Source: an optimization exercise on an open RTL-to-GDS flow (aim: small area). Production flows keep margins and buffers that such runs may drop.
Where RTL was checked, it was by simulation tests only, not by an equivalence proof against the original.
Not every run is shown, and edits may drop behaviour that the tests do not exercise.
The RTL of run 6 was laid out without a check of its function.
The flow treats the clock pin as an ideal source, which a real chip does not have.
Power figures rest on the tool's default switching activity, not on a simulated workload.

Fig. 1: run 1, clock network drawn from the DEF
Bar = 50 µm.
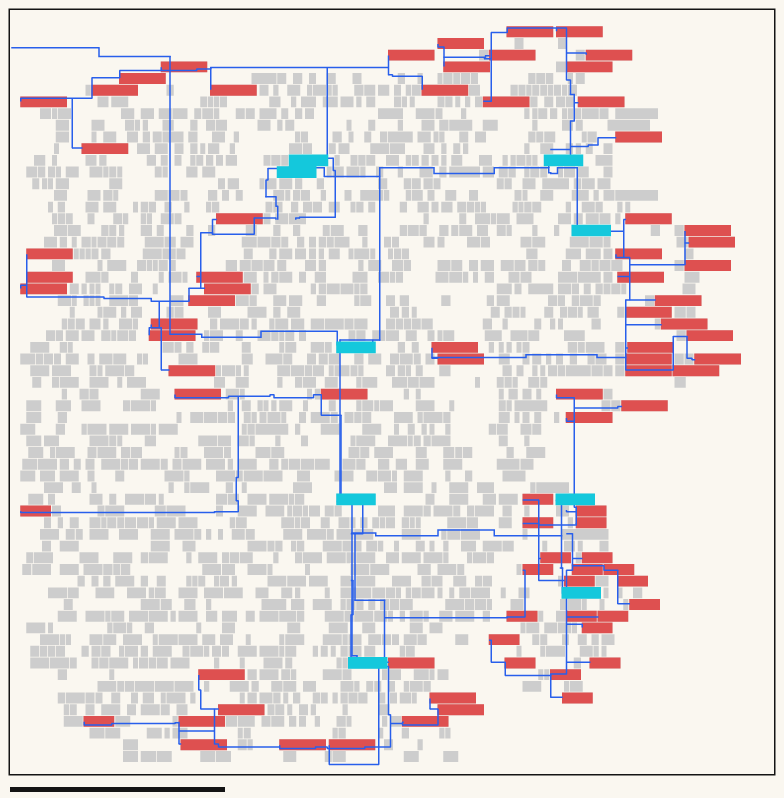
Fig. 2: run 1, the metal 1 layer
Bar = 50 µm. Supply wires on this layer in grey.
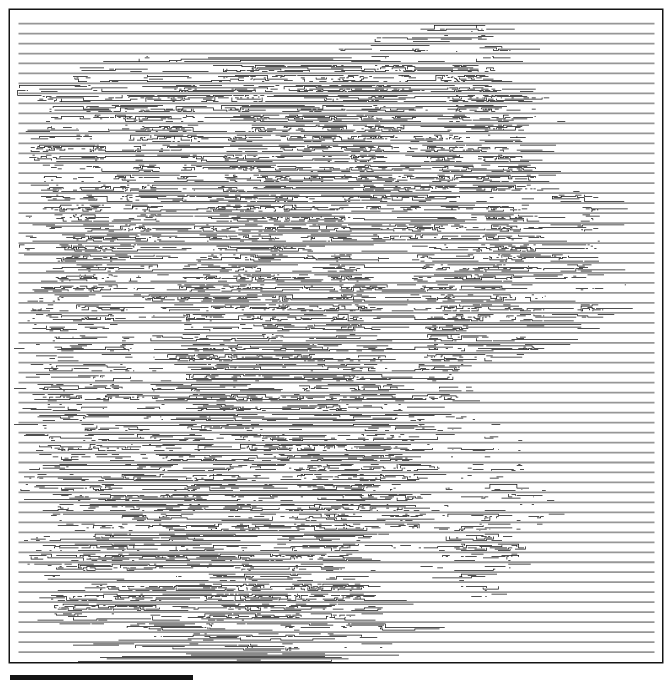
Fig. 3: run 1, close-up of the layout
Bar = 10 µm. Region (118, 29) to (148, 59) µm. Cells in grey, sequential cells in the stronger grey; small squares are vias.
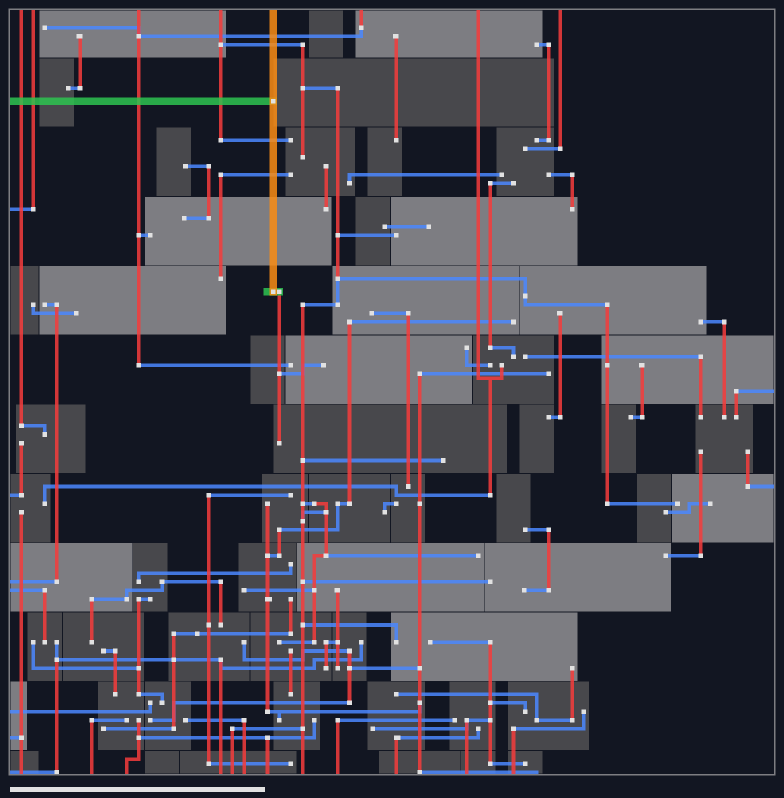
Fig. 4: run 1, CTS result over the die
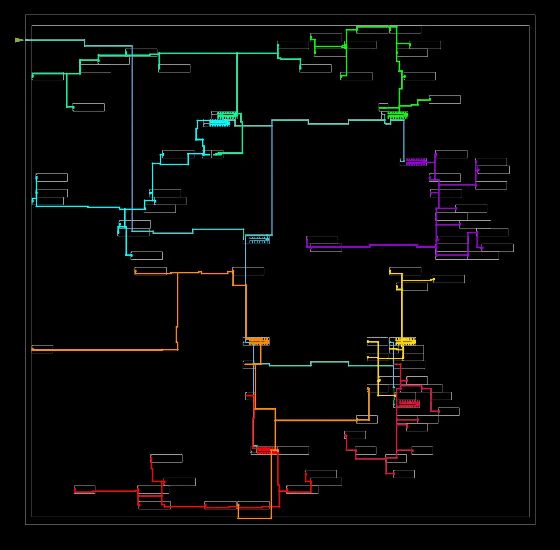
### flow/design.v
module pong(clk, row, column, left, right, pause, reset, barra, bola);
	input clk;
	input [9:0] row, column;
	input right, left, pause, reset;
	output reg barra;
	output reg bola;
	reg innerClk;
	reg [19:0] innerCounter;
	reg [9:0] x;
	reg [9:0] y;
	reg [9:0] x1;
	reg [9:0] y1;
	reg [9:0] cont_aux;
	reg [9:0] cont_aux2;
	reg [9:0] colisao;
	reg [9:0] cont;
	always@(posedge clk)
		begin
			barra <= (row < x + 10  && row > x && column < y + 70 && column > y)? 1 : 0;
			bola <= (row < x1 + 12 && row > x1 && column < y1 + 12 && column > y1)? 1 : 0;		
		end
	always@(posedge clk)
	begin
		if(!reset)
		begin
			innerCounter <= 0;
			innerClk <= 0;
		end
		else
		begin
			innerCounter <= (innerCounter >= 255)? 0 : innerCounter + 1;
			innerClk <= (innerCounter == 254)? 1 : 0;
		end
	end
	always@(posedge clk)
	if(!reset || innerClk)
	begin
		if(reset)
		begin
			if(right == 0)
				y <= (y >= 565)? 565 : y + 1;
			if (left == 0)
				y <= (y <= 0)? 0 : y - 1;	
		end
		if(!reset)
		begin
			x <= 439;
			y <= 320;
		end
	end
		always@(posedge clk)
		if(!reset || innerClk)
		begin
			if(!reset)
			begin
				cont = 0;
				x1 <= 20;
				y1 <= 320;
				cont_aux = 0;
				colisao = 0;
			end
			if(reset)
			begin
				if(cont == 0)
				begin
					x1 <= x1 + 1;
				end
				if(x == x1 + 12 && y < y1 + 12 && y + 30 > y1)
				begin
					colisao = 1;
					cont_aux = 0;
					cont_aux2 = 0;
					cont = 1;
				end
				if(x == x1 + 12 && y + 35 > y1 && y1 + 12 > y + 30)
				begin
					colisao = 2;
					cont_aux = 0;
					cont_aux2 = 0;
					cont = 1;
				end
				if(x == x1 + 12 && y + 70 > y1 && y1 + 12 > y + 40)
				begin
					colisao = 3;
					cont_aux2 = 0;
					cont_aux = 0;
					cont = 1;
				end
				if(x == x1 + 12 && y + 40 > y1 && y1 + 12 > y + 35)
				begin
					colisao = 4;
					cont_aux = 0;
					cont_aux2 = 0;
					cont = 1;
				end
				if(colisao == 1)
				begin
					x1 <= x1 - 1;
					y1 <= y1 - 1;
					cont_aux = 0;
				end
				if(colisao == 2)
				begin				
					x1 <= x1 - 1;
					y1 <= y1 - 1;
					y1 <= y1 - 1;
					cont_aux = 0;
				end
				if(colisao == 3)
				begin	
					x1 <= x1 - 1;
					y1 <= y1 + 1;
					cont_aux = 0;
				end
				if(colisao == 4)
				begin
					x1 <= x1 - 1;
					y1 <= y1 + 1;
					y1 <= y1 + 1;		
					cont_aux = 0;
				end
				if(y1 == 630 && cont_aux == 0)
				begin
					cont_aux = 1;
					colisao = 0;
				end
				if(cont_aux == 1)
				begin
					x1 <= x1 - 1;
					y1 <= y1 - 1;
				end
				if(x1 == 0 && cont_aux == 1)
				begin
					cont_aux = 2;
				end
				if(cont_aux == 2)
				begin
					x1 <= x1 + 1;
					y1 <= y1 - 1;
					colisao = 0;
				end
				if(y1 == 0 && cont_aux == 2)
				begin
					cont_aux = 3;
				end
				if(cont_aux == 3)
				begin
					x1 <= x1 + 1;
					y1 <= y1 + 1;
				end
				if(y1 == 0 && cont_aux == 0 && colisao != 2)
				begin
					colisao = 0;
					cont_aux = 4;
				end 
				if(cont_aux == 4)
				begin
					x1 <= x1 - 1;
					y1 <= y1 + 1;
				end
				if(x1 == 0 && cont_aux == 4)
				begin
					cont_aux = 5;
				end
				if(cont_aux == 5)
				begin
					x1 <= x1 + 1;
					y1 <= y1 + 1;
				end 
				if(y1 == 630 && cont_aux == 5)
				begin
					cont_aux = 6;
				end
				if(cont_aux == 6)
				begin
					x1 <= x1 + 1;
					y1 <= y1 - 1;
				end
				if(cont_aux == 0 && x1 == 0 && colisao == 3)
				begin
					colisao = 0;
					cont_aux = 8;
				end
				if(cont_aux == 8)
				begin
					x1 <= x1 + 1;
					y1 <= y1 + 1;
				end
				if(cont_aux == 8 && y1 == 630)
				begin
					cont_aux = 9;
				end
				if(cont_aux == 9)
				begin
					x1 <= x1 + 1;
					y1 <= y1 - 1;
				end
				if(cont_aux == 0 && x1 == 0 && colisao == 1)
				begin
					colisao = 0;
					cont_aux = 10;
				end
				if(cont_aux == 10)
				begin
					x1 <= x1 + 1;
					y1 <= y1 - 1;
				end
				if(y1 == 0 && cont_aux == 10)
				begin
					cont_aux = 11;
				end	
				if(cont_aux == 11)
				begin
					x1 <= x1 + 1;
					y1 <= y1 + 1;
				end
				if(colisao == 4 && x1 <= 0 && cont_aux == 0)
				begin
					colisao = 0;
					cont_aux = 16;
				end
				if(cont_aux == 16)
				begin
					x1 <= x1 + 1;
					y1 <= y1 + 1;
				end
				if(cont_aux == 16 && y1 == 630)
				begin
					cont_aux = 17;
				end
				if(cont_aux == 17)
				begin
					x1 <= x1 + 1;
					y1 <= y1 - 1;
				end
				if(colisao == 4 && y1 >= 630 && cont_aux == 0)
				begin
					colisao = 0;
					cont_aux = 18;
				end
				if(cont_aux == 18)
				begin
					x1 <= x1 - 1;
					y1 <= y1 - 1;
				end
				if(cont_aux == 18 && x1 == 0)
				begin
					cont_aux = 19;
				end
				if(cont_aux == 19)
				begin
					x1 <= x1 + 1;
					y1 <= y1 - 1;
				end
				if(cont_aux == 19 && y1 <= 0)
				begin
					cont_aux = 25;
				end
				if(cont_aux == 25)
				begin
					x1 <= x1 + 1;
					y1 <= y1 + 1;
				end
				if(colisao == 2 && x1 <= 0 && cont_aux == 0)
				begin
					colisao = 0;
					cont_aux = 20;
				end
				if(cont_aux == 20)
				begin
					x1 <= x1 + 1;
					y1 <= y1 - 1;
				end
				if(cont_aux == 20 && y1 <= 0)
				begin
					cont_aux = 21;
				end
				if(cont_aux == 21)
				begin
					x1 <= x1 + 1;
					y1 <= y1 + 1;
				end
				if(colisao == 2 && y1 <= 0 && cont_aux == 0)
				begin
					colisao = 0;
					cont_aux = 22;
				end
				if(cont_aux == 22)
				begin
					x1 <=  x1 - 1;
					y1 <=  y1 + 1;
				end
				if(cont_aux == 22 && x1 <= 0)
				begin
					cont_aux = 23;
				end
				if(cont_aux == 23)
				begin
					x1 <= x1 + 1;
					y1 <= y1 + 1;
				end
				if(cont_aux == 23 && y1 >= 630)
				begin
					cont_aux = 24;
				end
				if(cont_aux == 24)
				begin
					x1 <= x1 + 1;
					y1 <= y1 - 1;
				end
				if(x1 >= 460 || x1 < 0)
				begin
					cont = 0;
					y1 <= 320;
					x1 <= 20;
					cont_aux = 0;
					colisao = 0;
				end
			end	
		end
endmodule 
### flow/run.sh
#!/bin/bash
# synth_recipe.tcl (not shown) runs the flow's synth.tcl, then flattens the netlist and writes it again
# the make line also repeats each setting of config.mk as NAME=value (left out here)
make -C /OpenROAD-flow-scripts/flow DESIGN_CONFIG=/design/flow/config.mk WORK_HOME=/design/flow/orfs CLKGATE_MAP_FILE= SYNTH_SCRIPT=/design/flow/synth_recipe.tcl finish
### flow/config.mk
export PLATFORM = sky130hd
export DESIGN_NAME = pong
export DESIGN_NICKNAME = pong
export VERILOG_FILES = /design/flow/design.v
export SDC_FILE = /design/flow/constraint.sdc
export NUM_CORES = 4
export LEC_CHECK = 0
export CAP_MARGIN = 20
export CORE_MARGIN = 2
export CORE_UTILIZATION = 40
export PLACE_DENSITY = 0.6
export SLEW_MARGIN = 20
### flow/constraint.sdc
create_clock -name core_clock -period 10.0 [get_ports {clk}]
set_input_delay 2.0000 -clock core_clock [delete_from_list [all_inputs] [get_ports {clk}]]
set_output_delay 2.0000 -clock core_clock [all_outputs]
set_load 0.01 [all_outputs]
==> results by group, run 1 <==
Clock tree
  – H-Tree Depth: 3
  – Worst-case clock buffer depth: 2
  – Post-CTS Setup Bufs: 0
  – CTS tree: built

Floorplanning
  – Starting density of the core: roughly two fifths
  – Chip height: 178 µm
  – I/O pin count: 27

Critical path
  – CP Max Fanout: 18
  – Critical path data arrival time: 9.21 ns
  – CP cell instances: inv_1 -> ha_1 -> or3_1 -> xnor2_1 -> inv_1 -> ha_1 -> a21o_1 -> nand2_1 -> and4_1 -> o22ai_1 -> o22ai_1 -> o21ai_1 -> nand2b_1 -> o211ai_2 -> o21ai_0 -> or3b_1 -> o21a_1 -> mux2i_1 -> o21ai_0 -> and4_1 -> a32o_1 -> a32oi_2 -> o211a_1 -> o21ai_0
  – Worst reg-to-reg setup slack: 0.86 ns
  – Worst path bufs/invs: 2
  – Worst Path Class, Setup: register to register
  – R2R depth: 24
  – Critical-path cell with the highest stage delay: a32oi_2
  – Critical path's largest stage delay: 0.82 ns

Cells and area
  – Fraction of area in multi-input gates: a little under three quarters
  – Buffer share of cell area: 2.68%
  – Biggest Area Class: multi-input combinational cells
  – Final Cell Area: 13,000 µm²
  – Fill cells: 2,991
  – Number of clock buffers in the layout: 9
  – Most common cell after layout, fill and taps aside: ha_1
  – Most frequent cells in the layout: ha_1 (157), nor2_1 (123), a21oi_1 (117), nand2_1 (117), inv_1 (84)
  – P&R area growth vs syn: 7.27%
  – Clock buf/inv share: ~2.4%

Synth
  – Post-synth EDFFs: 60
  – Seq/Total Area, Yosys: 18.7%
  – Area leader, netlist: ha_1
  – Share of the synthesized area in the top cell type: approximately 16%
  – Syn Inst Count: 1,535
  – Asr flop ratio synth: 0%
  – Synth area leaders: ha_1 (16%), edfxtp_1 (15%), xnor2_1 (5.0%)

Timing
  – Fin. max-slew vios: 0
  – Fmax: 109 MHz
  – RSZ-0062 raised after global routing: false
  – Worst Setup Slack, final: 0.863 ns
  – Max_slew headroom: 30.9%
  – Worst Tran Pin Value: 1.04 ns

Worst hold path
  – Hold depth: 1

Global routing
  – First-pass GRT wire length: around 65,000 µm
  – Initial antenna violation count: 1
  – Total GRT Usage: 26.4%
  – Largest net degree at the start of global routing: 51

Pwr
  – Power Density: 112 nW/µm²
  – Combinational share of power: 43.6%
  – Comb group: 632 µW
  – Net Sw Frac: 42.1%
  – P_sw: 608 µW

Status
  – Status: complete, no violations

Placement
  – Cells after DPL: 1,911

Drt
  – Drt wl/cell: 21.5 µm
  – First DRT Iteration DRCs: between 1,000 and 1,500

Run
  – MaxCap Viol Count: 0
-- Fig. 1 (at the start) --
clock drivers -> cyan  # count 9
flip-flops -> red  # count 83
clock wires -> blue  # length 1,720 µm
flops lie = all over the die
clock network power: 386 µW
worst skew pair latency: 0.39 ns

-- Fig. 2 (at the start) --
nets with wire on the layer = 1,608
main direction = horizontal
longest straight run = 69.0 µm
vias after detailed routing: 12,200
total wire length: 41,400 µm
met1 usage: 38.6%

-- Fig. 3 (at the start) --
metal 3 -> green
metal 2 -> red
metal 1 -> blue
metal 4 -> orange
netlist names of flops here include = innerCounter (14)
cells with their middle in the window = 48
most frequent = dfxtp_1 (14), conb_1 (11)
sequential cells in the window = 14

-- Fig. 4 (at the start) --
CTS buffer count: 9
clk root buf: clkbuf_16

-- run 1: layer usage --
layer	track usage, %	wire length, µm	up-vias
met5	0	13	-
met4	7.55	886	2
met3	4.63	3690	72
met2	39.4	17600	553
met1	38.6	19200	5798
li1	-	-	5784
-- run 1: how the worst max path moves through the flow --
stage,start,to,slack [ns],depth (start not counted)
after floorplan,y[3]$_SDFFCE_PN0P_,y1[6]$_DFFE_PP_,2.81,30
after CTS,y[1]$_SDFFCE_PN0P_,y1[8]$_DFFE_PP_,1.22,26
final,y1[3]$_DFFE_PP_,y1[8]$_DFFE_PP_,0.86,24
after detailed placement,y[1]$_SDFFCE_PN0P_,y1[8]$_DFFE_PP_,1.24,26
after global placement,y[1]$_SDFFCE_PN0P_,y1[8]$_DFFE_PP_,1.26,26
after global routing,y[1]$_SDFFCE_PN0P_,y1[8]$_DFFE_PP_,0.46,26
-- run 1: cells by family (layout without fill, tap and decap cells) --
kind of cell | after synthesis | count (layout) | share of synthesized area (%)
xor gates and xnor gates | 80 | 80 | 5.92
and+or+nand+nor | 590 | 590 | 25.9
DFF | 83 | 83 | 18.7
adders and majority gates | 157 | 157 | 16.3
muxes | 9 | 9 | 0.797
AOI/OAI and AO/OA | 460 | 460 | 26.9
buffers and inverters | 155 | 146 | 5.49
other | 1 | 12 | 0.0310
-- run 1: synthesized netlist by cell type (8+ instances only) --
cell,n
a21oi_1,117
and2_1,17
dfxtp_1,23
xor2_1,9
a31o_2,8
clkbuf_1,27
nand3_1,60
or3_1,23
a31oi_1,20
nand2_1,117
nor2_1,123
nand4_1,33
a211o_1,9
nor2b_1,23
o22ai_1,16
and3_1,37
xnor2_1,69
nor3_1,47
o21ai_0,73
buf_2,23
a21o_1,20
edfxtp_1,60
a211oi_1,24
nand2b_1,21
a22oi_1,8
o21ai_1,11
o21a_1,14
inv_1,84
ha_1,157
o211ai_1,20
nor4_1,27
-- run 1: metrics by stage --
stage,utilization [%],hold slack (ns),total power [µW]
floorplan,-,0.445,882
global placement,42.6,0.466,1040
detailed placement,42.6,0.467,1050
CTS,43.6,0.500,1440
global route,43.6,0.527,1530
finish,43.6,0.504,1450
-- run 1: sequential cells by signal, indices dropped and copies added, names as in the netlist --
name / flops
y: 10
cont_aux: 10
x1: 10
bola: 1
colisao: 10
barra: 1
innerCounter: 20
cont: 10
innerClk: 1
y1: 10
==> inputs of run 2 (changes only) <==
==> flow/design.v (replaced) <==
module pong(clk, row, column, left, right, pause, reset, barra, bola);
	input clk;
	input [9:0] row, column;
	input right, left, pause, reset;
	output reg barra;
	output reg bola;
	reg [7:0] lf;
	wire lz = ~|lf[6:0];
	wire tick = lz & ~lf[7];
	wire fb = lf[7] ^ lf[5] ^ lf[4] ^ lf[3] ^ lz;
	reg [9:0] y;
	reg [8:0] x1;
	reg [9:0] y1;
	reg srv, dxn, dyn;
	function [10:0] sub10(input [9:0] a, input [9:0] b);
		integer i;
		reg c;
		begin
			c = 1'b1;
			for (i = 0; i < 10; i = i + 1) begin
				sub10[i] = a[i] ^ ~b[i] ^ c;
				c = (a[i] & ~b[i]) | (a[i] & c) | (~b[i] & c);
			end
			sub10[10] = ~c;
		end
	endfunction
	function [9:0] step10(input [9:0] v, input d);
		integer i;
		reg c;
		begin
			c = 1'b1;
			for (i = 0; i < 10; i = i + 1) begin
				step10[i] = v[i] ^ c;
				c = c & (v[i] ^ d);
			end
		end
	endfunction
	wire [10:0] dpc = sub10(column, y);
	wire [10:0] dbr = sub10(row, {1'b0, x1});
	wire [10:0] dbc = sub10(column, y1);
	wire prow = (row[9:3] == 7'd55) | (row == 10'd448);
	wire pcol = (dpc[10:7] == 4'd0) & (dpc[6:0] != 7'd0) &
		(~dpc[6] | (dpc[5:3] == 3'd0 & ~(dpc[2] & dpc[1])));
	wire brow = (dbr[10:4] == 7'd0) & (dbr[3:0] != 4'd0) & ~(dbr[3] & dbr[2]);
	wire bcol = (dbc[10:4] == 7'd0) & (dbc[3:0] != 4'd0) & ~(dbc[3] & dbc[2]);
	always @(posedge clk) begin
		barra <= prow & pcol;
		bola <= brow & bcol;
	end
	wire [10:0] f = sub10(y1, y);
	wire fneg = (f[10:4] == 7'h7f) & (f[3:0] >= 4'd5);
	wire fpos = (f[10:7] == 4'd0) & (~f[6] | (f[5:3] == 3'd0 & ~(f[2] & f[1])));
	wire hit = (x1 == 9'd427) & (fneg | fpos);
	wire hup = fpos & (f[6] | f[5] | (f[4] & f[3]));
	wire x0 = (x1 == 9'd0);
	wire y0 = (y1 == 10'd0);
	wire y630 = (y1 == 10'd630);
	wire out = (x1 == 9'd460);
	reg ndx, ndy;
	always @(*) begin
		ndx = dxn;
		ndy = dyn;
		if (dxn && x0) ndx = 1'b0;
		if (dyn && y0) ndy = 1'b0;
		if (!dyn && y630) ndy = 1'b1;
		if (hit) begin
			ndx = 1'b1;
			ndy = !hup;
		end
	end
	wire ydn = !left;
	wire ymove = ydn ? (y != 10'd0) : (!right && y != 10'd565);
	wire [9:0] yn = step10(y, ydn);
	wire xd = (srv && !hit) ? 1'b0 : ndx;
	wire [9:0] x1n = step10({1'b0, x1}, xd);
	wire [9:0] y1n = step10(y1, ndy);
	always @(posedge clk) begin
		if (!reset) begin
			lf <= 8'd1;
			y <= 10'd320;
			x1 <= 9'd20;
			y1 <= 10'd320;
			srv <= 1'b1;
			dxn <= 1'b0;
			dyn <= 1'b0;
		end else begin
			lf <= {lf[6:0], fb};
			if (tick) begin
				if (ymove)
					y <= yn;
				if (out) begin
					x1 <= 9'd20;
					y1 <= 10'd320;
					srv <= 1'b1;
				end else begin
					x1 <= x1n[8:0];
					if (!srv || hit) begin
						srv <= 1'b0;
						dxn <= ndx;
						dyn <= ndy;
						y1 <= y1n;
					end
				end
			end
		end
	end
endmodule
==> results by group, run 2 <==
Status
  – Status: complete, no violations

Pwr
  – Power Density: 103 nW/µm² (-8.0%)
  – Net Sw Frac: 32.7% (-9.3 points)
  – Combinational share of power: 25.5% (-18 points)
  – Final Power: 399 µW (-72%)
  – Flop pwr share: 44.7%
  – P_sw: 131 µW (-79%)
  – Clock group share of total power: 29.8%
  – Internal power: between 200 and 300 µW
  – Leak: 0.00156 µW
  – Worst vdd ir: around 46 µV

Synth
  – Top post-synthesis cells by count: inv_1 (48), dfxtp_1 (42), fa_1 (35), nand2_1 (29), nor2_1 (28)
  – Synth Warn #: 1
  – Post-synth cell types: 63
  – Post-synth EDFFs: 0 (-100%)
  – Asr flop ratio synth: 0% (unchanged)
  – Syn Inst Count: 398 (-74%)
  – Synth area leaders: dfxtp_1 (24%), fa_1 (20%), inv_1 (5.2%)
  – Share of the synthesized area in the top cell type: 24.3% (+8.1 points)
  – Synth Flop Type: dfxtp_1
  – Synthesis-stage register bit count: 42
  – Seq/Total Area, Yosys: 24.3% (+5.6 points)
  – Area leader, netlist: dfxtp_1
  – Syn_area_per_cell: 8.69 µm²
  – Top-count cell post-synth: inv_1

Timing
  – Worst hold slack: 0.467 ns (-0.0372 ns)
  – Fin. max-slew vios: 0 (unchanged)
  – Setup TNS: 0 ns
  – Tmin final: a little under 7 ns
  – Fmax: 145 MHz (+32%)
  – RSZ-0062 raised after global routing: false
  – Fin crit share: 69.2%
  – Post-route clock skew: 0.0119 ns
  – Worst Tran Pin Value: 0.981 ns (-0.0560 ns)
  – Max_slew headroom: 34.1% (+3.2 points)
  – Final Hold Viols: 0
  – Final setup viols: 0

Cells and area
  – Fill cells: 807 (-73%)
  – Multi-input gate area: 2360 µm²
  – Most common cell after layout, fill and taps aside: inv_1
  – Biggest registers after layout: y1 (10), y (10), x1 (9)
  – Seq. cell area: 841 µm²
  – Post-Route Utilization: 46.8% (+3.2 points)
  – # nets final: 482
  – P&R area growth vs syn: 12.3%
  – # diodes: 0
  – Most frequent cells in the layout: inv_1 (48), dfxtp_1 (42), fa_1 (35)

Critical path
  – Worst reg-to-reg setup slack: 3.08 ns (+2.22 ns)
  – Worst path bufs/invs: 3 (+1)
  – Worst r2r src: y1[0]$_SDFFE_PN0P_
  – R2r endpoint: y1[4]$_SDFFE_PN0P_
  – R2R depth: 19 (-21%)
  – Critical path data required time: 10.24 ns
  – Crit start category: register
  – Critical path data arrival time: 7.15 ns (-2.06 ns)
  – Critical Path End Type: register
  – CP cell instances: inv_1 -> ha_1 -> inv_1 -> fa_1 -> fa_1 -> fa_1 -> fa_1 -> fa_1 -> fa_1 -> fa_1 -> fa_1 -> inv_1 -> fa_1 -> nand4b_1 -> o31ai_1 -> a21oi_4 -> or4_1 -> a211o_1 -> o22ai_1
  – Worst Path Class, Setup: register to register
  – CP Max Fanout: 16 (-2)
  – Critical-path cell with the highest stage delay: o31ai_1
  – Critical path's largest stage delay: 0.85 ns (+0.03 ns)
  – Worst path top cell family by delay: adder cells

Drt
  – Total wire length: 8160 µm (-80%)
  – First DRT Iteration DRCs: 216 (-84%)
  – Drt wl/cell: 15.6 µm (-27%)
  – Via/cell ratio: 5.55
  – DRC viols: 0
  – Pre-Repair DR Iteration Count: 4
  – DRT antenna net count: 0

Worst hold path
  – Hold Path Origin: lf[6]$_SDFF_PN0_
  – Hold depth: 1 (unchanged)
  – Hold Crit Endpoint: lf[7]$_SDFF_PN0_
  – Hold crit path type: register to register

Floorplanning
  – Total core area: 8300 µm²
  – Die X: ~97 µm
  – Starting density of the core: 41.7% (+1.0 points)
  – I/O pin count: 27 (unchanged)
  – Chip height: 97.0 µm (-45%)
  – Die area: 9410 µm²
  – Row count: 33

Clock tree
  – Post-CTS Setup Bufs: 0 (unchanged)
  – CTS tree: built
  – Worst-case clock buffer depth: 2 (unchanged)
  – Reg clk slew, reported paths: 0.09 ns
  – H-Tree Depth: 2 (-1)
  – Sink Count: 42
  – Worst skew pair latency: 0.31 ns (-0.08 ns)
  – # hold bufs at CTS: 0

Global routing
  – Total GRT Usage: 18.0% (-8.4 points)
  – Grt ovf: 0
  – Number of global-route vias before repair: 2,926
  – Initial antenna violation count: 0 (-1)
  – First-pass GRT wire length: 13,900 µm (-79%)
  – Largest net degree at the start of global routing: 19 (-63%)

Placement
  – Gp weighted congestion: between 0.8 and 0.9

Run
  – MaxCap Viol Count: 0 (unchanged)
==> run 2: changes by cell type after synthesis, sizes merged, moves of 29 or more <==
cell    delta
a21oi    -103
and3      -29
buf       -29
edfxtp    -60
fa        +35
ha       -152
inv       -38
nand2     -88
nand3     -47
nand4     -29
nor2      -97
nor3      -32
o21ai     -72
xnor2     -56
==> run 2: logic make-up (layout without fill, tap and decap cells) <==
kind of cell    Yosys count  count (layout)  share of synthesized area (%)
simple gates            153             153                           23.9
compound gates           70              70                           14.5
buf+inv                  64              84                           7.49
flops                    42              42                           24.3
fa+ha+maj                40              40                           22.1
xor+xnor                 19              19                           4.81
mux                      10              10                           2.93
==> run 2: how the worst max path moves through the flow <==
stage	slack [ns]	from	cells after the start	endpoint
after floorplan	3.88	y1[0]$_SDFFE_PN0P_	20	y1[4]$_SDFFE_PN0P_
after global placement	3.24	column[0]	17	bola$_DFF_P_
after detailed placement	3.15	column[0]	17	bola$_DFF_P_
after CTS	3.13	y1[0]$_SDFFE_PN0P_	19	y1[4]$_SDFFE_PN0P_
after global routing	2.77	y1[0]$_SDFFE_PN0P_	19	y1[4]$_SDFFE_PN0P_
final	3.08	y1[0]$_SDFFE_PN0P_	19	y1[4]$_SDFFE_PN0P_
==> run 2: area by class of cell <==
type	count	area share, %
sequential	42	21.6
tap	105	3.38
inverter	48	4.64
timing repair buffer	28	7.02
multi-input combinational	292	60.9
clock buffer	5	1.77
clock inverter	3	0.644
==> run 2: stage by stage <==
step | setup WS [ns] | cell area (µm²) | cells
6_report | 3.08 | 3880 | 523
5_1_grt | 2.77 | 3880 | 523
4_1_cts | 3.13 | 3880 | 523
3_5_place_dp | 3.15 | 3780 | 515
3_3_place_gp | 3.24 | 3780 | 515
2_1_floorplan | 3.88 | 3460 | 398
==> run 2: routing by layer <==
metal  up-vias  routed length, µm  share of wire, %  GRT usage [%]
met3         8                393               4.8           3.61
li1       1422                  -                 -              -
met5         -                  0                 0              0
met1      1392               3960                48           24.6
met4         0                154               1.9           5.85
met2        81               3650                45           28.5
==> run 2: power by group through the flow <==
stage / Clock, µW / Combinational [µW] / Sequential (µW)
CTS: 122 / 101 / 179
finish: 119 / 102 / 178
global placement: 0 / 97.2 / 182
global route: 129 / 116 / 180
floorplan: 0 / 73.2 / 179
detailed placement: 0 / 100 / 182
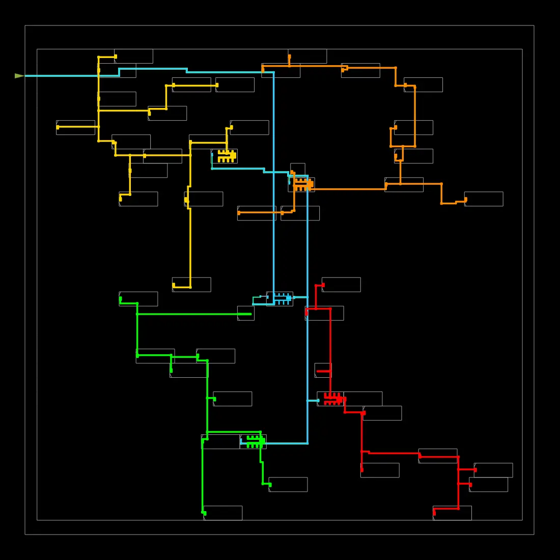
Fig. 5. CTS result over the die (run 2).
CTS buffer count: 5
Seq cells: 42
clk root buf: clkbuf_8

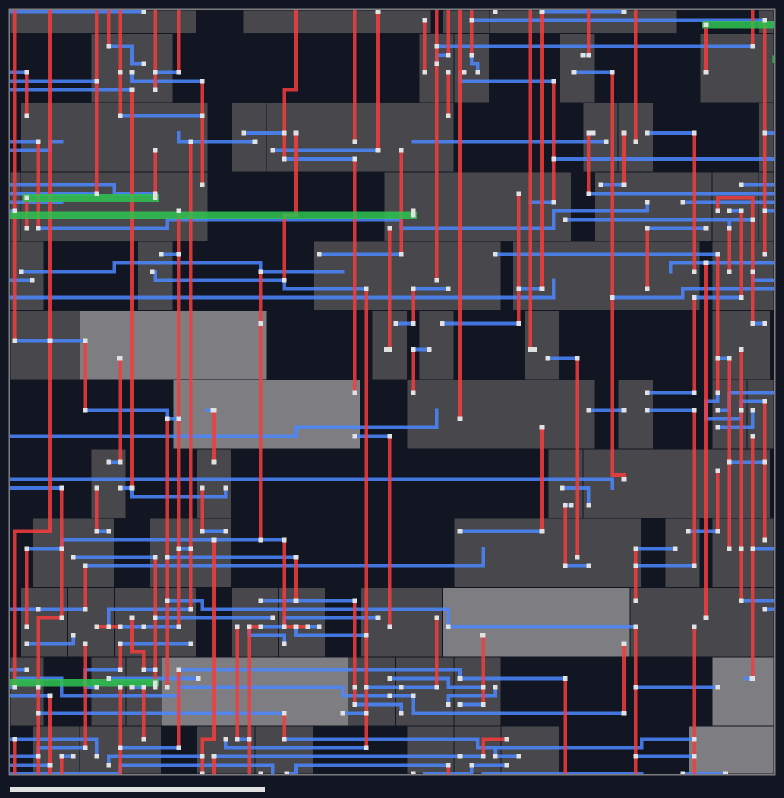
Fig. 6. Close-up of the layout (run 2).
Bar = 10 µm. Region (58, 9) to (88, 39) µm. Cells in grey, sequential cells in the stronger grey; small squares are vias.
metal 3 -> green
metal 2 -> red
metal 1 -> blue
most frequent = inv_1 (11), fa_1 (10), nand2_1 (6)
netlist names of flops here include = y (4)
cells with their middle in the window = 61
sequential cells in the window = 4

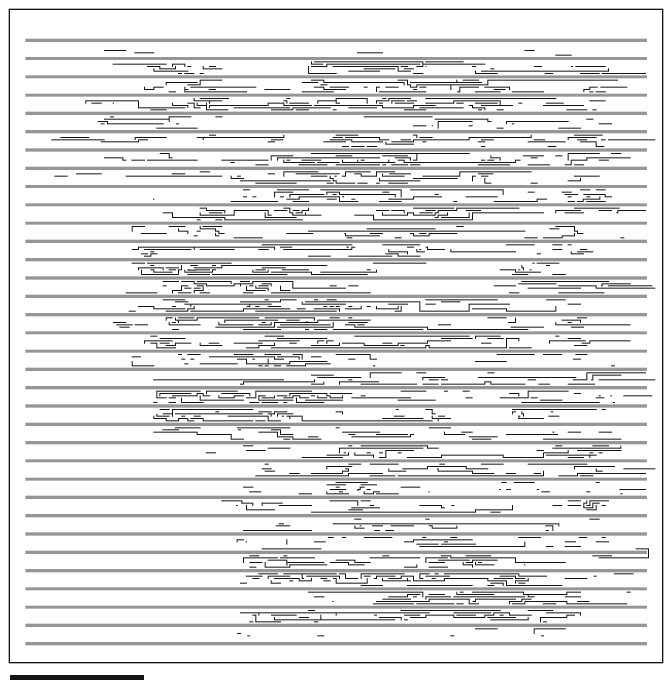
Fig. 7. The metal 1 layer (run 2).
Bar = 20 µm. Supply wires on this layer in grey.
main direction = horizontal
nets with wire on the layer = 448
met1 usage: 24.6%
vias after detailed routing: 2,903

==> inputs of run 3 (changes only) <==
==> flow/design.v (replaced) <==
module pong(clk, row, column, left, right, pause, reset, barra, bola);
	input clk;
	input [9:0] row, column;
	input right, left, pause, reset;
	output reg barra;
	output reg bola;
	reg [7:0] lf;
	wire lz = ~|lf[6:0];
	wire tick = lz & ~lf[7];
	wire fb = lf[7] ^ lf[5] ^ lf[4] ^ lf[3] ^ lz;
	reg [9:0] yc;
	reg [8:0] x1c;
	reg [9:0] y1c;
	reg srv, dxn, dyn;
	function [10:0] add10(input [9:0] a, input [9:0] b);
		integer i;
		reg c;
		begin
			c = 1'b0;
			for (i = 0; i < 10; i = i + 1) begin
				add10[i] = a[i] ^ b[i] ^ c;
				c = (a[i] & b[i]) | (a[i] & c) | (b[i] & c);
			end
			add10[10] = c;
		end
	endfunction
	function [9:0] step10(input [9:0] v, input d, input e);
		integer i;
		reg c;
		begin
			c = e;
			for (i = 0; i < 10; i = i + 1) begin
				step10[i] = v[i] ^ c;
				c = c & (v[i] ^ d);
			end
		end
	endfunction
	wire [10:0] spc = add10(column, yc);
	wire [10:0] sbr = add10(row, {1'b1, x1c});
	wire [10:0] sbc = add10(column, y1c);
	wire prow = (row[9:3] == 7'd55) | (row == 10'd448);
	wire pcol = spc[10] & (spc[9:7] == 3'd0) &
		(~spc[6] | (spc[5:3] == 3'd0 & ~(spc[2] & (spc[1] | spc[0]))));
	wire brow = sbr[10] & (sbr[9:4] == 6'd0) & ~(sbr[3] & (sbr[2] | (sbr[1] & sbr[0])));
	wire bcol = sbc[10] & (sbc[9:4] == 6'd0) & ~(sbc[3] & (sbc[2] | (sbc[1] & sbc[0])));
	always @(posedge clk) begin
		barra <= prow & pcol;
		bola <= brow & bcol;
	end
	wire [10:0] h = add10(~y1c, yc);
	wire fneg = ~h[10] & (h[9:4] == 6'h3f) & (h[3] | h[2]);
	wire fpos = h[10] & (h[9:7] == 3'd0) & (~h[6] | (h[5:3] == 3'd0 & ~(h[2] & (h[1] | h[0]))));
	wire hit = (x1c == ~9'd427) & (fneg | fpos);
	wire hup = fpos & (h[6] | h[5] | (h[4] & (h[3] | (h[2] & h[1] & h[0]))));
	wire x0 = (x1c == 9'h1ff);
	wire y0 = (y1c == 10'h3ff);
	wire y630 = (y1c == ~10'd630);
	wire out = (x1c == ~9'd460);
	reg ndx, ndy;
	always @(*) begin
		ndx = dxn;
		ndy = dyn;
		if (dxn && x0) ndx = 1'b0;
		if (dyn && y0) ndy = 1'b0;
		if (!dyn && y630) ndy = 1'b1;
		if (hit) begin
			ndx = 1'b1;
			ndy = !hup;
		end
	end
	wire ydn = !left;
	wire ymove = tick & (ydn ? (yc != 10'h3ff) : (!right && yc != ~10'd565));
	wire [9:0] ycn = step10(yc, !ydn, ymove);
	wire diag = !srv || hit;
	wire [9:0] x1cn = step10({1'b1, x1c}, !(diag ? ndx : 1'b0), tick);
	wire [9:0] y1cn = step10(y1c, !ndy, tick & diag);
	wire ld = !reset | (tick & out);
	always @(posedge clk) begin
		lf <= reset ? {lf[6:0], fb} : 8'd1;
		yc <= reset ? ycn : ~10'd320;
		x1c <= ld ? ~9'd20 : x1cn[8:0];
		y1c <= ld ? ~10'd320 : y1cn;
		if (ld) begin
			srv <= 1'b1;
		end else if (tick && diag) begin
			srv <= 1'b0;
			dxn <= ndx;
			dyn <= ndy;
		end
	end
endmodule
==> results by group, run 3 <==
Global routing
  – Number of global-route vias before repair: 2,601 (-11%)
  – Grt ovf: 0 (unchanged)
  – Largest net degree at the start of global routing: 22 (+3)
  – Total GRT Usage: 18.2% (+0.21 points)
  – Initial antenna violation count: 0 (unchanged)
  – First-pass GRT wire length: 12,600 µm (-9.3%)

Clock tree
  – Clk root buf: clkbuf_8
  – CTS buffer count: 5 (unchanged)
  – Sink Count: 42 (unchanged)
  – # hold bufs at CTS: 0 (unchanged)
  – CTS tree: built
  – H-Tree Depth: 2 (unchanged)
  – PostCTS Resize Cnt: 0
  – Post-CTS Setup Bufs: 0 (unchanged)
  – Reg clk slew, reported paths: 0.08 ns (about the same)
  – Worst-case clock buffer depth: 2 (unchanged)

Floorplanning
  – Row count: 32 (-3.0%)
  – Total core area: 7810 µm² (-5.9%)
  – I/O pin count: 27 (unchanged)
  – Chip height: 94.4 µm (-2.6%)
  – Starting density of the core: 41.9% (+0.22 points)
  – Die X: 94.4 µm (-2.6%)
  – Die area: 8920 µm² (-5.2%)

Drt
  – Drt wl/cell: 15.6 µm (about the same)
  – First DRT Iteration DRCs: 120 (-44%)
  – Pre-Repair DR Iteration Count: 4 (unchanged)
  – Total wire length: 7460 µm (-8.5%)
  – DRT antenna net count: 0 (unchanged)
  – Via/cell ratio: 5.41 (-2.6%)
  – DRC viols: 0 (unchanged)

Pwr
  – Power Density: 96.8 nW/µm² (-5.8%)
  – Worst vdd ir: 79.6 µV (+72%)
  – Leak: 0.00139 µW (-11%)

Synth
  – Synth Flop Type: dfxtp_1
  – Syn Inst Count: 355 (-11%)
  – Share of the synthesized area in the top cell type: 24.5% (+0.17 points)
  – Synthesis-stage register bit count: 42 (unchanged)
  – Top post-synthesis cells by count: dfxtp_1 (40), nand2_1 (36), fa_1 (35), inv_1 (26), nor2_1 (19)
  – Seq/Total Area, Yosys: 26.3% (+2.0 points)
  – Post-synth EDFFs: 2 (+2)
  – Syn_area_per_cell: 9.21 µm² (+6.0%)
  – Post-Syn Area: 3270 µm²
  – Area leader, netlist: dfxtp_1
  – Top-count cell post-synth: dfxtp_1
  – Asr flop ratio synth: 0% (unchanged)
  – Synth Warn #: 1 (unchanged)
  – Synth area leaders: dfxtp_1 (24%), fa_1 (21%), xnor2_1 (4.8%)
  – Post-synth cell types: 62 (-1.6%)

Critical path
  – Critical path data required time: 10.15 ns (-0.09 ns)
  – Critical-path cell with the highest stage delay: o2bb2ai_1
  – CP cell instances: inv_1 -> ha_1 -> fa_1 -> fa_1 -> fa_1 -> fa_1 -> fa_1 -> fa_1 -> fa_1 -> inv_1 -> fa_1 -> inv_1 -> fa_1 -> nor4bb_1 -> nand4_1 -> o22a_1 -> a211o_1 -> o2bb2ai_1 -> and3_1 -> o21ai_1
  – Crit start category: register
  – Worst Path Class, Setup: register to register
  – Critical Path End Type: register
  – Critical path data arrival time: 6.97 ns (-0.18 ns)
  – Worst path top cell family by delay: adder cells
  – Critical path's largest stage delay: 0.65 ns (-0.20 ns)
  – Worst path bufs/invs: 3 (unchanged)
  – CP dominant cell by count: fa_1
  – CP Max Fanout: 11 (-5)

Cells and area
  – Share of cells above drive strength 1: under 10%
  – Biggest registers after layout: y1c (10), yc (10), x1c (9)
  – Final Cell Area: 3690 µm² (-4.9%)
  – # nets final: 440 (-8.7%)
  – Most common cell after layout, fill and taps aside: dfxtp_1
  – P&R area growth vs syn: 12.9%
  – # diodes: 0 (unchanged)
  – Most frequent cells in the layout: dfxtp_1 (40), nand2_1 (36), fa_1 (35)

Timing
  – Final Hold Viols: 0 (unchanged)
  – Fin. max-slew vios: 0 (unchanged)
  – Max_slew headroom: 44.2% (+10 points)
  – RSZ-0062 raised after global routing: false
  – Tmin final: 6.82 ns (-0.0973 ns)
  – Worst Tran Pin Value: 0.837 ns (-0.144 ns)
  – Final setup viols: 0 (unchanged)
  – Fmax: 147 MHz (+1.4%)
  – Fin crit share: 68.2% (-0.97 points)
  – Setup TNS: 0 ns (unchanged)

Placement
  – Gp weighted congestion: 0.818 (-3.2%)
  – Port Buffers: 25
  – DP HPWL: 5780 µm
  – Dpl cell area: 3600 µm² (-4.9%)

Status
  – Status: complete, no violations

Worst hold path
  – Hold crit path type: register to register

Run
  – MaxCap Viol Count: 0 (unchanged)
## run 3: kinds of logic after synthesis
family	Yosys count	share of synthesized area, %
fa+ha+maj	40	23.3
compound gates	68	15.1
flops	42	26.3
simple gates	137	22.6
mux	6	1.87
xor+xnor	22	5.89
buf+inv	40	4.90
## run 3: layout make-up
type / instances / area, µm²
Clock buffer: 6 / 82.6
Multi-Input combinational cell: 273 / 2250
Timing Repair Buffer: 26 / 258
Inverter: 27 / 101
Tap cell: 102 / 128
Clock inverter: 2 / 12.5
Sequential cell: 42 / 861
Fill cell: 769 / 4120
## run 3: stage by stage
step	power, µW	setup slack (ns)	instances	hold slack, ns	util [%]
6_report	357	3.18	478	0.467	47.3
5_1_grt	380	2.79	478	0.505	47.3
4_1_cts	363	3.19	478	0.472	47.3
3_5_place_dp	245	3.01	470	0.442	46.1
3_3_place_gp	243	3.10	470	0.441	46.1
2_1_floorplan	220	3.86	355	0.421	-
## run 3: report_power, final
group	leakage, µW	switching, µW	internal (µW)
Clock	0.0000472	61.7	55.6
Combinational	0.00101	30.5	30.3
Sequential	0.000336	7.14	172
## run 3: path summary, 6_finish.rpt
check	startpoint	endpoint	slack (ns)	cells after the start
setup reg to reg	y1c[0]$_SDFF_PP1_	y1c[5]$_SDFF_PP1_	3.18	20
hold reg to reg	lf[2]$_SDFF_PN0_	lf[3]$_SDFF_PN0_	0.47	1
hold / removal	lf[2]$_SDFF_PN0_	lf[3]$_SDFF_PN0_	0.47	1
setup / recovery	y1c[0]$_SDFF_PP1_	y1c[5]$_SDFF_PP1_	3.18	20
## run 3: worst register-to-register path: cells and delay by family (launching register included)
kind	cells	cell delay, ns
flip-flops	1	0.52
adder cells (fa/ha/maj)	10	3.50
AO/OA/AOI/OAI	4	1.44
AND/OR/NAND/NOR	3	0.88
buffers and inverters	3	0.35
## run 3: metal layers
layer | global-route usage (%) | part of all wire (%) | up-vias
met1 | 24.0 | 48 | 1255
met4 | 3.38 | 0.52 | 0
li1 | - | - | 1291
met5 | 0 | 0 | -
met2 | 32.0 | 49 | 36
met3 | 2.71 | 2.5 | 2
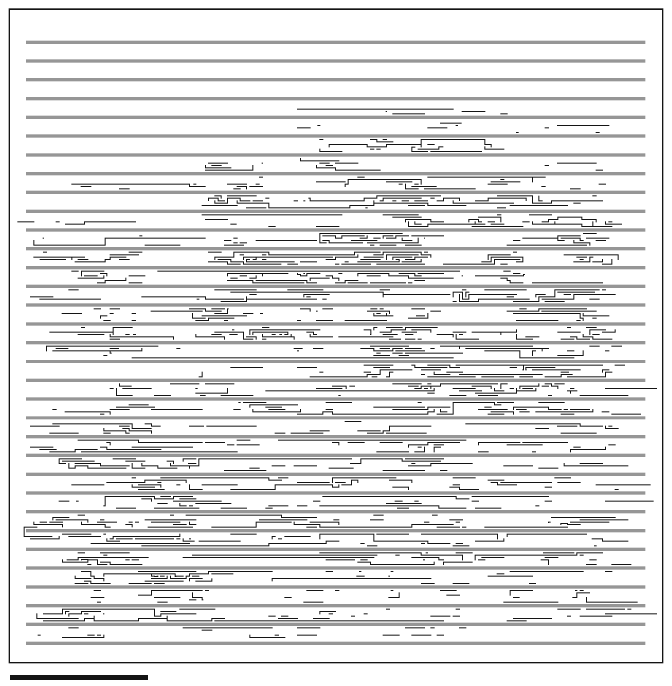
Fig. 8. The metal 1 layer (run 3).
Bar = 20 µm. Supply wires on this layer in grey.
share of all routed wire = 48%
nets with wire on the layer = 420
longest straight run = 46.5 µm
wire length on this layer = 3,580 µm
main direction = horizontal
met1 usage: 24.0%
vias after detailed routing: 2,584

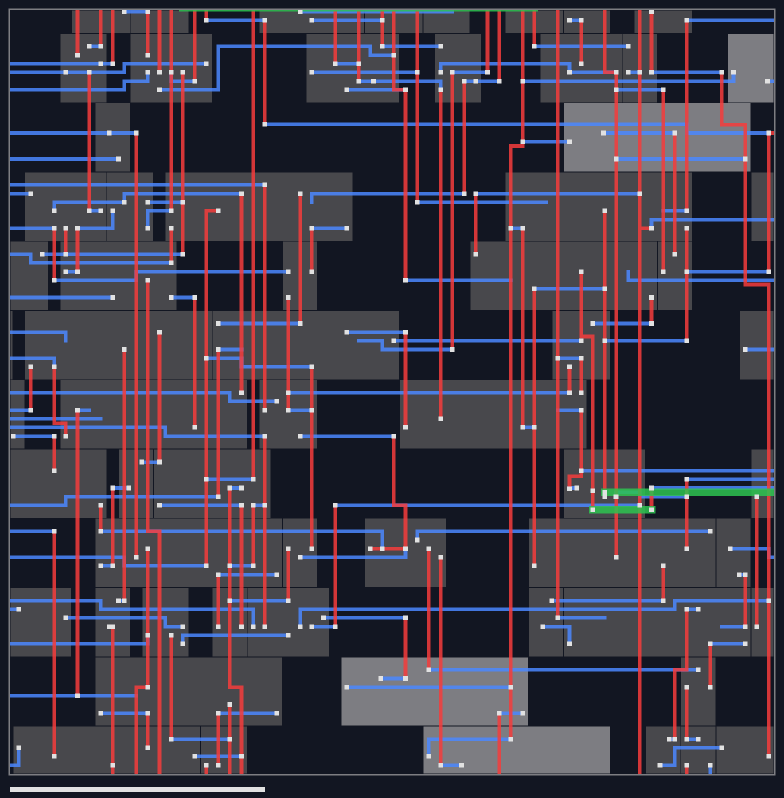
Fig. 9. Close-up of the layout (run 3).
Bar = 10 µm. Region (56, 9) to (86, 39) µm. Cells in grey, sequential cells in the stronger grey; small squares are vias.
metal 3 -> green
metal 2 -> red
metal 1 -> blue
sequential cells in the window = 3
cells with their middle in the window = 46
most frequent = fa_1 (13), nand2_1 (6), inv_1 (6)

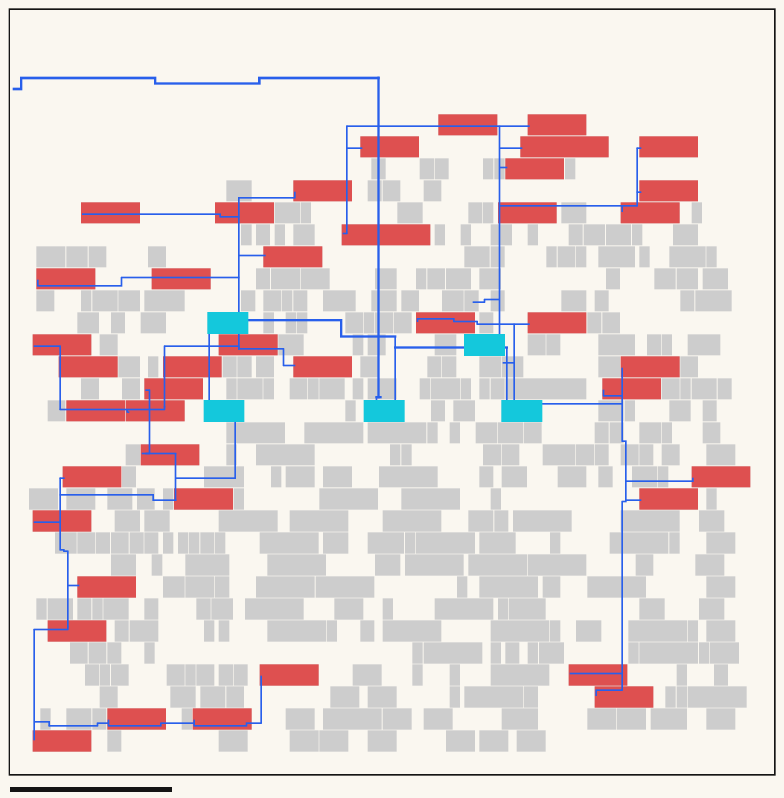
Fig. 10. Clock network drawn from the DEF (run 3).
Bar = 20 µm.
clock wires -> blue  # length 614 µm
flip-flops -> red  # count 42
clock drivers -> cyan  # count 5
flops lie = all over the die
routed clock nets = 6
post-route clock skew: 0.00907 ns
worst skew pair latency: 0.29 ns
clock group share of total power: 32.8%

==> inputs of run 4 (changes only) <==
==> flow/flow/run.sh (new file) <==
#!/bin/bash
# Layout flow: the standard flow (standard.sh) with three changes:
#  - synthesis maps the logic with ABC for area (dch + amap) instead of
#    ORFS's delay script; everything else in synthesis is unchanged, so the
#    registers are those of the standard synthesis;
#  - the port buffers are the smallest buffer, buf_1;
#  - clock tree synthesis settings from flow/cts_args.
# The make output goes to flow.log here; ORFS's own logs are under orfs/logs.
set -euo pipefail
W=$(pwd)
F=$W/flow
sed 's|  log_cmd abc {\*}\$abc_args|  log_cmd abc -script '"$F"'/area.abc {*}[lrange $abc_args 2 end]|' \
	"$FLOW_HOME/scripts/synth.tcl" > "$W/synth_area.tcl"
grep -q 'area.abc' "$W/synth_area.tcl"
sed "s|source \$::env(SCRIPTS_DIR)/synth.tcl|source $W/synth_area.tcl|" \
	"$W/synth_recipe.tcl" > "$W/synth_recipe_area.tcl"
grep -q 'synth_area.tcl' "$W/synth_recipe_area.tcl"
CTS="$(cat "$F/cts_args")"
bash "$W/standard.sh" "SYNTH_SCRIPT=$W/synth_recipe_area.tcl" \
	"BUFFER_PORTS_ARGS=-buffer_cell sky130_fd_sc_hd__buf_1" \
	"CTS_ARGS=$CTS" finish > "$W/flow.log" 2>&1
==> flow/flow/area.abc (new file) <==
strash
dch -f
amap
topo
==> flow/flow/cts_args (new file) <==
-sink_clustering_enable -repair_clock_nets -dont_use_dummy_load -buf_list sky130_fd_sc_hd__clkbuf_4 -root_buf sky130_fd_sc_hd__clkbuf_4 -sink_clustering_size 8
==> flow/standard.sh (new file) <==
#!/bin/bash
# synth_recipe.tcl (not shown) runs the flow's synth.tcl, then flattens the netlist and writes it again
# the make line also repeats each setting of config.mk as NAME=value (left out here)
make -C /OpenROAD-flow-scripts/flow DESIGN_CONFIG=/design/flow/config.mk WORK_HOME=/design/flow/orfs CLKGATE_MAP_FILE= SYNTH_SCRIPT=/design/flow/synth_recipe.tcl "${@:-finish}"
--- a/flow/config.mk
+++ b/flow/config.mk
@@ -7,6 +7,6 @@
 export LEC_CHECK = 0
 export CAP_MARGIN = 20
 export CORE_MARGIN = 2
-export CORE_UTILIZATION = 40
-export PLACE_DENSITY = 0.6
+export CORE_UTILIZATION = 65
+export PLACE_DENSITY = 0.75
 export SLEW_MARGIN = 20
removed: flow/run.sh
==> results by group, run 4 <==
Placement
  – DP HPWL: 5200 µm (-10%)
  – Port Buffers: 25 (unchanged)
  – Setup Slack @ Placement: 1.10 ns (-1.91 ns)
  – Cells after DPL: 389 (-17%)

Clock tree
  – Worst-case clock buffer depth: 2 (unchanged)
  – Post-CTS Setup Bufs: 0 (unchanged)
  – Worst skew pair latency: 0.34 ns (+0.05 ns)
  – # hold bufs at CTS: 0 (unchanged)
  – CTS tree: built
  – Reg clk slew, reported paths: 0.12 ns (+0.04 ns)

Pwr
  – Flop pwr share: 59.6% (+9.4 points)
  – Internal power: 214 µW (-17%)
  – P_sw: 81.8 µW (-18%)
  – Leak: 0.00101 µW (-27%)
  – Combinational share of power: 15.4% (-1.6 points)
  – Clock group share of total power: 25.0% (-7.8 points)
  – Net Sw Frac: 27.6% (-0.18 points)

Worst hold path
  – Hold depth: 2 (+1)
  – Hold crit path type: register to register

Synth
  – Top post-synthesis cells by count: clkinv_1 (76), dfxtp_1 (40), o221ai_1 (37), fa_1 (35), nor2_1 (24)
  – Main combinational cell family by area after synthesis: adder cells
  – Area leader, netlist: dfxtp_1
  – Synth area leaders: dfxtp_1 (28%), fa_1 (24%), o221ai_1 (11%)
  – Seq/Total Area, Yosys: 29.8% (+3.5 points)
  – Share of the synthesized area in the top cell type: 27.8% (+3.3 points)
  – Post-synth cell types: 33 (-47%)
  – Post-Synth Adder-Cell Area: 26.5% (+3.1 points)
  – Top-count cell post-synth: clkinv_1
  – Synth Flop Type: dfxtp_1
  – Post-Synth XOR/XNOR Area: 0% (-5.9 points)
  – Post-synth EDFFs: 2 (unchanged)
  – Syn_area_per_cell: 9.33 µm² (+1.3%)
  – Asr flop ratio synth: 0% (unchanged)
  – Syn Inst Count: 309 (-13%)
  – Synth Area in Simple Gates: 10.9% (-12 points)

Critical path
  – Critical path data arrival time: 9.11 ns (+2.14 ns)
  – Worst path top cell family by delay: adder cells
  – Crit start category: register
  – Worst path bufs/invs: 11 (+8)
  – Setup crit end: x1c[8]$_SDFF_PP1_
  – Worst path depth: 36 (+80%)
  – R2r endpoint: x1c[8]$_SDFF_PP1_
  – Worst Path Class, Setup: register to register
  – CP Max Fanout: 9 (-2)
  – Worst reg-to-reg setup slack: 1.17 ns (-2.01 ns)
  – Critical path data required time: 10.28 ns (+0.13 ns)
  – CP dominant cell by count: clkinv_1
  – Critical-path cell with the highest stage delay: a2111oi_1

Drt
  – DRT antenna net count: 0 (unchanged)
  – DRC viols: 0 (unchanged)

Global routing
  – Largest net degree at the start of global routing: 15 (-32%)
  – Number of global-route vias before repair: 2,344 (-9.9%)
  – Met2 GRT Util: 43.5% (+11 points)

Cells and area
  – Fill cells: 349 (-55%)
  – Most frequent cells in the layout: clkinv_1 (76), dfxtp_1 (40), o221ai_1 (37)
  – P&R area growth vs syn: 7.90%
  – Share of cells above drive strength 1: 2.63% (-3.2 points)

Floorplanning
  – Die area: 4990 µm² (-44%)
  – Row count: 24 (-25%)
  – I/O pin count: 27 (unchanged)

Timing
  – RSZ-0062 raised after global routing: false
  – Worst Tran Pin Value: 0.778 ns (-0.0582 ns)
  – Setup TNS: 0 ns (unchanged)
  – Worst hold slack: 0.452 ns (-0.0147 ns)
  – Final Hold Viols: 0 (unchanged)
  – Final setup viols: 0 (unchanged)

Run
  – MaxCap Viol Count: 0 (unchanged)

Status
  – Status: complete, no violations
run 4: cell types whose count changed after synthesis, sizes merged, moves of 12 or more:
| cell | delta |
|---|---|
| inv | -27 |
| xnor2 | -18 |
| o221ai | +37 |
| nand3 | -12 |
| nand2 | -24 |
| clkinv | +76 |
run 4: power groups by stage:
stage | Combinational [µW] | Sequential, µW | Clock [µW]
floorplan | 29.5 | 179 | 0
global placement | 44.5 | 180 | 0
detailed placement | 46.2 | 180 | 0
CTS | 46.6 | 176 | 77.1
global route | 53.8 | 177 | 81.2
finish | 45.7 | 176 | 74.0
run 4: final cells by class:
class                      instances  area, µm²  area share, %
multi-input combinational        191       1750           56.1
clock buffer                       5       37.5           1.21
sequential                        42        861           27.7
tap                               52       65.1           2.09
inverter                          76        285           9.17
timing repair buffer              28        116           3.74
run 4: stage by stage:
stage          cell area, µm²  power (µW)  utilization (%)
2_1_floorplan            2880         208                -
3_3_place_gp             3070         225             71.1
3_5_place_dp             3070         226             71.1
4_1_cts                  3110         300             71.9
5_1_grt                  3110         312             72.0
6_report                 3110         296             72.0
run 4: cell families (layout without fill, tap and decap cells):
kind of cell | after synthesis | in the layout
and+or+nand+nor | 64 | 64
adders and majority gates | 40 | 40
AOI/OAI and AO/OA | 87 | 87
buffers and inverters | 76 | 109
DFF | 42 | 42
run 4: worst min-delay path, stage by stage, from the launching register on:
cell and delay, ns:
dfxtp_1 0.32, clkinv_1 0.07, nor2_1 0.04
run 4: how the worst min path moves through the flow:
| stage | endpoint | slack (ns) | startpoint |
|---|---|---|---|
| 2_1_floorplan | lf[4]$_SDFF_PN0_ | 0.41 | lf[3]$_SDFF_PN0_ |
| 3_3_place_gp | lf[4]$_SDFF_PN0_ | 0.43 | lf[3]$_SDFF_PN0_ |
| 3_5_place_dp | lf[4]$_SDFF_PN0_ | 0.44 | lf[3]$_SDFF_PN0_ |
| 4_1_cts | lf[4]$_SDFF_PN0_ | 0.46 | lf[3]$_SDFF_PN0_ |
| 5_1_grt | lf[5]$_SDFF_PN0_ | 0.49 | lf[4]$_SDFF_PN0_ |
| 6_report | lf[4]$_SDFF_PN0_ | 0.45 | lf[3]$_SDFF_PN0_ |
run 4: layer usage:
metal,vias up,share of wire (%)
met1,1143,44
met5,-,0
met4,0,0.87
met2,99,46
met3,6,10
li1,1197,-
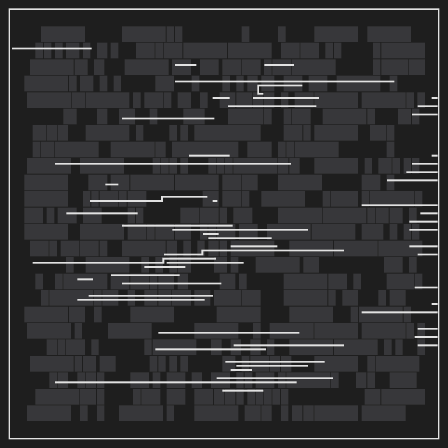
Fig. 11. M3 wires (run 4).
wire length on this layer = 633 µm
share of all routed wire = 10%
main direction = horizontal
total wire length: 6310 µm
vias after detailed routing: 2,445
met3 usage: 5.56%

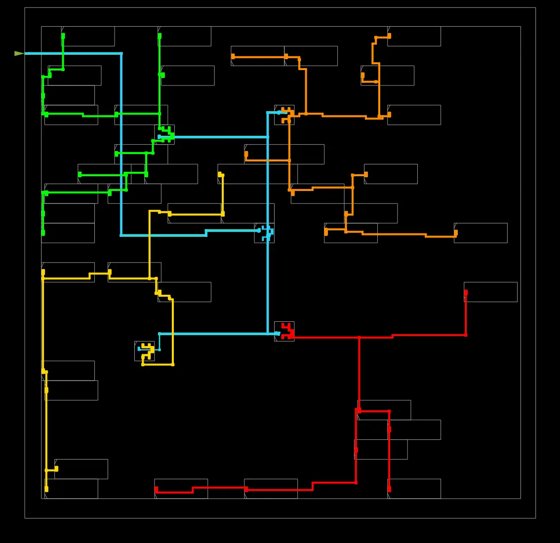
Fig. 12. CTS result over the die (run 4).
Sink Count: 42
clk root buf: clkbuf_4

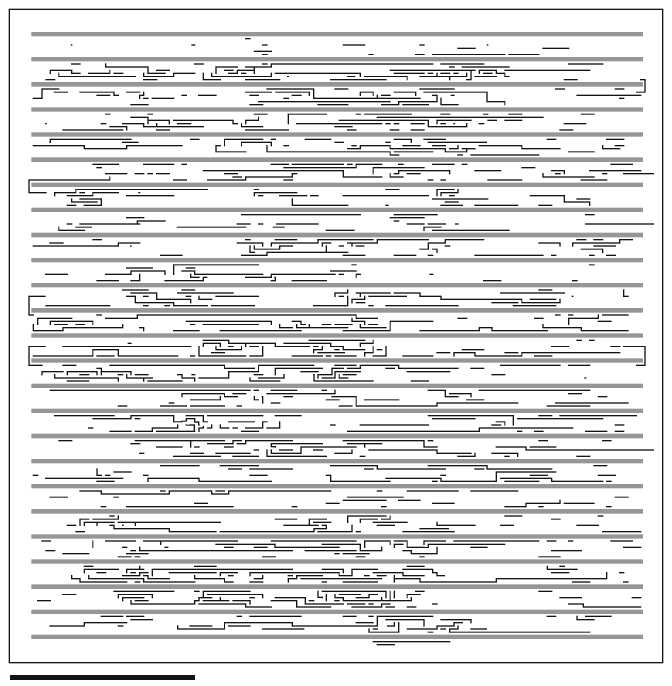
Fig. 13. The metal 1 layer (run 4).
Bar = 20 µm. Supply wires on this layer in grey.
wire length on this layer = 2,750 µm
share of all routed wire = 44%
main direction = horizontal
longest straight run = 23.7 µm
nets with wire on the layer = 382
met1 usage: 41.6%

==> inputs of run 5 (changes only) <==
==> flow/flow/cts_args (replaced) <==
-sink_clustering_enable -repair_clock_nets -dont_use_dummy_load -buf_list sky130_fd_sc_hd__clkbuf_8 -root_buf sky130_fd_sc_hd__clkbuf_8
--- a/flow/config.mk
+++ b/flow/config.mk
@@ -7,6 +7,6 @@
 export LEC_CHECK = 0
 export CAP_MARGIN = 20
 export CORE_MARGIN = 2
-export CORE_UTILIZATION = 65
-export PLACE_DENSITY = 0.75
+export CORE_UTILIZATION = 40
+export PLACE_DENSITY = 0.6
 export SLEW_MARGIN = 20
==> results by group, run 5 <==
Synth
  – Syn Inst Count: 309 (unchanged)
  – Asr flop ratio synth: 0% (unchanged)
  – Post-synth EDFFs: 2 (unchanged)
  – Share of the synthesized area in the top cell type: 27.8% (unchanged)
  – Synth Flop Type: dfxtp_1
  – Synth Warn #: 1
  – Synth area leaders: dfxtp_1 (28%), fa_1 (24%), o221ai_1 (11%)
  – Post-Syn Area: approximately 2900 µm²
  – Syn_area_per_cell: 9.33 µm² (unchanged)
  – Area leader, netlist: dfxtp_1
  – Seq/Total Area, Yosys: 29.8% (unchanged)
  – Post-synth cell types: 33 (unchanged)
  – Top-count cell post-synth: clkinv_1
  – Top post-synthesis cells by count: clkinv_1 (76), dfxtp_1 (40), o221ai_1 (37), fa_1 (35), nor2_1 (24)

Timing
  – Fin crit share: 89.6%
  – Setup TNS: 0 ns (unchanged)
  – RSZ-0062 raised after global routing: false
  – Max_slew headroom: between 30% and 40%
  – Fin. max-slew vios: 0
  – Worst hold slack: 0.452 ns (+0.000334 ns)
  – Final Hold Viols: 0 (unchanged)
  – Final setup viols: 0 (unchanged)
  – Worst Tran Pin Value: 0.926 ns (+0.148 ns)

Global routing
  – First-pass GRT wire length: 11,100 µm
  – Largest net degree at the start of global routing: 15 (unchanged)
  – Grt ovf: 0
  – Initial antenna violation count: 0
  – Number of global-route vias before repair: 2,270 (-3.2%)

Cells and area
  – Most common cell after layout, fill and taps aside: clkinv_1
  – # diodes: 0
  – Final Cell Area: 3180 µm² (+2.3%)
  – Most frequent cells in the layout: clkinv_1 (76), dfxtp_1 (40), o221ai_1 (37)
  – Finished Layout Cells: 436
  – Share of cells above drive strength 1: 2.06% (-0.57 points)
  – Biggest registers after layout: y1c (10), yc (10), x1c (9)
  – P&R area growth vs syn: 10.4%

Clock tree
  – H-Tree Depth: 2
  – # hold bufs at CTS: 0 (unchanged)
  – Worst skew pair latency: 0.30 ns (-0.04 ns)
  – Post-CTS Setup Bufs: 0 (unchanged)
  – CTS tree: built
  – CTS buffer count: 5
  – Worst-case clock buffer depth: 2 (unchanged)
  – Clk root buf: clkbuf_8
  – Sink Count: 42 (unchanged)
  – Reg clk slew, reported paths: 0.10 ns (-0.02 ns)
  – PostCTS Resize Cnt: 0

Placement
  – DP HPWL: 5380 µm (+3.3%)
  – Port Buffers: 25 (unchanged)
  – Gp weighted congestion: approximately 0.9
  – Dpl cell area: 3110 µm² (+1.3%)
  – Cells after DPL: 431 (+11%)

Drt
  – Via/cell ratio: 5.48
  – DRC viols: 0 (unchanged)
  – DRT antenna net count: 0 (unchanged)
  – First DRT Iteration DRCs: between 150 and 200

Pwr
  – Leak: 0.00102 µW (+0.26%)
  – Worst vdd ir: 64.9 µV
  – Power Density: 101 nW/µm²
  – Final Power: 322 µW (+8.7%)

Critical path
  – CP Launch Point: y1c[0]$_SDFF_PP1_
  – Worst reg-to-reg setup slack: 1.04 ns (-0.14 ns)
  – Critical path data arrival time: 9.20 ns (+0.09 ns)
  – Critical path's largest stage delay: approximately 0.77 ns
  – Worst r2r src: y1c[0]$_SDFF_PP1_
  – Critical path data required time: 10.24 ns (-0.04 ns)
  – Worst Path Class, Setup: register to register
  – CP dominant cell by count: clkinv_1
  – Critical Path End Type: register
  – Critical-path cell with the highest stage delay: a2111oi_1
  – CP Max Fanout: 9 (unchanged)
  – Crit start category: register

Floorplanning
  – Die area: 7900 µm² (+59%)
  – Total core area: 6870 µm²
  – I/O pin count: 27 (unchanged)
  – Row count: 30 (+25%)

Worst hold path
  – Hold Path Origin: lf[3]$_SDFF_PN0_
  – Hold crit path type: register to register

Run
  – MaxCap Viol Count: 0 (unchanged)

Status
  – Status: complete, no violations
run 5: area by class of cell:
cell class / instances / area [µm²]
fill: 674 / 3690
multi-input combinational: 191 / 1750
sequential: 42 / 861
inverter: 76 / 285
tap: 96 / 120
timing repair buffer: 26 / 101
clock buffer: 5 / 68.8
run 5: worst max-delay path, delay by kind of cell, from the launching register on:
family	cells	cell delay [ns]
AO/OA/AOI/OAI	12	2.29
buffers and inverters	11	1.61
flip-flops	1	0.45
AND/OR/NAND/NOR	3	0.97
adder cells (fa/ha/maj)	10	3.54
run 5: path summary, 6_finish.rpt:
check | cells past startpoint | endpoint
setup / recovery | 36 | x1c[8]$_SDFF_PP1_
hold / removal | 2 | lf[4]$_SDFF_PN0_
setup reg to reg | 36 | x1c[8]$_SDFF_PP1_
hold reg to reg | 2 | lf[4]$_SDFF_PN0_
run 5: kinds of logic (layout without fill, tap and decap cells):
kind of cell | Yosys count | in the layout | synth area share (%)
simple gates | 64 | 64 | 10.9
fa+ha+maj | 40 | 40 | 26.5
flops | 42 | 42 | 29.8
buf+inv | 76 | 107 | 9.89
compound gates | 87 | 87 | 22.9
run 5: power by group:
part	internal, µW	switching [µW]
Combinational	18.7	27.5
Sequential	172	4.76
Clock	45.1	54.3
run 5: through the flow:
stage / util, % / setup slack [ns]
floorplan: - / 1.83
global placement: 45.3 / 1.25
detailed placement: 45.3 / 0.933
CTS: 46.3 / 0.879
global route: 46.3 / 0.271
finish: 46.3 / 1.04
run 5: per-layer routing:
metal  vias to the layer above  wire (µm)  track usage [%]
li1                       1186          -                -
met1                      1119       3280             26.9
met2                        75       2960             29.2
met3                         8        326             3.32
met4                         0         74             3.99
met5                         -          0                0
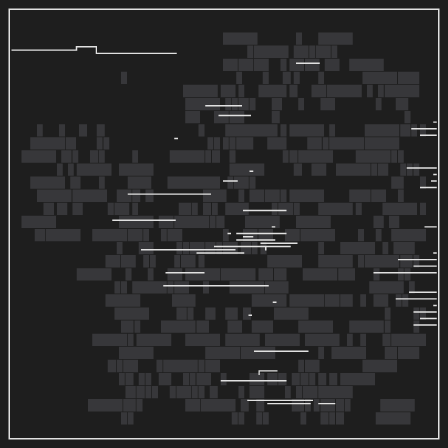
Fig. 14. M3 wires (run 5).
wire length on this layer = 327 µm
longest straight run = 21.6 µm
vias after detailed routing: 2,388
met3 usage: 3.32%
total wire length: 6640 µm

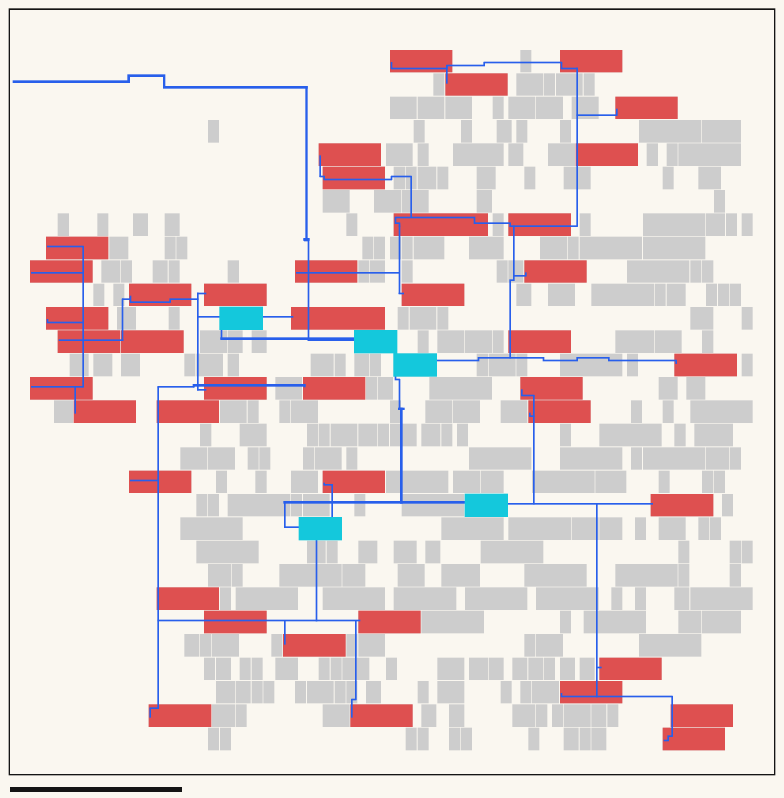
Fig. 15. Clock network drawn from the DEF (run 5).
Bar = 20 µm.
flip-flops -> red  # count 42
clock drivers -> cyan  # count 5
clock wires -> blue  # length 578 µm
flops lie = all over the die
routed clock nets = 6
clock network power: 99.4 µW
post-route clock skew: 0.0350 ns

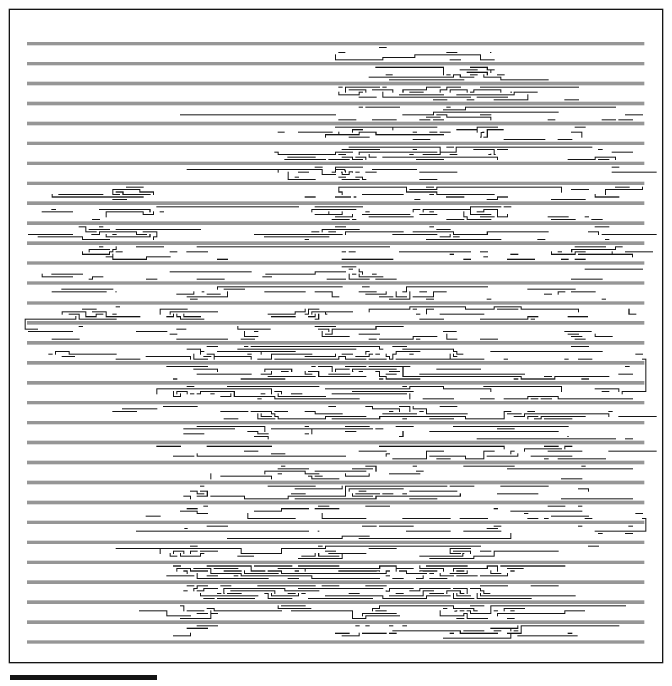
Fig. 16. The metal 1 layer (run 5).
Bar = 20 µm. Supply wires on this layer in grey.
main direction = horizontal
share of all routed wire = 49%
wire length on this layer = 3,280 µm
longest straight run = 26.2 µm
met1 usage: 26.9%

==> inputs of run 6 (changes only) <==
--- a/flow/design.v
+++ b/flow/design.v
@@ -50,12 +50,12 @@
 	wire [10:0] h = add10(~y1c, yc);
 	wire fneg = ~h[10] & (h[9:4] == 6'h3f) & (h[3] | h[2]);
 	wire fpos = h[10] & (h[9:7] == 3'd0) & (~h[6] | (h[5:3] == 3'd0 & ~(h[2] & (h[1] | h[0]))));
-	wire hit = (x1c == ~9'd427) & (fneg | fpos);
+	wire hit = ~x1c[8] & ~x1c[7] & ~x1c[5] & x1c[4] & ~x1c[3] & x1c[2] & ~x1c[1] & ~x1c[0] & (fneg | fpos);
 	wire hup = fpos & (h[6] | h[5] | (h[4] & (h[3] | (h[2] & h[1] & h[0]))));
 	wire x0 = (x1c == 9'h1ff);
 	wire y0 = (y1c == 10'h3ff);
 	wire y630 = (y1c == ~10'd630);
-	wire out = (x1c == ~9'd460);
+	wire out = ~x1c[8] & ~x1c[7] & ~x1c[6] & ~x1c[3] & ~x1c[2];
 	reg ndx, ndy;
 	always @(*) begin
 		ndx = dxn;
@@ -69,7 +69,8 @@
 		end
 	end
 	wire ydn = !left;
-	wire ymove = tick & (ydn ? (yc != 10'h3ff) : (!right && yc != ~10'd565));
+	wire ymax = ~yc[9] & ~yc[5] & ~yc[4] & ~yc[2] & ~yc[0];
+	wire ymove = tick & (ydn ? (yc != 10'h3ff) : (!right && !ymax));
 	wire [9:0] ycn = step10(yc, !ydn, ymove);
 	wire diag = !srv || hit;
 	wire [9:0] x1cn = step10({1'b1, x1c}, !(diag ? ndx : 1'b0), tick);
==> flow/flow/run.sh (replaced) <==
#!/bin/bash
# Layout flow: the standard flow (standard.sh) with these changes:
#  - synthesis maps the logic with ABC for area (dch + amap) instead of
#    ORFS's delay script; everything else in synthesis is unchanged, so the
#    registers are those of the standard synthesis;
#  - the port buffers are the smallest buffer, buf_1;
#  - the clock tree is built of clkbuf_4, and flow/post_cts.tcl upsizes
#    to clkbuf_8 the buffers whose clock pins would see too high a slew.
# The make output goes to flow.log here; ORFS's own logs are under orfs/logs.
set -euo pipefail
W=$(pwd)
F=$W/flow
sed 's|  log_cmd abc {\*}\$abc_args|  log_cmd abc -script '"$F"'/area.abc {*}[lrange $abc_args 2 end]|' \
	"$FLOW_HOME/scripts/synth.tcl" > "$W/synth_area.tcl"
grep -q 'area.abc' "$W/synth_area.tcl"
sed "s|source \$::env(SCRIPTS_DIR)/synth.tcl|source $W/synth_area.tcl|" \
	"$W/synth_recipe.tcl" > "$W/synth_recipe_area.tcl"
grep -q 'synth_area.tcl' "$W/synth_recipe_area.tcl"
bash "$W/standard.sh" "SYNTH_SCRIPT=$W/synth_recipe_area.tcl" \
	"BUFFER_PORTS_ARGS=-buffer_cell sky130_fd_sc_hd__buf_1" \
	"CTS_ARGS=-sink_clustering_enable -repair_clock_nets -dont_use_dummy_load -buf_list sky130_fd_sc_hd__clkbuf_4 -root_buf sky130_fd_sc_hd__clkbuf_4" \
	"POST_CTS_TCL=$F/post_cts.tcl" finish > "$W/flow.log" 2>&1
==> flow/flow/post_cts.tcl (new file) <==
estimate_parasitics -placement
set resized 0
foreach inst [get_cells *] {
  if { ![string match "*clkbuf_4" [get_property $inst ref_name]] } { continue }
  set out [get_pins -of_objects $inst -filter "direction==output"]
  set worst 0.0
  foreach p [get_pins -of_objects [get_nets -of_objects $out] -filter "direction==input"] {
    set s [get_property $p slew_max]
    if { $s > $worst } { set worst $s }
  }
  if { $worst > 0.100 } {
    replace_cell $inst sky130_fd_sc_hd__clkbuf_8
    incr resized
    puts "post_cts: [get_full_name $inst] worst sink slew $worst ns, now clkbuf_8"
  }
}
puts "post_cts: resized $resized clock buffers"
if { $resized > 0 } {
  detailed_placement
  check_placement -verbose
  estimate_parasitics -placement
}
removed: flow/flow/cts_args
==> results by group, run 6 <==
Synth
  – Synth Flop Type: dfxtp_1
  – Post-synth cell types: 31 (-6.1%)
  – Synth Warn #: 1 (unchanged)
  – Synth area leaders: dfxtp_1 (28%), fa_1 (24%), o221ai_1 (11%)
  – Asr flop ratio synth: 0% (unchanged)
  – Syn_area_per_cell: 9.35 µm² (+0.17%)
  – Post-Syn Area: 2870 µm² (-0.48%)
  – Post-synth EDFFs: 2 (unchanged)
  – Share of the synthesized area in the top cell type: 27.9% (+0.13 points)
  – Top post-synthesis cells by count: clkinv_1 (77), dfxtp_1 (40), o221ai_1 (36), fa_1 (35), nor2_1 (19)
  – Area leader, netlist: dfxtp_1
  – Top-count cell post-synth: clkinv_1
  – Syn Inst Count: 307 (-0.65%)
  – Seq/Total Area, Yosys: 30.0% (+0.14 points)

Critical path
  – Critical path's largest stage delay: 0.49 ns (-0.28 ns)
  – Critical path data arrival time: 8.75 ns (-0.45 ns)
  – Worst reg-to-reg setup slack: 1.52 ns (+0.48 ns)
  – Crit start category: register
  – R2r endpoint: x1c[8]$_SDFF_PP1_
  – Critical Path End Type: register
  – CP Max Fanout: 9 (unchanged)
  – R2R depth: 39 (+8.3%)
  – CP dominant cell by count: clkinv_1
  – Critical-path cell with the highest stage delay: nor2_1
  – Critical path data required time: 10.27 ns (+0.03 ns)
  – Worst r2r src: y1c[0]$_SDFF_PP1_

Cells and area
  – Seq. cell area: 861 µm² (unchanged)
  – Multi-input gate area: 1720 µm² (-1.5%)
  – Post-Route Utilization: 46.2% (-0.091 points)
  – Most common cell after layout, fill and taps aside: clkinv_1
  – # diodes: 0 (unchanged)
  – Most frequent cells in the layout: clkinv_1 (77), dfxtp_1 (40), o221ai_1 (36)
  – Biggest registers after layout: y1c (10), yc (10), x1c (9)
  – Share of cells above drive strength 1: 2.64% (+0.58 points)
  – P&R area growth vs syn: 10.7%

Drt
  – Via/cell ratio: 5.49 (+0.19%)
  – First DRT Iteration DRCs: 185 (+13%)
  – DRT antenna net count: 0 (unchanged)
  – DRC viols: 0 (unchanged)

Floorplanning
  – Row count: 30 (unchanged)
  – I/O pin count: 27 (unchanged)
  – Total core area: 6870 µm² (unchanged)
  – Chip height: about 89 µm
  – Die area: 7870 µm² (-0.45%)

Global routing
  – Number of global-route vias before repair: 2,255 (-0.66%)
  – Grt ovf: 0 (unchanged)
  – First-pass GRT wire length: 10,800 µm (-2.7%)
  – Largest net degree at the start of global routing: 16 (+1)
  – Initial antenna violation count: 0 (unchanged)

Placement
  – Setup Slack @ Placement: 1.59 ns (+0.657 ns)
  – Cells after DPL: 432 (+0.23%)
  – Port Buffers: 25 (unchanged)
  – DP HPWL: 5210 µm (-3.0%)
  – Gp weighted congestion: 0.880 (about the same)

Worst hold path
  – Hold depth: 2 (unchanged)
  – Hold Crit Endpoint: lf[4]$_SDFF_PN0_
  – Hold Path Origin: lf[3]$_SDFF_PN0_
  – Hold crit path type: register to register

Timing
  – Fmax: approximately 120 MHz
  – Max_slew headroom: 46.3% (+8.7 points)
  – Final Hold Viols: 0 (unchanged)
  – RSZ-0062 raised after global routing: false
  – Fin crit share: 84.8% (-4.8 points)
  – Worst hold slack: 0.450 ns (-0.00237 ns)
  – Setup TNS: 0 ns (unchanged)
  – Worst Tran Pin Value: 0.796 ns (-0.130 ns)
  – Worst Setup Slack, final: 1.52 ns (+0.482 ns)
  – Final setup viols: 0 (unchanged)

Pwr
  – Power Density: 101 nW/µm² (-0.31%)
  – Leak: 0.00102 µW (+0.17%)
  – Worst vdd ir: 43.6 µV (-33%)

Clock tree
  – Sink Count: 42 (unchanged)
  – Reg clk slew, reported paths: 0.08 ns (-0.02 ns)
  – CTS tree: built

Run
  – MaxCap Viol Count: 0 (unchanged)

Status
  – Status: complete, no violations
[run 6: changes by cell type after synthesis, sizes merged, moves of 2 or more]
cell / delta
nor4: +2
nor3: +5
a31oi: +4
nand3: -2
o2111ai: -2
nand2: -4
o311ai: +2
nor2: -5
o41ai: -2
[run 6: where the power goes]
group          internal [µW]  switching [µW]
Clock                   40.6            55.4
Sequential               172            5.45
Combinational           19.6            27.6
[run 6: worst max path at each step]
| stage | from | end |
|---|---|---|
| floorplan | y1c[0]$_SDFF_PP1_ | y1c[8]$_SDFF_PP0_ |
| global placement | y1c[0]$_SDFF_PP1_ | x1c[8]$_SDFF_PP1_ |
| detailed placement | y1c[0]$_SDFF_PP1_ | x1c[8]$_SDFF_PP1_ |
| global route | y1c[0]$_SDFF_PP1_ | x1c[8]$_SDFF_PP1_ |
| finish | y1c[0]$_SDFF_PP1_ | x1c[8]$_SDFF_PP1_ |
[run 6: worst max-delay path: cells and delay by family, from the launching register on]
family,cells,cell delay [ns]
AO/OA/AOI/OAI,13,1.58
adder cells (fa/ha/maj),10,3.47
buffers and inverters,12,1.82
flip-flops,1,0.46
AND/OR/NAND/NOR,4,1.10
[run 6: kinds of logic after synthesis]
group | Yosys count | share of synthesized area, %
AO/OA/AOI/OAI | 86 | 22.2
buffers and inverters | 77 | 10.1
AND/OR/NAND/NOR | 62 | 11.1
flip-flops | 42 | 30.0
adder cells (fa/ha/maj) | 40 | 26.6
[run 6: metal layers]
metal  vias up  part of all wire (%)  global-route usage, %
met5         -                     0                      0
met4         0                  0.96                   3.99
met3         5                   5.1                   3.45
met2        57                    46                   29.0
met1      1156                    48                   25.4
li1       1180                     -                      -
[run 6: stage by stage]
step / power, µW / area, µm²
global route: 340 / 3180
floorplan: 210 / 2870
detailed placement: 229 / 3110
finish: 320 / 3180
global placement: 228 / 3110
[run 6: layout make-up]
cell class,instances,share of cell area (%)
Multi-Input combinational cell,188,54.2
Sequential cell,42,27.1
Inverter,77,9.10
Timing Repair Buffer,29,3.90
Tap cell,96,3.78
Clock buffer,5,1.97
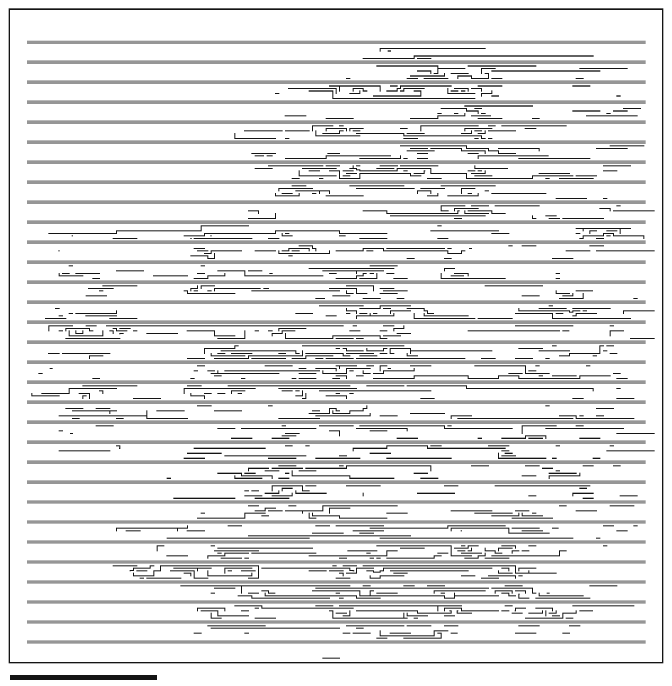
Fig. 17. The metal 1 layer (run 6).
Bar = 20 µm. Supply wires on this layer in grey.
share of all routed wire = 48%
wire length on this layer = 3,110 µm
longest straight run = 32.2 µm
nets with wire on the layer = 385
met1 usage: 25.4%
total wire length: 6460 µm
vias after detailed routing: 2,398

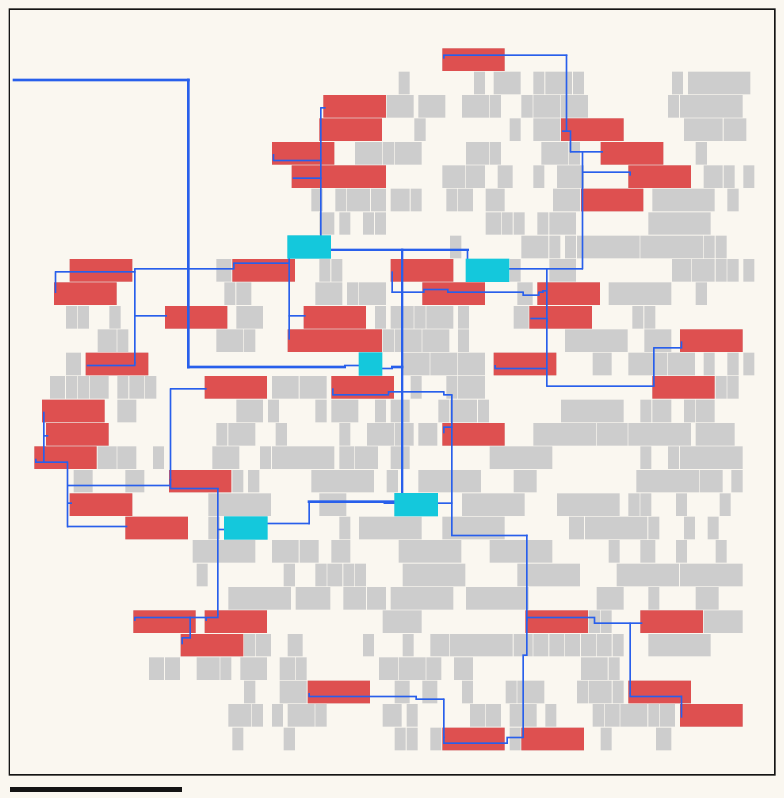
Fig. 18. Clock network drawn from the DEF (run 6).
Bar = 20 µm.
clock wires -> blue  # length 595 µm
clock drivers -> cyan  # count 5
flip-flops -> red  # count 42
routed clock nets = 6
flops lie = all over the die
post-route clock skew: 0.0120 ns
worst skew pair latency: 0.34 ns

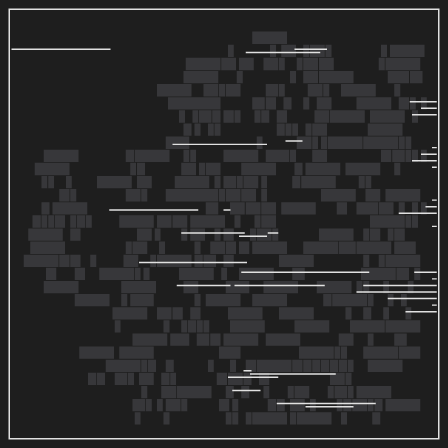
Fig. 19. M3 wires (run 6).
wire length on this layer = 332 µm
share of all routed wire = 5.1%
longest straight run = 26.2 µm
met3 usage: 3.45%

==> inputs of run 7 (changes only) <==
--- a/flow/design.v
+++ b/flow/design.v
@@ -24,6 +24,18 @@
 			add10[10] = c;
 		end
 	endfunction
+	function [9:0] add9(input [8:0] a, input [8:0] b);
+		integer i;
+		reg c;
+		begin
+			c = 1'b0;
+			for (i = 0; i < 9; i = i + 1) begin
+				add9[i] = a[i] ^ b[i] ^ c;
+				c = (a[i] & b[i]) | (a[i] & c) | (b[i] & c);
+			end
+			add9[9] = c;
+		end
+	endfunction
 	function [9:0] step10(input [9:0] v, input d, input e);
 		integer i;
 		reg c;
@@ -36,12 +48,12 @@
 		end
 	endfunction
 	wire [10:0] spc = add10(column, yc);
-	wire [10:0] sbr = add10(row, {1'b1, x1c});
+	wire [9:0] sbr = add9(row[8:0], x1c);
 	wire [10:0] sbc = add10(column, y1c);
 	wire prow = (row[9:3] == 7'd55) | (row == 10'd448);
 	wire pcol = spc[10] & (spc[9:7] == 3'd0) &
 		(~spc[6] | (spc[5:3] == 3'd0 & ~(spc[2] & (spc[1] | spc[0]))));
-	wire brow = sbr[10] & (sbr[9:4] == 6'd0) & ~(sbr[3] & (sbr[2] | (sbr[1] & sbr[0])));
+	wire brow = ~row[9] & sbr[9] & (sbr[8:4] == 5'd0) & ~(sbr[3] & (sbr[2] | (sbr[1] & sbr[0])));
 	wire bcol = sbc[10] & (sbc[9:4] == 6'd0) & ~(sbc[3] & (sbc[2] | (sbc[1] & sbc[0])));
 	always @(posedge clk) begin
 		barra <= prow & pcol;
--- a/flow/config.mk
+++ b/flow/config.mk
@@ -8,5 +8,6 @@
 export CAP_MARGIN = 20
 export CORE_MARGIN = 2
 export CORE_UTILIZATION = 40
+export GPL_TIMING_DRIVEN = 0
 export PLACE_DENSITY = 0.6
 export SLEW_MARGIN = 20
==> results by group, run 7 <==
Floorplanning
  – Total core area: 6870 µm² (unchanged)
  – Chip height: 88.6 µm (-0.15%)
  – Row count: 30 (unchanged)
  – Die area: 7850 µm² (-0.29%)
  – Die X: 88.6 µm
  – Starting density of the core: 41.7%
  – I/O pin count: 27 (unchanged)

Critical path
  – Critical path data required time: 10.23 ns (-0.04 ns)
  – CP dominant cell by count: clkinv_1
  – Critical path's largest stage delay: 0.46 ns (-0.03 ns)
  – Crit start category: register
  – R2R depth: 38 (-2.6%)
  – CP Max Fanout: 10 (+1)
  – Critical path data arrival time: 9.16 ns (+0.41 ns)
  – Worst Path Class, Setup: register to register
  – Critical-path cell with the highest stage delay: clkinv_1
  – Critical Path End Type: register

Cells and area
  – Most common cell after layout, fill and taps aside: clkinv_1
  – Share of cells above drive strength 1: 2.06% (-0.58 points)
  – # diodes: 0 (unchanged)
  – Biggest registers after layout: y1c (10), yc (10), x1c (9)
  – Most frequent cells in the layout: clkinv_1 (77), dfxtp_1 (40), fa_1 (35)
  – # nets final: just over 400
  – P&R area growth vs syn: 9.79%
  – Fill cells: 673
  – Seq. cell area: 861 µm² (unchanged)
  – Multi-input gate area: 1720 µm² (about the same)

Timing
  – Final Hold Viols: 0 (unchanged)
  – RSZ-0062 raised after global routing: false
  – Tmin final: between 8 and 9 ns
  – Final setup viols: 0 (unchanged)
  – Worst Tran Pin Value: 0.747 ns (-0.0488 ns)
  – Max_slew headroom: 50.2% (+3.9 points)
  – Fin. max-slew vios: 0
  – Worst Setup Slack, final: 1.07 ns (-0.447 ns)
  – Setup TNS: 0 ns (unchanged)
  – Fmax: 112 MHz (-5.0%)
  – Fin crit share: 89.3% (+4.5 points)
  – Post-route clock skew: 0.00976 ns (-0.00219 ns)

Pwr
  – Net Sw Frac: 27.9% (+0.31 points)
  – Leak: 0.00100 µW (-1.8%)
  – Flop pwr share: 55.6% (+0.3 points)
  – P_sw: 88.6 µW (about the same)
  – Combinational share of power: 15.9% (+1.2 points)
  – Worst vdd ir: 48.0 µV (+10%)
  – Power Density: 101 nW/µm² (about the same)
  – Internal power: 229 µW (-1.4%)

Drt
  – Via/cell ratio: 5.46 (-0.48%)
  – DRC viols: 0 (unchanged)
  – DRT antenna net count: 0 (unchanged)
  – First DRT Iteration DRCs: 140 (-24%)
  – Pre-Repair DR Iteration Count: 4
  – Drt wl/cell: between 10 and 15 µm

Global routing
  – Grt ovf: 0 (unchanged)
  – Number of global-route vias before repair: 2,282 (+1.2%)
  – Largest net degree at the start of global routing: 17 (+1)
  – Total GRT Usage: 18.6%
  – First-pass GRT wire length: 11,000 µm (+2.0%)
  – Initial antenna violation count: 0 (unchanged)

Run
  – MaxCap Viol Count: 0 (unchanged)

Synth
  – Seq/Total Area, Yosys: 30.1% (+0.092 points)
  – Syn_area_per_cell: 9.23 µm² (-1.3%)
  – Post-synth cell types: 30 (-3.2%)
  – Synthesis-stage register bit count: 42
  – Area leader, netlist: dfxtp_1
  – Synth Flop Type: dfxtp_1
  – Top post-synthesis cells by count: clkinv_1 (77), dfxtp_1 (40), fa_1 (35), o221ai_1 (33), nor2_1 (21)
  – Post-synth EDFFs: 2 (unchanged)
  – Share of the synthesized area in the top cell type: 28.0% (+0.085 points)
  – Post-Syn Area: 2860 µm² (-0.31%)
  – Syn Inst Count: 310 (+0.98%)
  – Asr flop ratio synth: 0% (unchanged)
  – Top-count cell post-synth: clkinv_1
  – Synth Warn #: 1 (unchanged)
  – Synth area leaders: dfxtp_1 (28%), fa_1 (24%), clkinv_1 (10%)

Clock tree
  – CTS tree: built
  – Worst skew pair latency: 0.33 ns (about the same)
  – Reg clk slew, reported paths: 0.08 ns (about the same)
  – Sink Count: 42 (unchanged)

Placement
  – Port Buffers: 25 (unchanged)
  – DP HPWL: 5290 µm (+1.5%)
  – Setup Slack @ Placement: 0.715 ns (-0.875 ns)
  – Gp weighted congestion: 0.915 (+4.0%)

Status
  – Status: complete, no violations

Worst hold path
  – Hold depth: 2 (unchanged)
  – Hold crit path type: register to register
run 7: routing by layer:
| metal | global-route usage [%] | wire, µm |
|---|---|---|
| met4 | 6.47 | 96 |
| met5 | 0 | 0 |
| met2 | 29.5 | 3030 |
| met3 | 3.17 | 224 |
| met1 | 25.7 | 3160 |
run 7: through the flow:
| stage | total power (µW) | utilization [%] | std cells | hold WS [ns] | instance area (µm²) |
|---|---|---|---|---|---|
| after floorplan | 211 | - | 310 | 0.412 | 2860 |
| after detailed placement | 231 | 44.8 | 431 | 0.431 | 3080 |
| final | 317 | 45.7 | 436 | 0.440 | 3140 |
| after global routing | 338 | 45.7 | 436 | 0.463 | 3140 |
| after global placement | 229 | 44.8 | 431 | 0.431 | 3080 |
run 7: worst max-delay path, delay by kind of cell (launching register included):
family	cells	cell delay [ns]
and+or+nand+nor	3	0.78
adders and majority gates	10	3.48
AOI/OAI and AO/OA	13	2.34
DFF	1	0.41
buffers and inverters	12	1.81
run 7: kinds of logic after synthesis:
group | count (synthesis) | share of synthesized area, %
compound gates | 89 | 22.3
fa+ha+maj | 39 | 26.2
buf+inv | 77 | 10.1
simple gates | 63 | 11.2
flops | 42 | 30.1
run 7: power by group through the flow:
stage | Clock, µW | Sequential, µW | Combinational, µW
2_1_floorplan | 0 | 179 | 31.6
3_3_place_gp | 0 | 180 | 48.6
3_5_place_dp | 0 | 180 | 50.5
5_1_grt | 101 | 177 | 59.3
6_report | 90.6 | 176 | 50.3
run 7: layout make-up:
| cell class | instances | area share (%) |
|---|---|---|
| Clock buffer | 5 | 1.79 |
| Inverter | 77 | 9.20 |
| Multi-Input combinational cell | 191 | 54.8 |
| Sequential cell | 42 | 27.4 |
| Tap cell | 96 | 3.82 |
| Timing Repair Buffer | 25 | 2.99 |
run 7: final timing paths:
path / start / end / slack [ns]
worst min-delay path: lf[3]$_SDFF_PN0_ / lf[4]$_SDFF_PN0_ / 0.44
worst max register to register: y1c[0]$_SDFF_PP1_ / y1c[8]$_SDFF_PP0_ / 1.07
worst max-delay path: y1c[0]$_SDFF_PP1_ / y1c[8]$_SDFF_PP0_ / 1.07
worst min register to register: lf[3]$_SDFF_PN0_ / lf[4]$_SDFF_PN0_ / 0.44
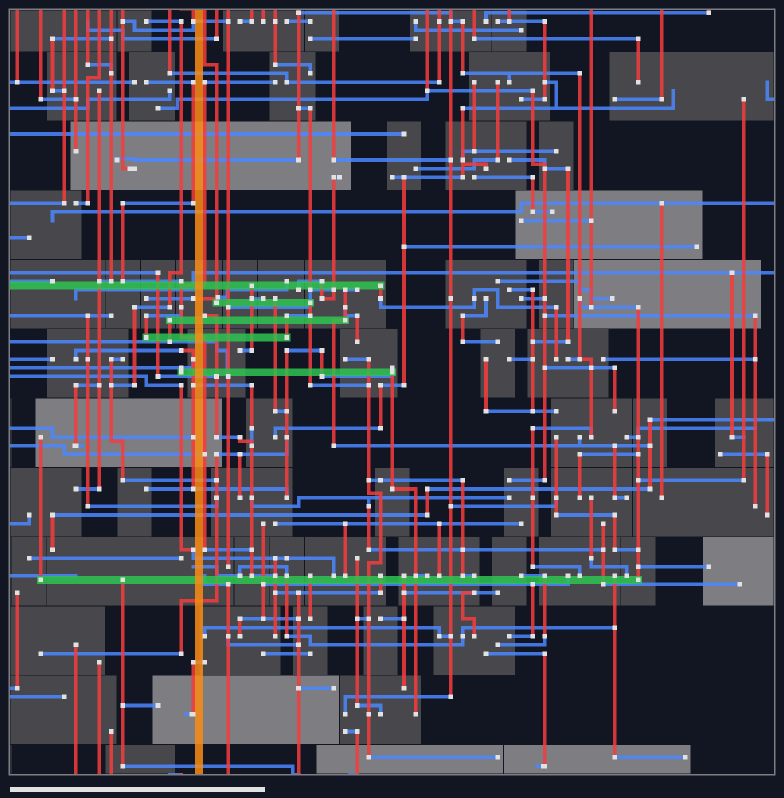
Fig. 20. Close-up of the layout (run 7).
Bar = 10 µm. Region (51, 7) to (81, 37) µm. Cells in grey, sequential cells in the stronger grey; small squares are vias.
metal 1 -> blue
metal 3 -> green
metal 2 -> red
metal 4 -> orange
cells with their middle in the window = 58
most frequent = clkinv_1 (20), o221ai_1 (14), fa_1 (6)
netlist names of flops here include = y1c (4), dyn (1)
sequential cells in the window = 5

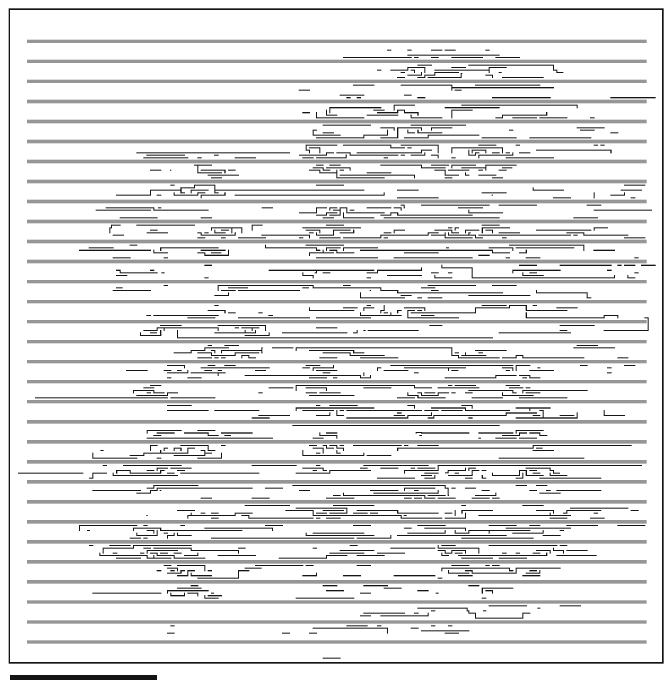
Fig. 21. The metal 1 layer (run 7).
Bar = 20 µm. Supply wires on this layer in grey.
main direction = horizontal
share of all routed wire = 49%
wire length on this layer = 3,160 µm
total wire length: 6510 µm
met1 usage: 25.7%
vias after detailed routing: 2,381

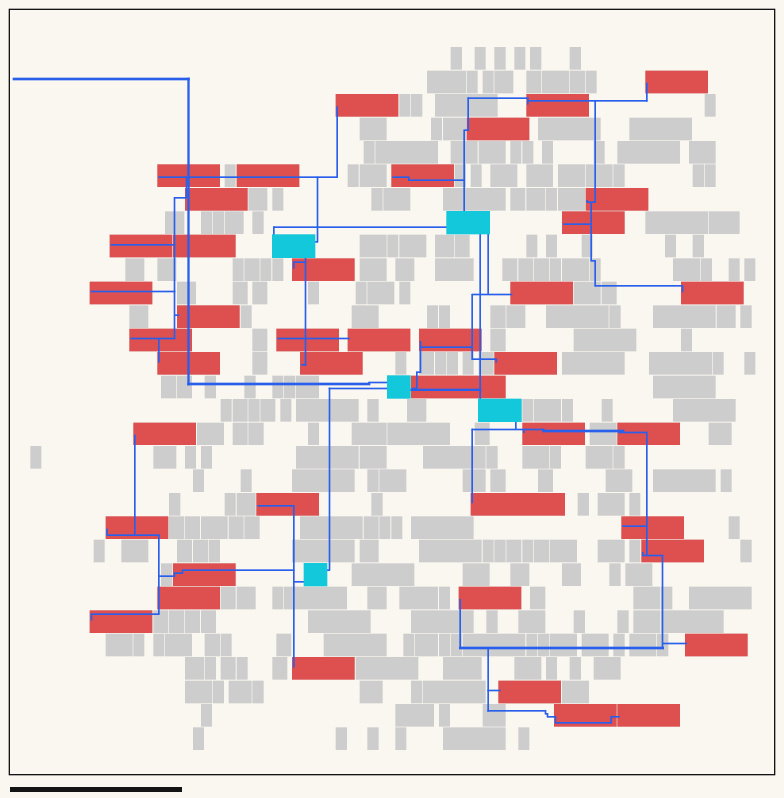
Fig. 22. Clock network drawn from the DEF (run 7).
Bar = 20 µm.
flip-flops -> red  # count 42
clock drivers -> cyan  # count 5
clock wires -> blue  # length 595 µm
flops lie = all over the die
clock network power: 90.6 µW
clock group share of total power: 28.6%

==> inputs of run 8 (changes only) <==
--- a/flow/flow/post_cts.tcl
+++ b/flow/flow/post_cts.tcl
@@ -8,7 +8,7 @@
     set s [get_property $p slew_max]
     if { $s > $worst } { set worst $s }
   }
-  if { $worst > 0.100 } {
+  if { $worst > 0.110 } {
     replace_cell $inst sky130_fd_sc_hd__clkbuf_8
     incr resized
     puts "post_cts: [get_full_name $inst] worst sink slew $worst ns, now clkbuf_8"
==> results by group, run 8 <==
Critical path
  – Crit start category: register
  – CP Max Fanout: 10 (unchanged)
  – Critical-path cell with the highest stage delay: clkinv_1
  – Worst Path Class, Setup: register to register
  – Critical path's largest stage delay: 0.46 ns (about the same)
  – CP dominant cell by count: clkinv_1
  – Critical Path End Type: register
  – Critical path data required time: 10.23 ns (about the same)
  – Critical path data arrival time: 9.16 ns (about the same)

Drt
  – Drt wl/cell: 14.9 µm (unchanged)
  – DRC viols: 0 (unchanged)
  – Pre-Repair DR Iteration Count: 4 (unchanged)
  – Via/cell ratio: 5.46 (unchanged)
  – DRT antenna net count: 0 (unchanged)
  – Vias after detailed routing: 2,381 (unchanged)
  – First DRT Iteration DRCs: 140 (unchanged)
  – Total wire length: 6510 µm (unchanged)

Synth
  – Post-Syn Area: 2860 µm² (unchanged)
  – Syn_area_per_cell: 9.23 µm² (unchanged)
  – Seq/Total Area, Yosys: 30.1% (unchanged)
  – Synthesis-stage register bit count: 42 (unchanged)
  – Asr flop ratio synth: 0% (unchanged)
  – Top-count cell post-synth: clkinv_1
  – Area leader, netlist: dfxtp_1
  – Main combinational cell family by area after synthesis: adder cells
  – Synth Warn #: 1 (unchanged)
  – Top post-synthesis cells by count: clkinv_1 (77), dfxtp_1 (40), fa_1 (35), o221ai_1 (33), nor2_1 (21)
  – Share of the synthesized area in the top cell type: 28.0% (unchanged)
  – Post-synth EDFFs: 2 (unchanged)
  – Synth Flop Type: dfxtp_1
  – Post-synth cell types: 30 (unchanged)
  – Multiplexer share of the synthesized area: 0% (unchanged)
  – Synth area leaders: dfxtp_1 (28%), fa_1 (24%), clkinv_1 (10%)
  – Post-Synth Adder-Cell Area: 26.2% (unchanged)
  – Post-Synth XOR/XNOR Area: 0% (unchanged)

Global routing
  – Largest net degree at the start of global routing: 17 (unchanged)
  – Grt ovf: 0 (unchanged)
  – First-pass GRT wire length: 11,000 µm (unchanged)
  – Number of global-route vias before repair: 2,282 (unchanged)
  – Initial antenna violation count: 0 (unchanged)
  – Total GRT Usage: 18.6% (unchanged)

Timing
  – Post-route clock skew: 0.00976 ns (unchanged)
  – Tmin final: 8.93 ns (unchanged)
  – Fin. max-slew vios: 0 (unchanged)
  – Worst Tran Pin Value: 0.747 ns (unchanged)
  – Max_slew headroom: 50.2% (unchanged)
  – Setup TNS: 0 ns (unchanged)
  – Final Hold Viols: 0 (unchanged)
  – Fmax: 112 MHz (unchanged)
  – RSZ-0062 raised after global routing: false
  – Final setup viols: 0 (unchanged)

Clock tree
  – Sink Count: 42 (unchanged)
  – CTS tree: built
  – Worst skew pair latency: 0.33 ns (about the same)
  – Reg clk slew, reported paths: 0.08 ns (about the same)

Placement
  – DP HPWL: 5290 µm (unchanged)
  – Port Buffers: 25 (unchanged)
  – Setup Slack @ Placement: 0.715 ns (unchanged)
  – Dpl cell area: 3080 µm² (unchanged)
  – Gp weighted congestion: 0.915 (unchanged)

Cells and area
  – Final Cell Area: 3140 µm² (unchanged)
  – # nets final: 406 (unchanged)
  – # diodes: 0 (unchanged)
  – Share of cells above drive strength 1: 2.06% (unchanged)
  – P&R area growth vs syn: 9.79% (unchanged)
  – Most common cell after layout, fill and taps aside: clkinv_1

Status
  – Status: complete, no violations

Pwr
  – Leak: 0.00100 µW (unchanged)
  – Worst vdd ir: 48.0 µV (unchanged)

Floorplanning
  – Starting density of the core: 41.7% (unchanged)
  – I/O pin count: 27 (unchanged)
  – Row count: 30 (unchanged)
  – Chip height: 88.6 µm (unchanged)

Worst hold path
  – Hold crit path type: register to register

Run
  – MaxCap Viol Count: 0 (unchanged)
==> run 8: layout make-up <==
class                           count  area, µm²
Fill cell                         673       3730
Multi-Input combinational cell    191       1720
Sequential cell                    42        861
Inverter                           77        289
Tap cell                           96        120
Timing Repair Buffer               25       93.8
Clock buffer                        5       56.3
==> run 8: report_power, final <==
part	internal (µW)	total, µW	leakage, µW	switching, µW
logic	20.5	50.3	0.000626	29.8
clock network	36.4	90.6	0.0000308	54.2
registers	172	176	0.000343	4.57
==> run 8: path summary, 6_finish.rpt <==
check / startpoint / end / slack [ns] / depth (start not counted)
max: y1c[0]$_SDFF_PP1_ / y1c[8]$_SDFF_PP0_ / 1.07 / 38
min: lf[3]$_SDFF_PN0_ / lf[4]$_SDFF_PN0_ / 0.44 / 2
max reg2reg: y1c[0]$_SDFF_PP1_ / y1c[8]$_SDFF_PP0_ / 1.07 / 38
min reg2reg: lf[3]$_SDFF_PN0_ / lf[4]$_SDFF_PN0_ / 0.44 / 2
==> run 8: metal layers <==
metal	GRT usage, %	wire [µm]	vias up
met1	25.7	3160	1138
met3	3.17	224	6
li1	-	-	1191
met2	29.5	3030	46
met5	0	0	-
met4	6.47	96	0
==> run 8: logic make-up after synthesis <==
family          after synthesis
buf+inv                      77
fa+ha+maj                    39
flops                        42
simple gates                 63
compound gates               89
==> run 8: through the flow <==
step / cells / total power (µW) / hold slack (ns) / util (%)
after floorplan: 310 / 211 / 0.412 / -
after global placement: 431 / 229 / 0.431 / 44.8
after detailed placement: 431 / 231 / 0.431 / 44.8
after global routing: 436 / 338 / 0.463 / 45.7
final: 436 / 317 / 0.440 / 45.7
==> run 8: critical path: cells and delay by family, from the launching register on <==
kind	cells	cell delay [ns]
and+or+nand+nor	3	0.78
buffers and inverters	12	1.81
adders and majority gates	10	3.48
AOI/OAI and AO/OA	13	2.34
DFF	1	0.41
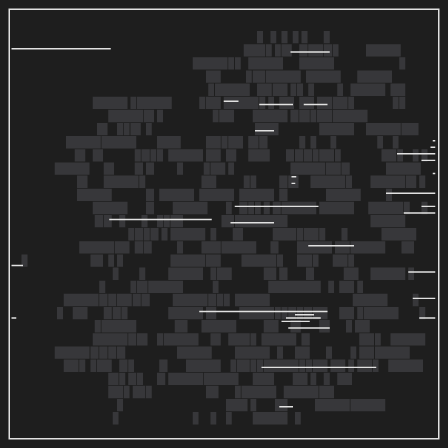
Fig. 23. M3 wires (run 8).
wire length on this layer = 225 µm
nets with wire on the layer = 27
longest straight run = 26.2 µm
main direction = horizontal
met3 usage: 3.17%

==> inputs of run 9 (changes only) <==
--- a/flow/config.mk
+++ b/flow/config.mk
@@ -7,7 +7,7 @@
 export LEC_CHECK = 0
 export CAP_MARGIN = 20
 export CORE_MARGIN = 2
-export CORE_UTILIZATION = 40
+export CORE_UTILIZATION = 62
 export GPL_TIMING_DRIVEN = 0
-export PLACE_DENSITY = 0.6
+export PLACE_DENSITY = 0.75
 export SLEW_MARGIN = 20
==> results by group, run 9 <==
Drt
  – Pre-Repair DR Iteration Count: 6 (+2)
  – Drt wl/cell: 16.2 µm (+8.6%)
  – DRC viols: 0 (unchanged)
  – Via/cell ratio: 6.14 (+12%)
  – DRT antenna net count: 0 (unchanged)
  – First DRT Iteration DRCs: 162 (+16%)

Critical path
  – R2r endpoint: y1c[8]$_SDFF_PP0_
  – Worst path top cell family by delay: adder cells
  – Worst r2r src: y1c[0]$_SDFF_PP1_
  – Critical path's largest stage delay: 0.52 ns (+0.06 ns)
  – CP dominant cell by count: clkinv_1
  – R2R depth: 38 (unchanged)
  – CP Max Fanout: 10 (unchanged)
  – Critical path data required time: 10.24 ns (about the same)
  – Critical-path cell with the highest stage delay: o21ai_1
  – Worst Path Class, Setup: register to register
  – Worst reg-to-reg setup slack: 1.05 ns (-0.02 ns)
  – Critical Path End Type: register
  – Critical path data arrival time: 9.19 ns (+0.03 ns)
  – Crit start category: register
  – Worst path bufs/invs: 12 (unchanged)

Global routing
  – Met2 GRT Util: 45.1% (+16 points)
  – Grt ovf: 0 (unchanged)
  – GRT busiest layer: met2
  – Total GRT Usage: 28.4% (+9.9 points)
  – First-pass GRT wire length: 11,300 µm (+2.7%)
  – Number of global-route vias before repair: 2,462 (+7.9%)
  – Largest net degree at the start of global routing: 17 (unchanged)
  – Met3 usage: 5.83% (+2.7 points)
  – Met1 usage: 41.2% (+16 points)
  – Initial antenna violation count: 0 (unchanged)

Floorplanning
  – Starting density of the core: 64.8% (+23 points)
  – Total core area: around 4400 µm²
  – Die X: 71.9 µm
  – Die area: 5170 µm²
  – I/O pin count: 27 (unchanged)
  – Row count: 24 (-20%)
  – Chip height: 71.9 µm (-19%)

Timing
  – Final setup viols: 0 (unchanged)
  – Fin. max-slew vios: 0 (unchanged)
  – RSZ-0062 raised after global routing: false
  – Tmin final: 8.95 ns (+0.0194 ns)
  – Final Hold Viols: 0 (unchanged)
  – Fin crit share: 89.5%
  – Fmax: 112 MHz (-0.22%)
  – Worst Tran Pin Value: 0.821 ns (+0.0742 ns)
  – Setup TNS: 0 ns (unchanged)
  – Max_slew headroom: 44.9% (-5.3 points)

Cells and area
  – Multi-input gate area: 1720 µm² (unchanged)
  – Fill cells: 396 (-41%)
  – P&R area growth vs syn: 8.09%
  – Seq. cell area: 861 µm² (unchanged)
  – Biggest registers after layout: y1c (10), yc (10), x1c (9)
  – Most common cell after layout, fill and taps aside: clkinv_1
  – Final Cell Area: 3090 µm² (-1.6%)
  – # nets final: 406 (unchanged)
  – Most frequent cells in the layout: clkinv_1 (76), dfxtp_1 (40), fa_1 (35)
  – # diodes: 0 (unchanged)
  – Share of cells above drive strength 1: 2.35% (+0.29 points)

Status
  – Status: complete, no violations

Synth
  – Syn_area_per_cell: 9.23 µm² (unchanged)
  – Asr flop ratio synth: 0% (unchanged)
  – Synth Flop Type: dfxtp_1
  – Post-synth cell types: 30 (unchanged)
  – Synth Warn #: 1 (unchanged)
  – Top post-synthesis cells by count: clkinv_1 (77), dfxtp_1 (40), fa_1 (35), o221ai_1 (33), nor2_1 (21)
  – Synthesis-stage register bit count: 42 (unchanged)
  – Seq/Total Area, Yosys: 30.1% (unchanged)
  – Post-Syn Area: 2860 µm² (unchanged)
  – Area leader, netlist: dfxtp_1
  – Share of the synthesized area in the top cell type: 28.0% (unchanged)
  – Synth area leaders: dfxtp_1 (28%), fa_1 (24%), clkinv_1 (10%)
  – Post-synth EDFFs: 2 (unchanged)
  – Syn Inst Count: 310
  – Top-count cell post-synth: clkinv_1

Worst hold path
  – Hold Path Origin: lf[3]$_SDFF_PN0_
  – Hold crit path type: register to register
  – Hold Crit Endpoint: lf[4]$_SDFF_PN0_
  – Hold depth: 2 (unchanged)

Pwr
  – Net Sw Frac: 27.9% (about the same)
  – P_sw: 90.1 µW (+1.7%)
  – Flop pwr share: 54.7% (-0.9 points)
  – Leak: 0.00101 µW (+0.64%)
  – Combinational share of power: 15.2% (-0.7 points)
  – Power Density: 104 nW/µm²
  – Internal power: 232 µW (+1.7%)
  – Worst vdd ir: 116 µV (+140%)

Clock tree
  – Worst skew pair latency: 0.34 ns (about the same)
  – Reg clk slew, reported paths: 0.08 ns (about the same)
  – CTS tree: built
  – Sink Count: 42 (unchanged)

Placement
  – Dpl cell area: 3020 µm² (-1.8%)
  – Gp weighted congestion: 0.878 (-4.1%)
  – Port Buffers: 25 (unchanged)
  – DP HPWL: 5130 µm (-3.0%)

Run
  – MaxCap Viol Count: 0 (unchanged)
[run 9: cell counts after synthesis]
Identical to the previous run, type by type.
[run 9: cell type report]
type | count | share of cell area (%)
Clock buffer | 5 | 2.02
Inverter | 77 | 9.34
Multi-Input combinational cell | 191 | 55.7
Sequential cell | 42 | 27.8
Tap cell | 52 | 2.10
Timing Repair Buffer | 25 | 3.03
[run 9: cell families (layout without fill, tap and decap cells)]
family / count (synthesis) / after routing / share of synthesized area [%]
AO/OA/AOI/OAI: 89 / 89 / 22.3
buffers and inverters: 77 / 107 / 10.1
AND/OR/NAND/NOR: 63 / 63 / 11.2
flip-flops: 42 / 42 / 30.1
adder cells (fa/ha/maj): 39 / 39 / 26.2
[run 9: metal layers]
layer  part of all wire (%)  wire [µm]  up-vias
met3                    4.0        256        7
met5                      0          0        -
met2                     47       3010       50
li1                       -          -     1188
met1                     47       3010     1163
met4                    1.3         85        0
[run 9: metrics by stage]
step | setup slack [ns] | hold slack [ns] | total power [µW] | cells | utilization [%]
floorplan | 2.04 | 0.412 | 211 | 310 | -
global placement | 0.711 | 0.435 | 228 | 387 | 68.4
detailed placement | 0.394 | 0.439 | 229 | 387 | 68.5
global route | 0.283 | 0.470 | 339 | 392 | 70.1
finish | 1.05 | 0.448 | 323 | 392 | 70.1
[run 9: tightest hold or removal path, delay by kind of cell (launching register included)]
family	cells	cell delay [ns]
flip-flops	1	0.31
AND/OR/NAND/NOR	1	0.04
buffers and inverters	1	0.07
[run 9: worst max-delay path by stage]
| stage | startpoint | end | slack [ns] | cells past startpoint |
|---|---|---|---|---|
| after floorplan | y1c[0]$_SDFF_PP1_ | y1c[8]$_SDFF_PP0_ | 2.04 | 38 |
| after global placement | y1c[0]$_SDFF_PP1_ | y1c[8]$_SDFF_PP0_ | 0.71 | 38 |
| after detailed placement | y1c[0]$_SDFF_PP1_ | y1c[8]$_SDFF_PP0_ | 0.39 | 38 |
| after global routing | y1c[0]$_SDFF_PP1_ | y1c[8]$_SDFF_PP0_ | 0.28 | 38 |
| final | y1c[0]$_SDFF_PP1_ | y1c[8]$_SDFF_PP0_ | 1.05 | 38 |
[run 9: power groups by stage]
stage          Combinational, µW  Sequential (µW)  Clock, µW
2_1_floorplan               31.6              179          0
3_3_place_gp                47.4              180          0
3_5_place_dp                49.0              180          0
5_1_grt                     57.5              177        105
6_report                    49.1              176       97.0
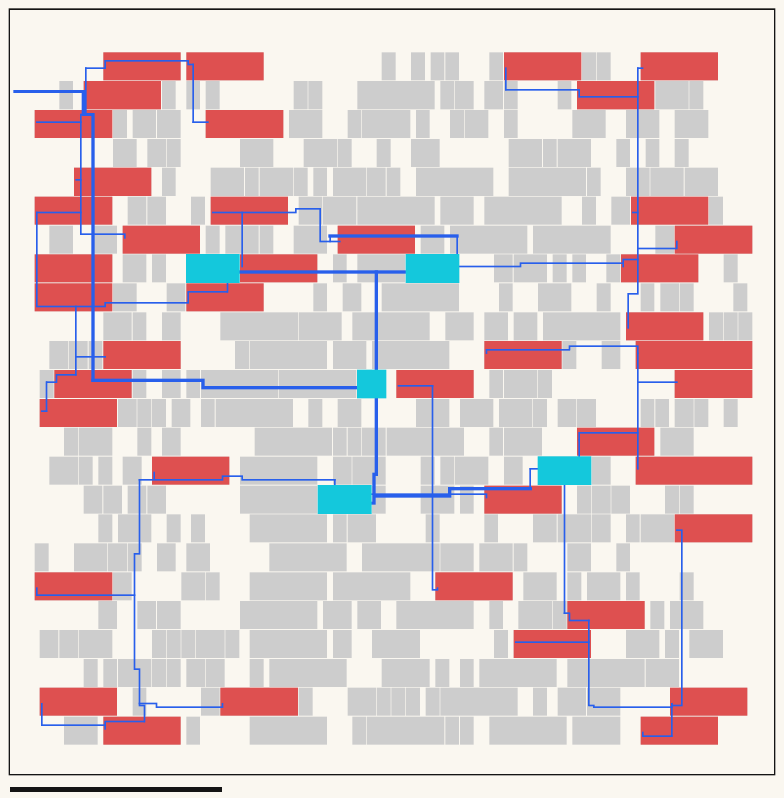
Fig. 24. Clock network drawn from the DEF (run 9).
Bar = 20 µm.
clock wires -> blue  # length 552 µm
clock drivers -> cyan  # count 5
flip-flops -> red  # count 42
routed clock nets = 6
clock group share of total power: 30.1%
post-route clock skew: 0.00737 ns

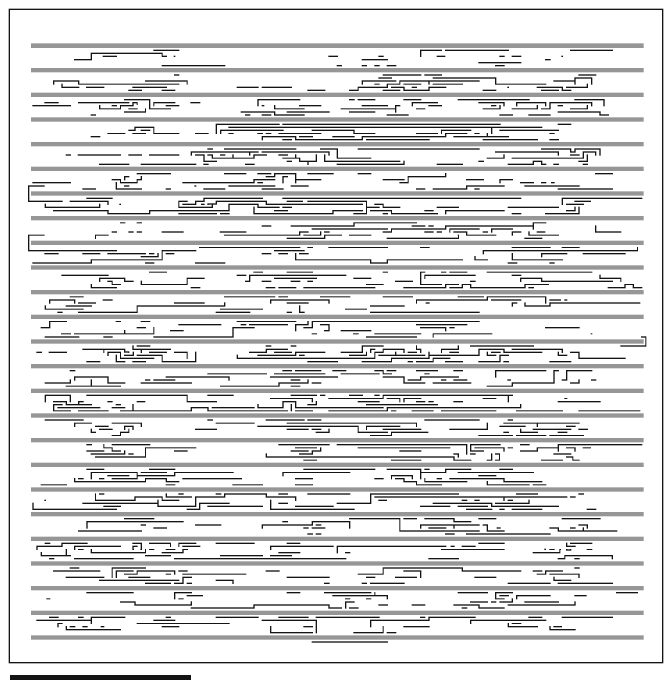
Fig. 25. The metal 1 layer (run 9).
Bar = 20 µm. Supply wires on this layer in grey.
share of all routed wire = 47%
wire length on this layer = 3,010 µm
nets with wire on the layer = 374
total wire length: 6360 µm
vias after detailed routing: 2,408

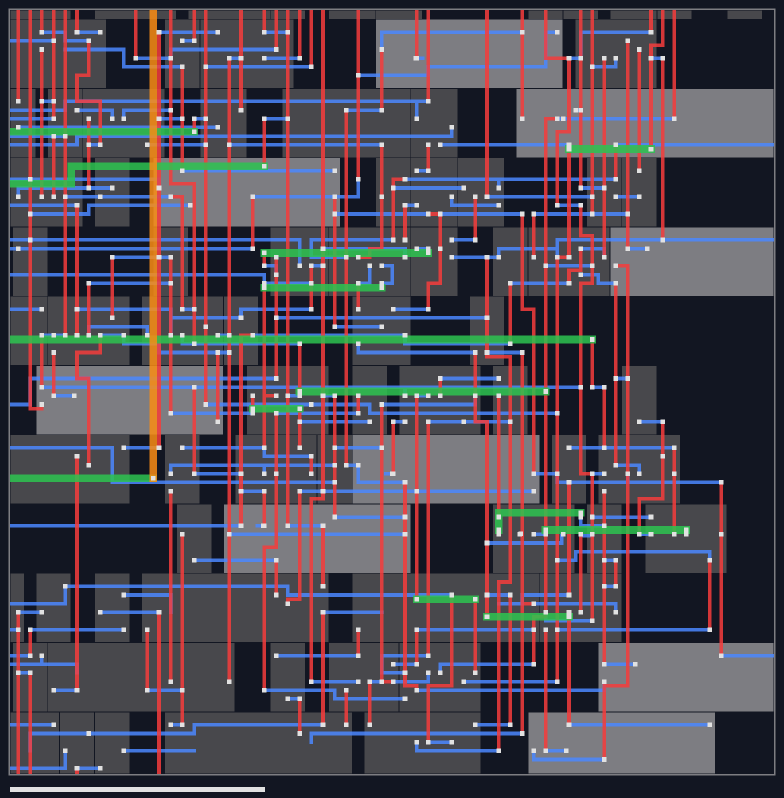
Fig. 26. Close-up of the layout (run 9).
Bar = 10 µm. Region (39, 3) to (69, 33) µm. Cells in grey, sequential cells in the stronger grey; small squares are vias.
metal 1 -> blue
metal 3 -> green
metal 2 -> red
metal 4 -> orange
most frequent = clkinv_1 (21), o221ai_1 (13), dfxtp_1 (8)
cells with their middle in the window = 67
netlist names of flops here include = y1c (8), dyn (1)
sequential cells in the window = 9


==> notes/layouts.md <==
Pictures saved along the way, in no particular order.

M3 wires.
picture 1
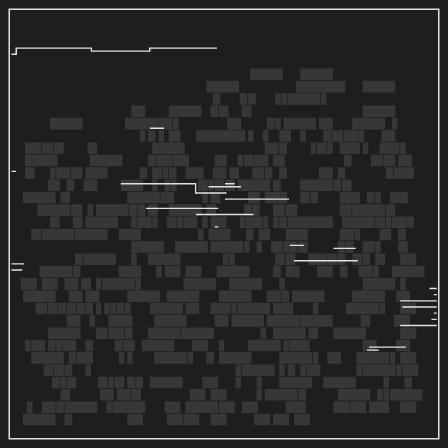
picture 2
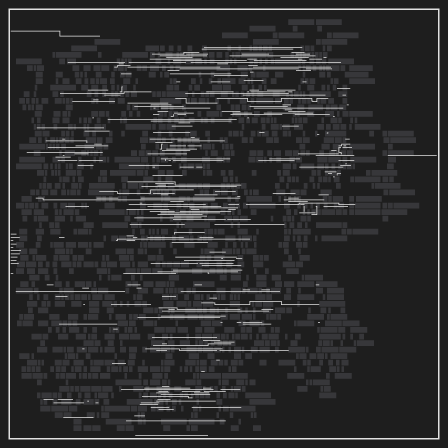
picture 3
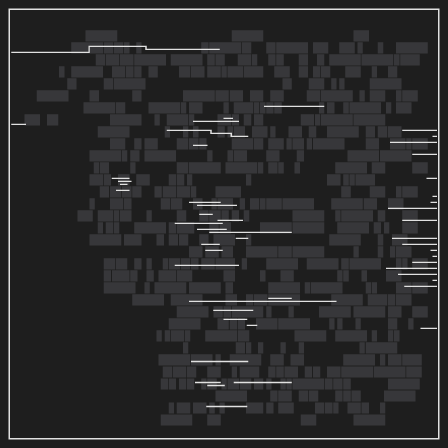
picture 4
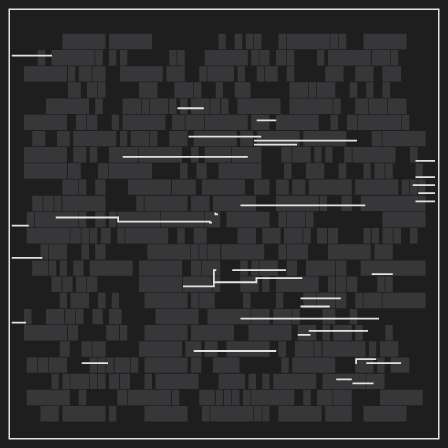
| from | picture |
|---|---|
| run 2 | picture 3 |
| run 3 | picture 1 |
| run 9 | picture 4 |
| run 1 | picture 2 |

Key to picture 2:
longest straight run = 71.3 µm
main direction = horizontal


## Gallery

Close-up of the layout.
image #1
Bar = 10 µm. Region (52, 7) to (82, 37) µm. Cells in grey, sequential cells in the stronger grey; small squares are vias.
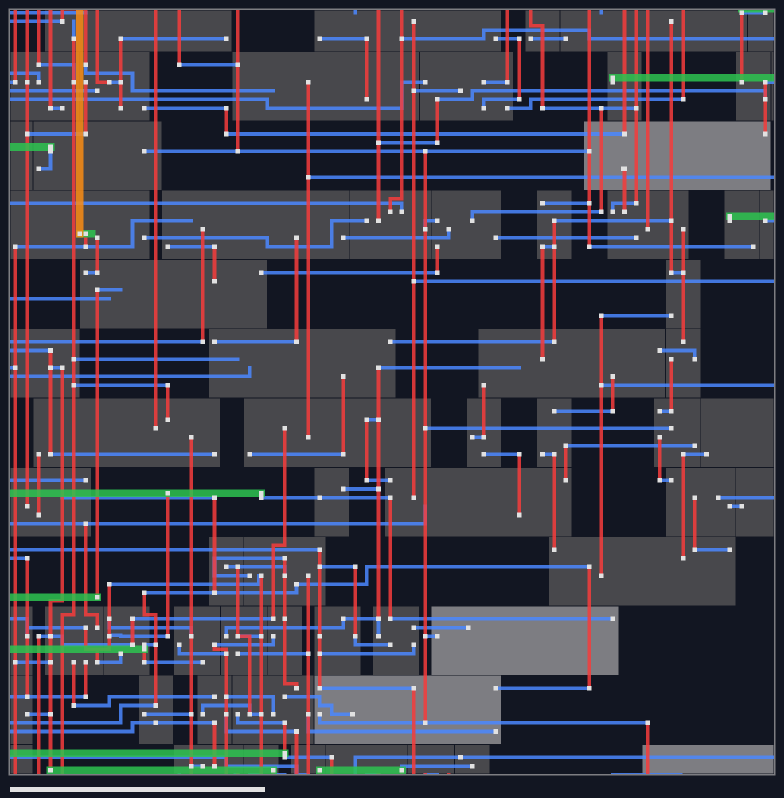
image #2
Bar = 10 µm. Region (52, 7) to (82, 37) µm. Cells in grey, sequential cells in the stronger grey; small squares are vias.
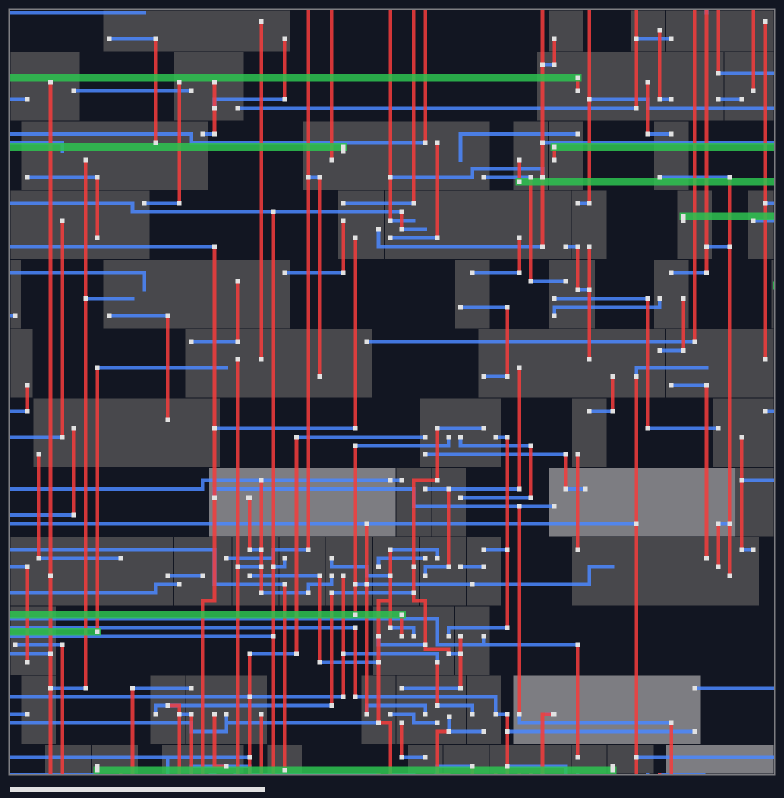
image #3
Bar = 10 µm. Region (38, 3) to (68, 33) µm. Cells in grey, sequential cells in the stronger grey; small squares are vias.
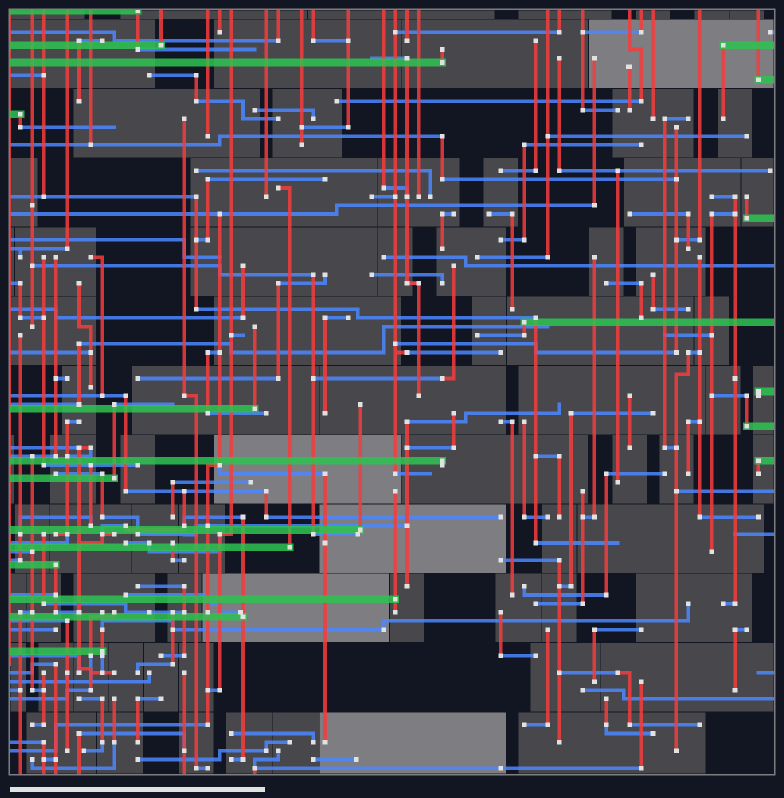
- smallest die: image #3
Run 5 is image #1.
Run 6 is image #2.
Run 4 is image #3.

Key to image #3:
metal 1 -> blue
metal 3 -> green
metal 2 -> red
cells with their middle in the window = 66
most frequent = fa_1 (15), clkinv_1 (12), buf_1 (10)
sequential cells in the window = 5
netlist names of flops here include = yc (4), barra (1)

==> re-timing with driven ports <==
The results above use ideal ports. As a check the final layouts listed here were re-extracted and re-timed, cells and wires unchanged. Step 1 (the two cells are an assumption about what drives the block):
set clk [get_ports {clk}]
set_driving_cell -lib_cell sky130_fd_sc_hd__clkbuf_16 $clk
set_driving_cell -lib_cell sky130_fd_sc_hd__buf_2 [delete_from_list [all_inputs] $clk]
Step 2 moves the port delays by t, midway between the first and last clock arrival at a register: inputs arrive t later, outputs are due t later. That takes back most of the time a late clock gives input paths. Three values: ideal ports, drivers, drivers and shift; two values: the first two.
| run | t (ns) | slack for setup (ns) | hold slack, ns | worst setup path after step 2 |
|---|---|---|---|---|
| run 1 | 0.424 | 0.863 / 0.863 / 0.863 | 0.504 / 0.504 / 0.504 | register to register |
| run 2 | 0.340 | 3.085 / 3.085 / 3.085 | 0.467 / 0.467 / 0.467 | register to register |
| run 3 | 0.322 | 3.182 / 3.182 / 2.975 | 0.467 / 0.467 / 0.467 | input to register |
| run 4 | 0.360 | 1.173 / 1.173 / 1.173 | 0.452 / 0.452 / 0.452 | register to register |
| run 5 | 0.312 | 1.036 / 1.036 / 1.036 | 0.452 / 0.452 / 0.452 | register to register |
| run 6 | 0.356 | 1.519 / 1.519 / 1.519 | 0.450 / 0.450 / 0.450 | register to register |
| run 7 | 0.355 | 1.072 / 1.072 / 1.072 | 0.440 / 0.440 / 0.440 | register to register |
| run 8 | 0.355 | 1.072 / 1.072 / 1.072 | 0.440 / 0.440 / 0.440 | register to register |
| run 9 | 0.360 | 1.053 / 1.053 / 1.053 | 0.448 / 0.448 / 0.448 | register to register |
After both steps every run listed still meets setup and hold. For run 3, which loses most, drivers alone change the setup slack by 0.000 ns; drivers and shift together by -0.207 ns.
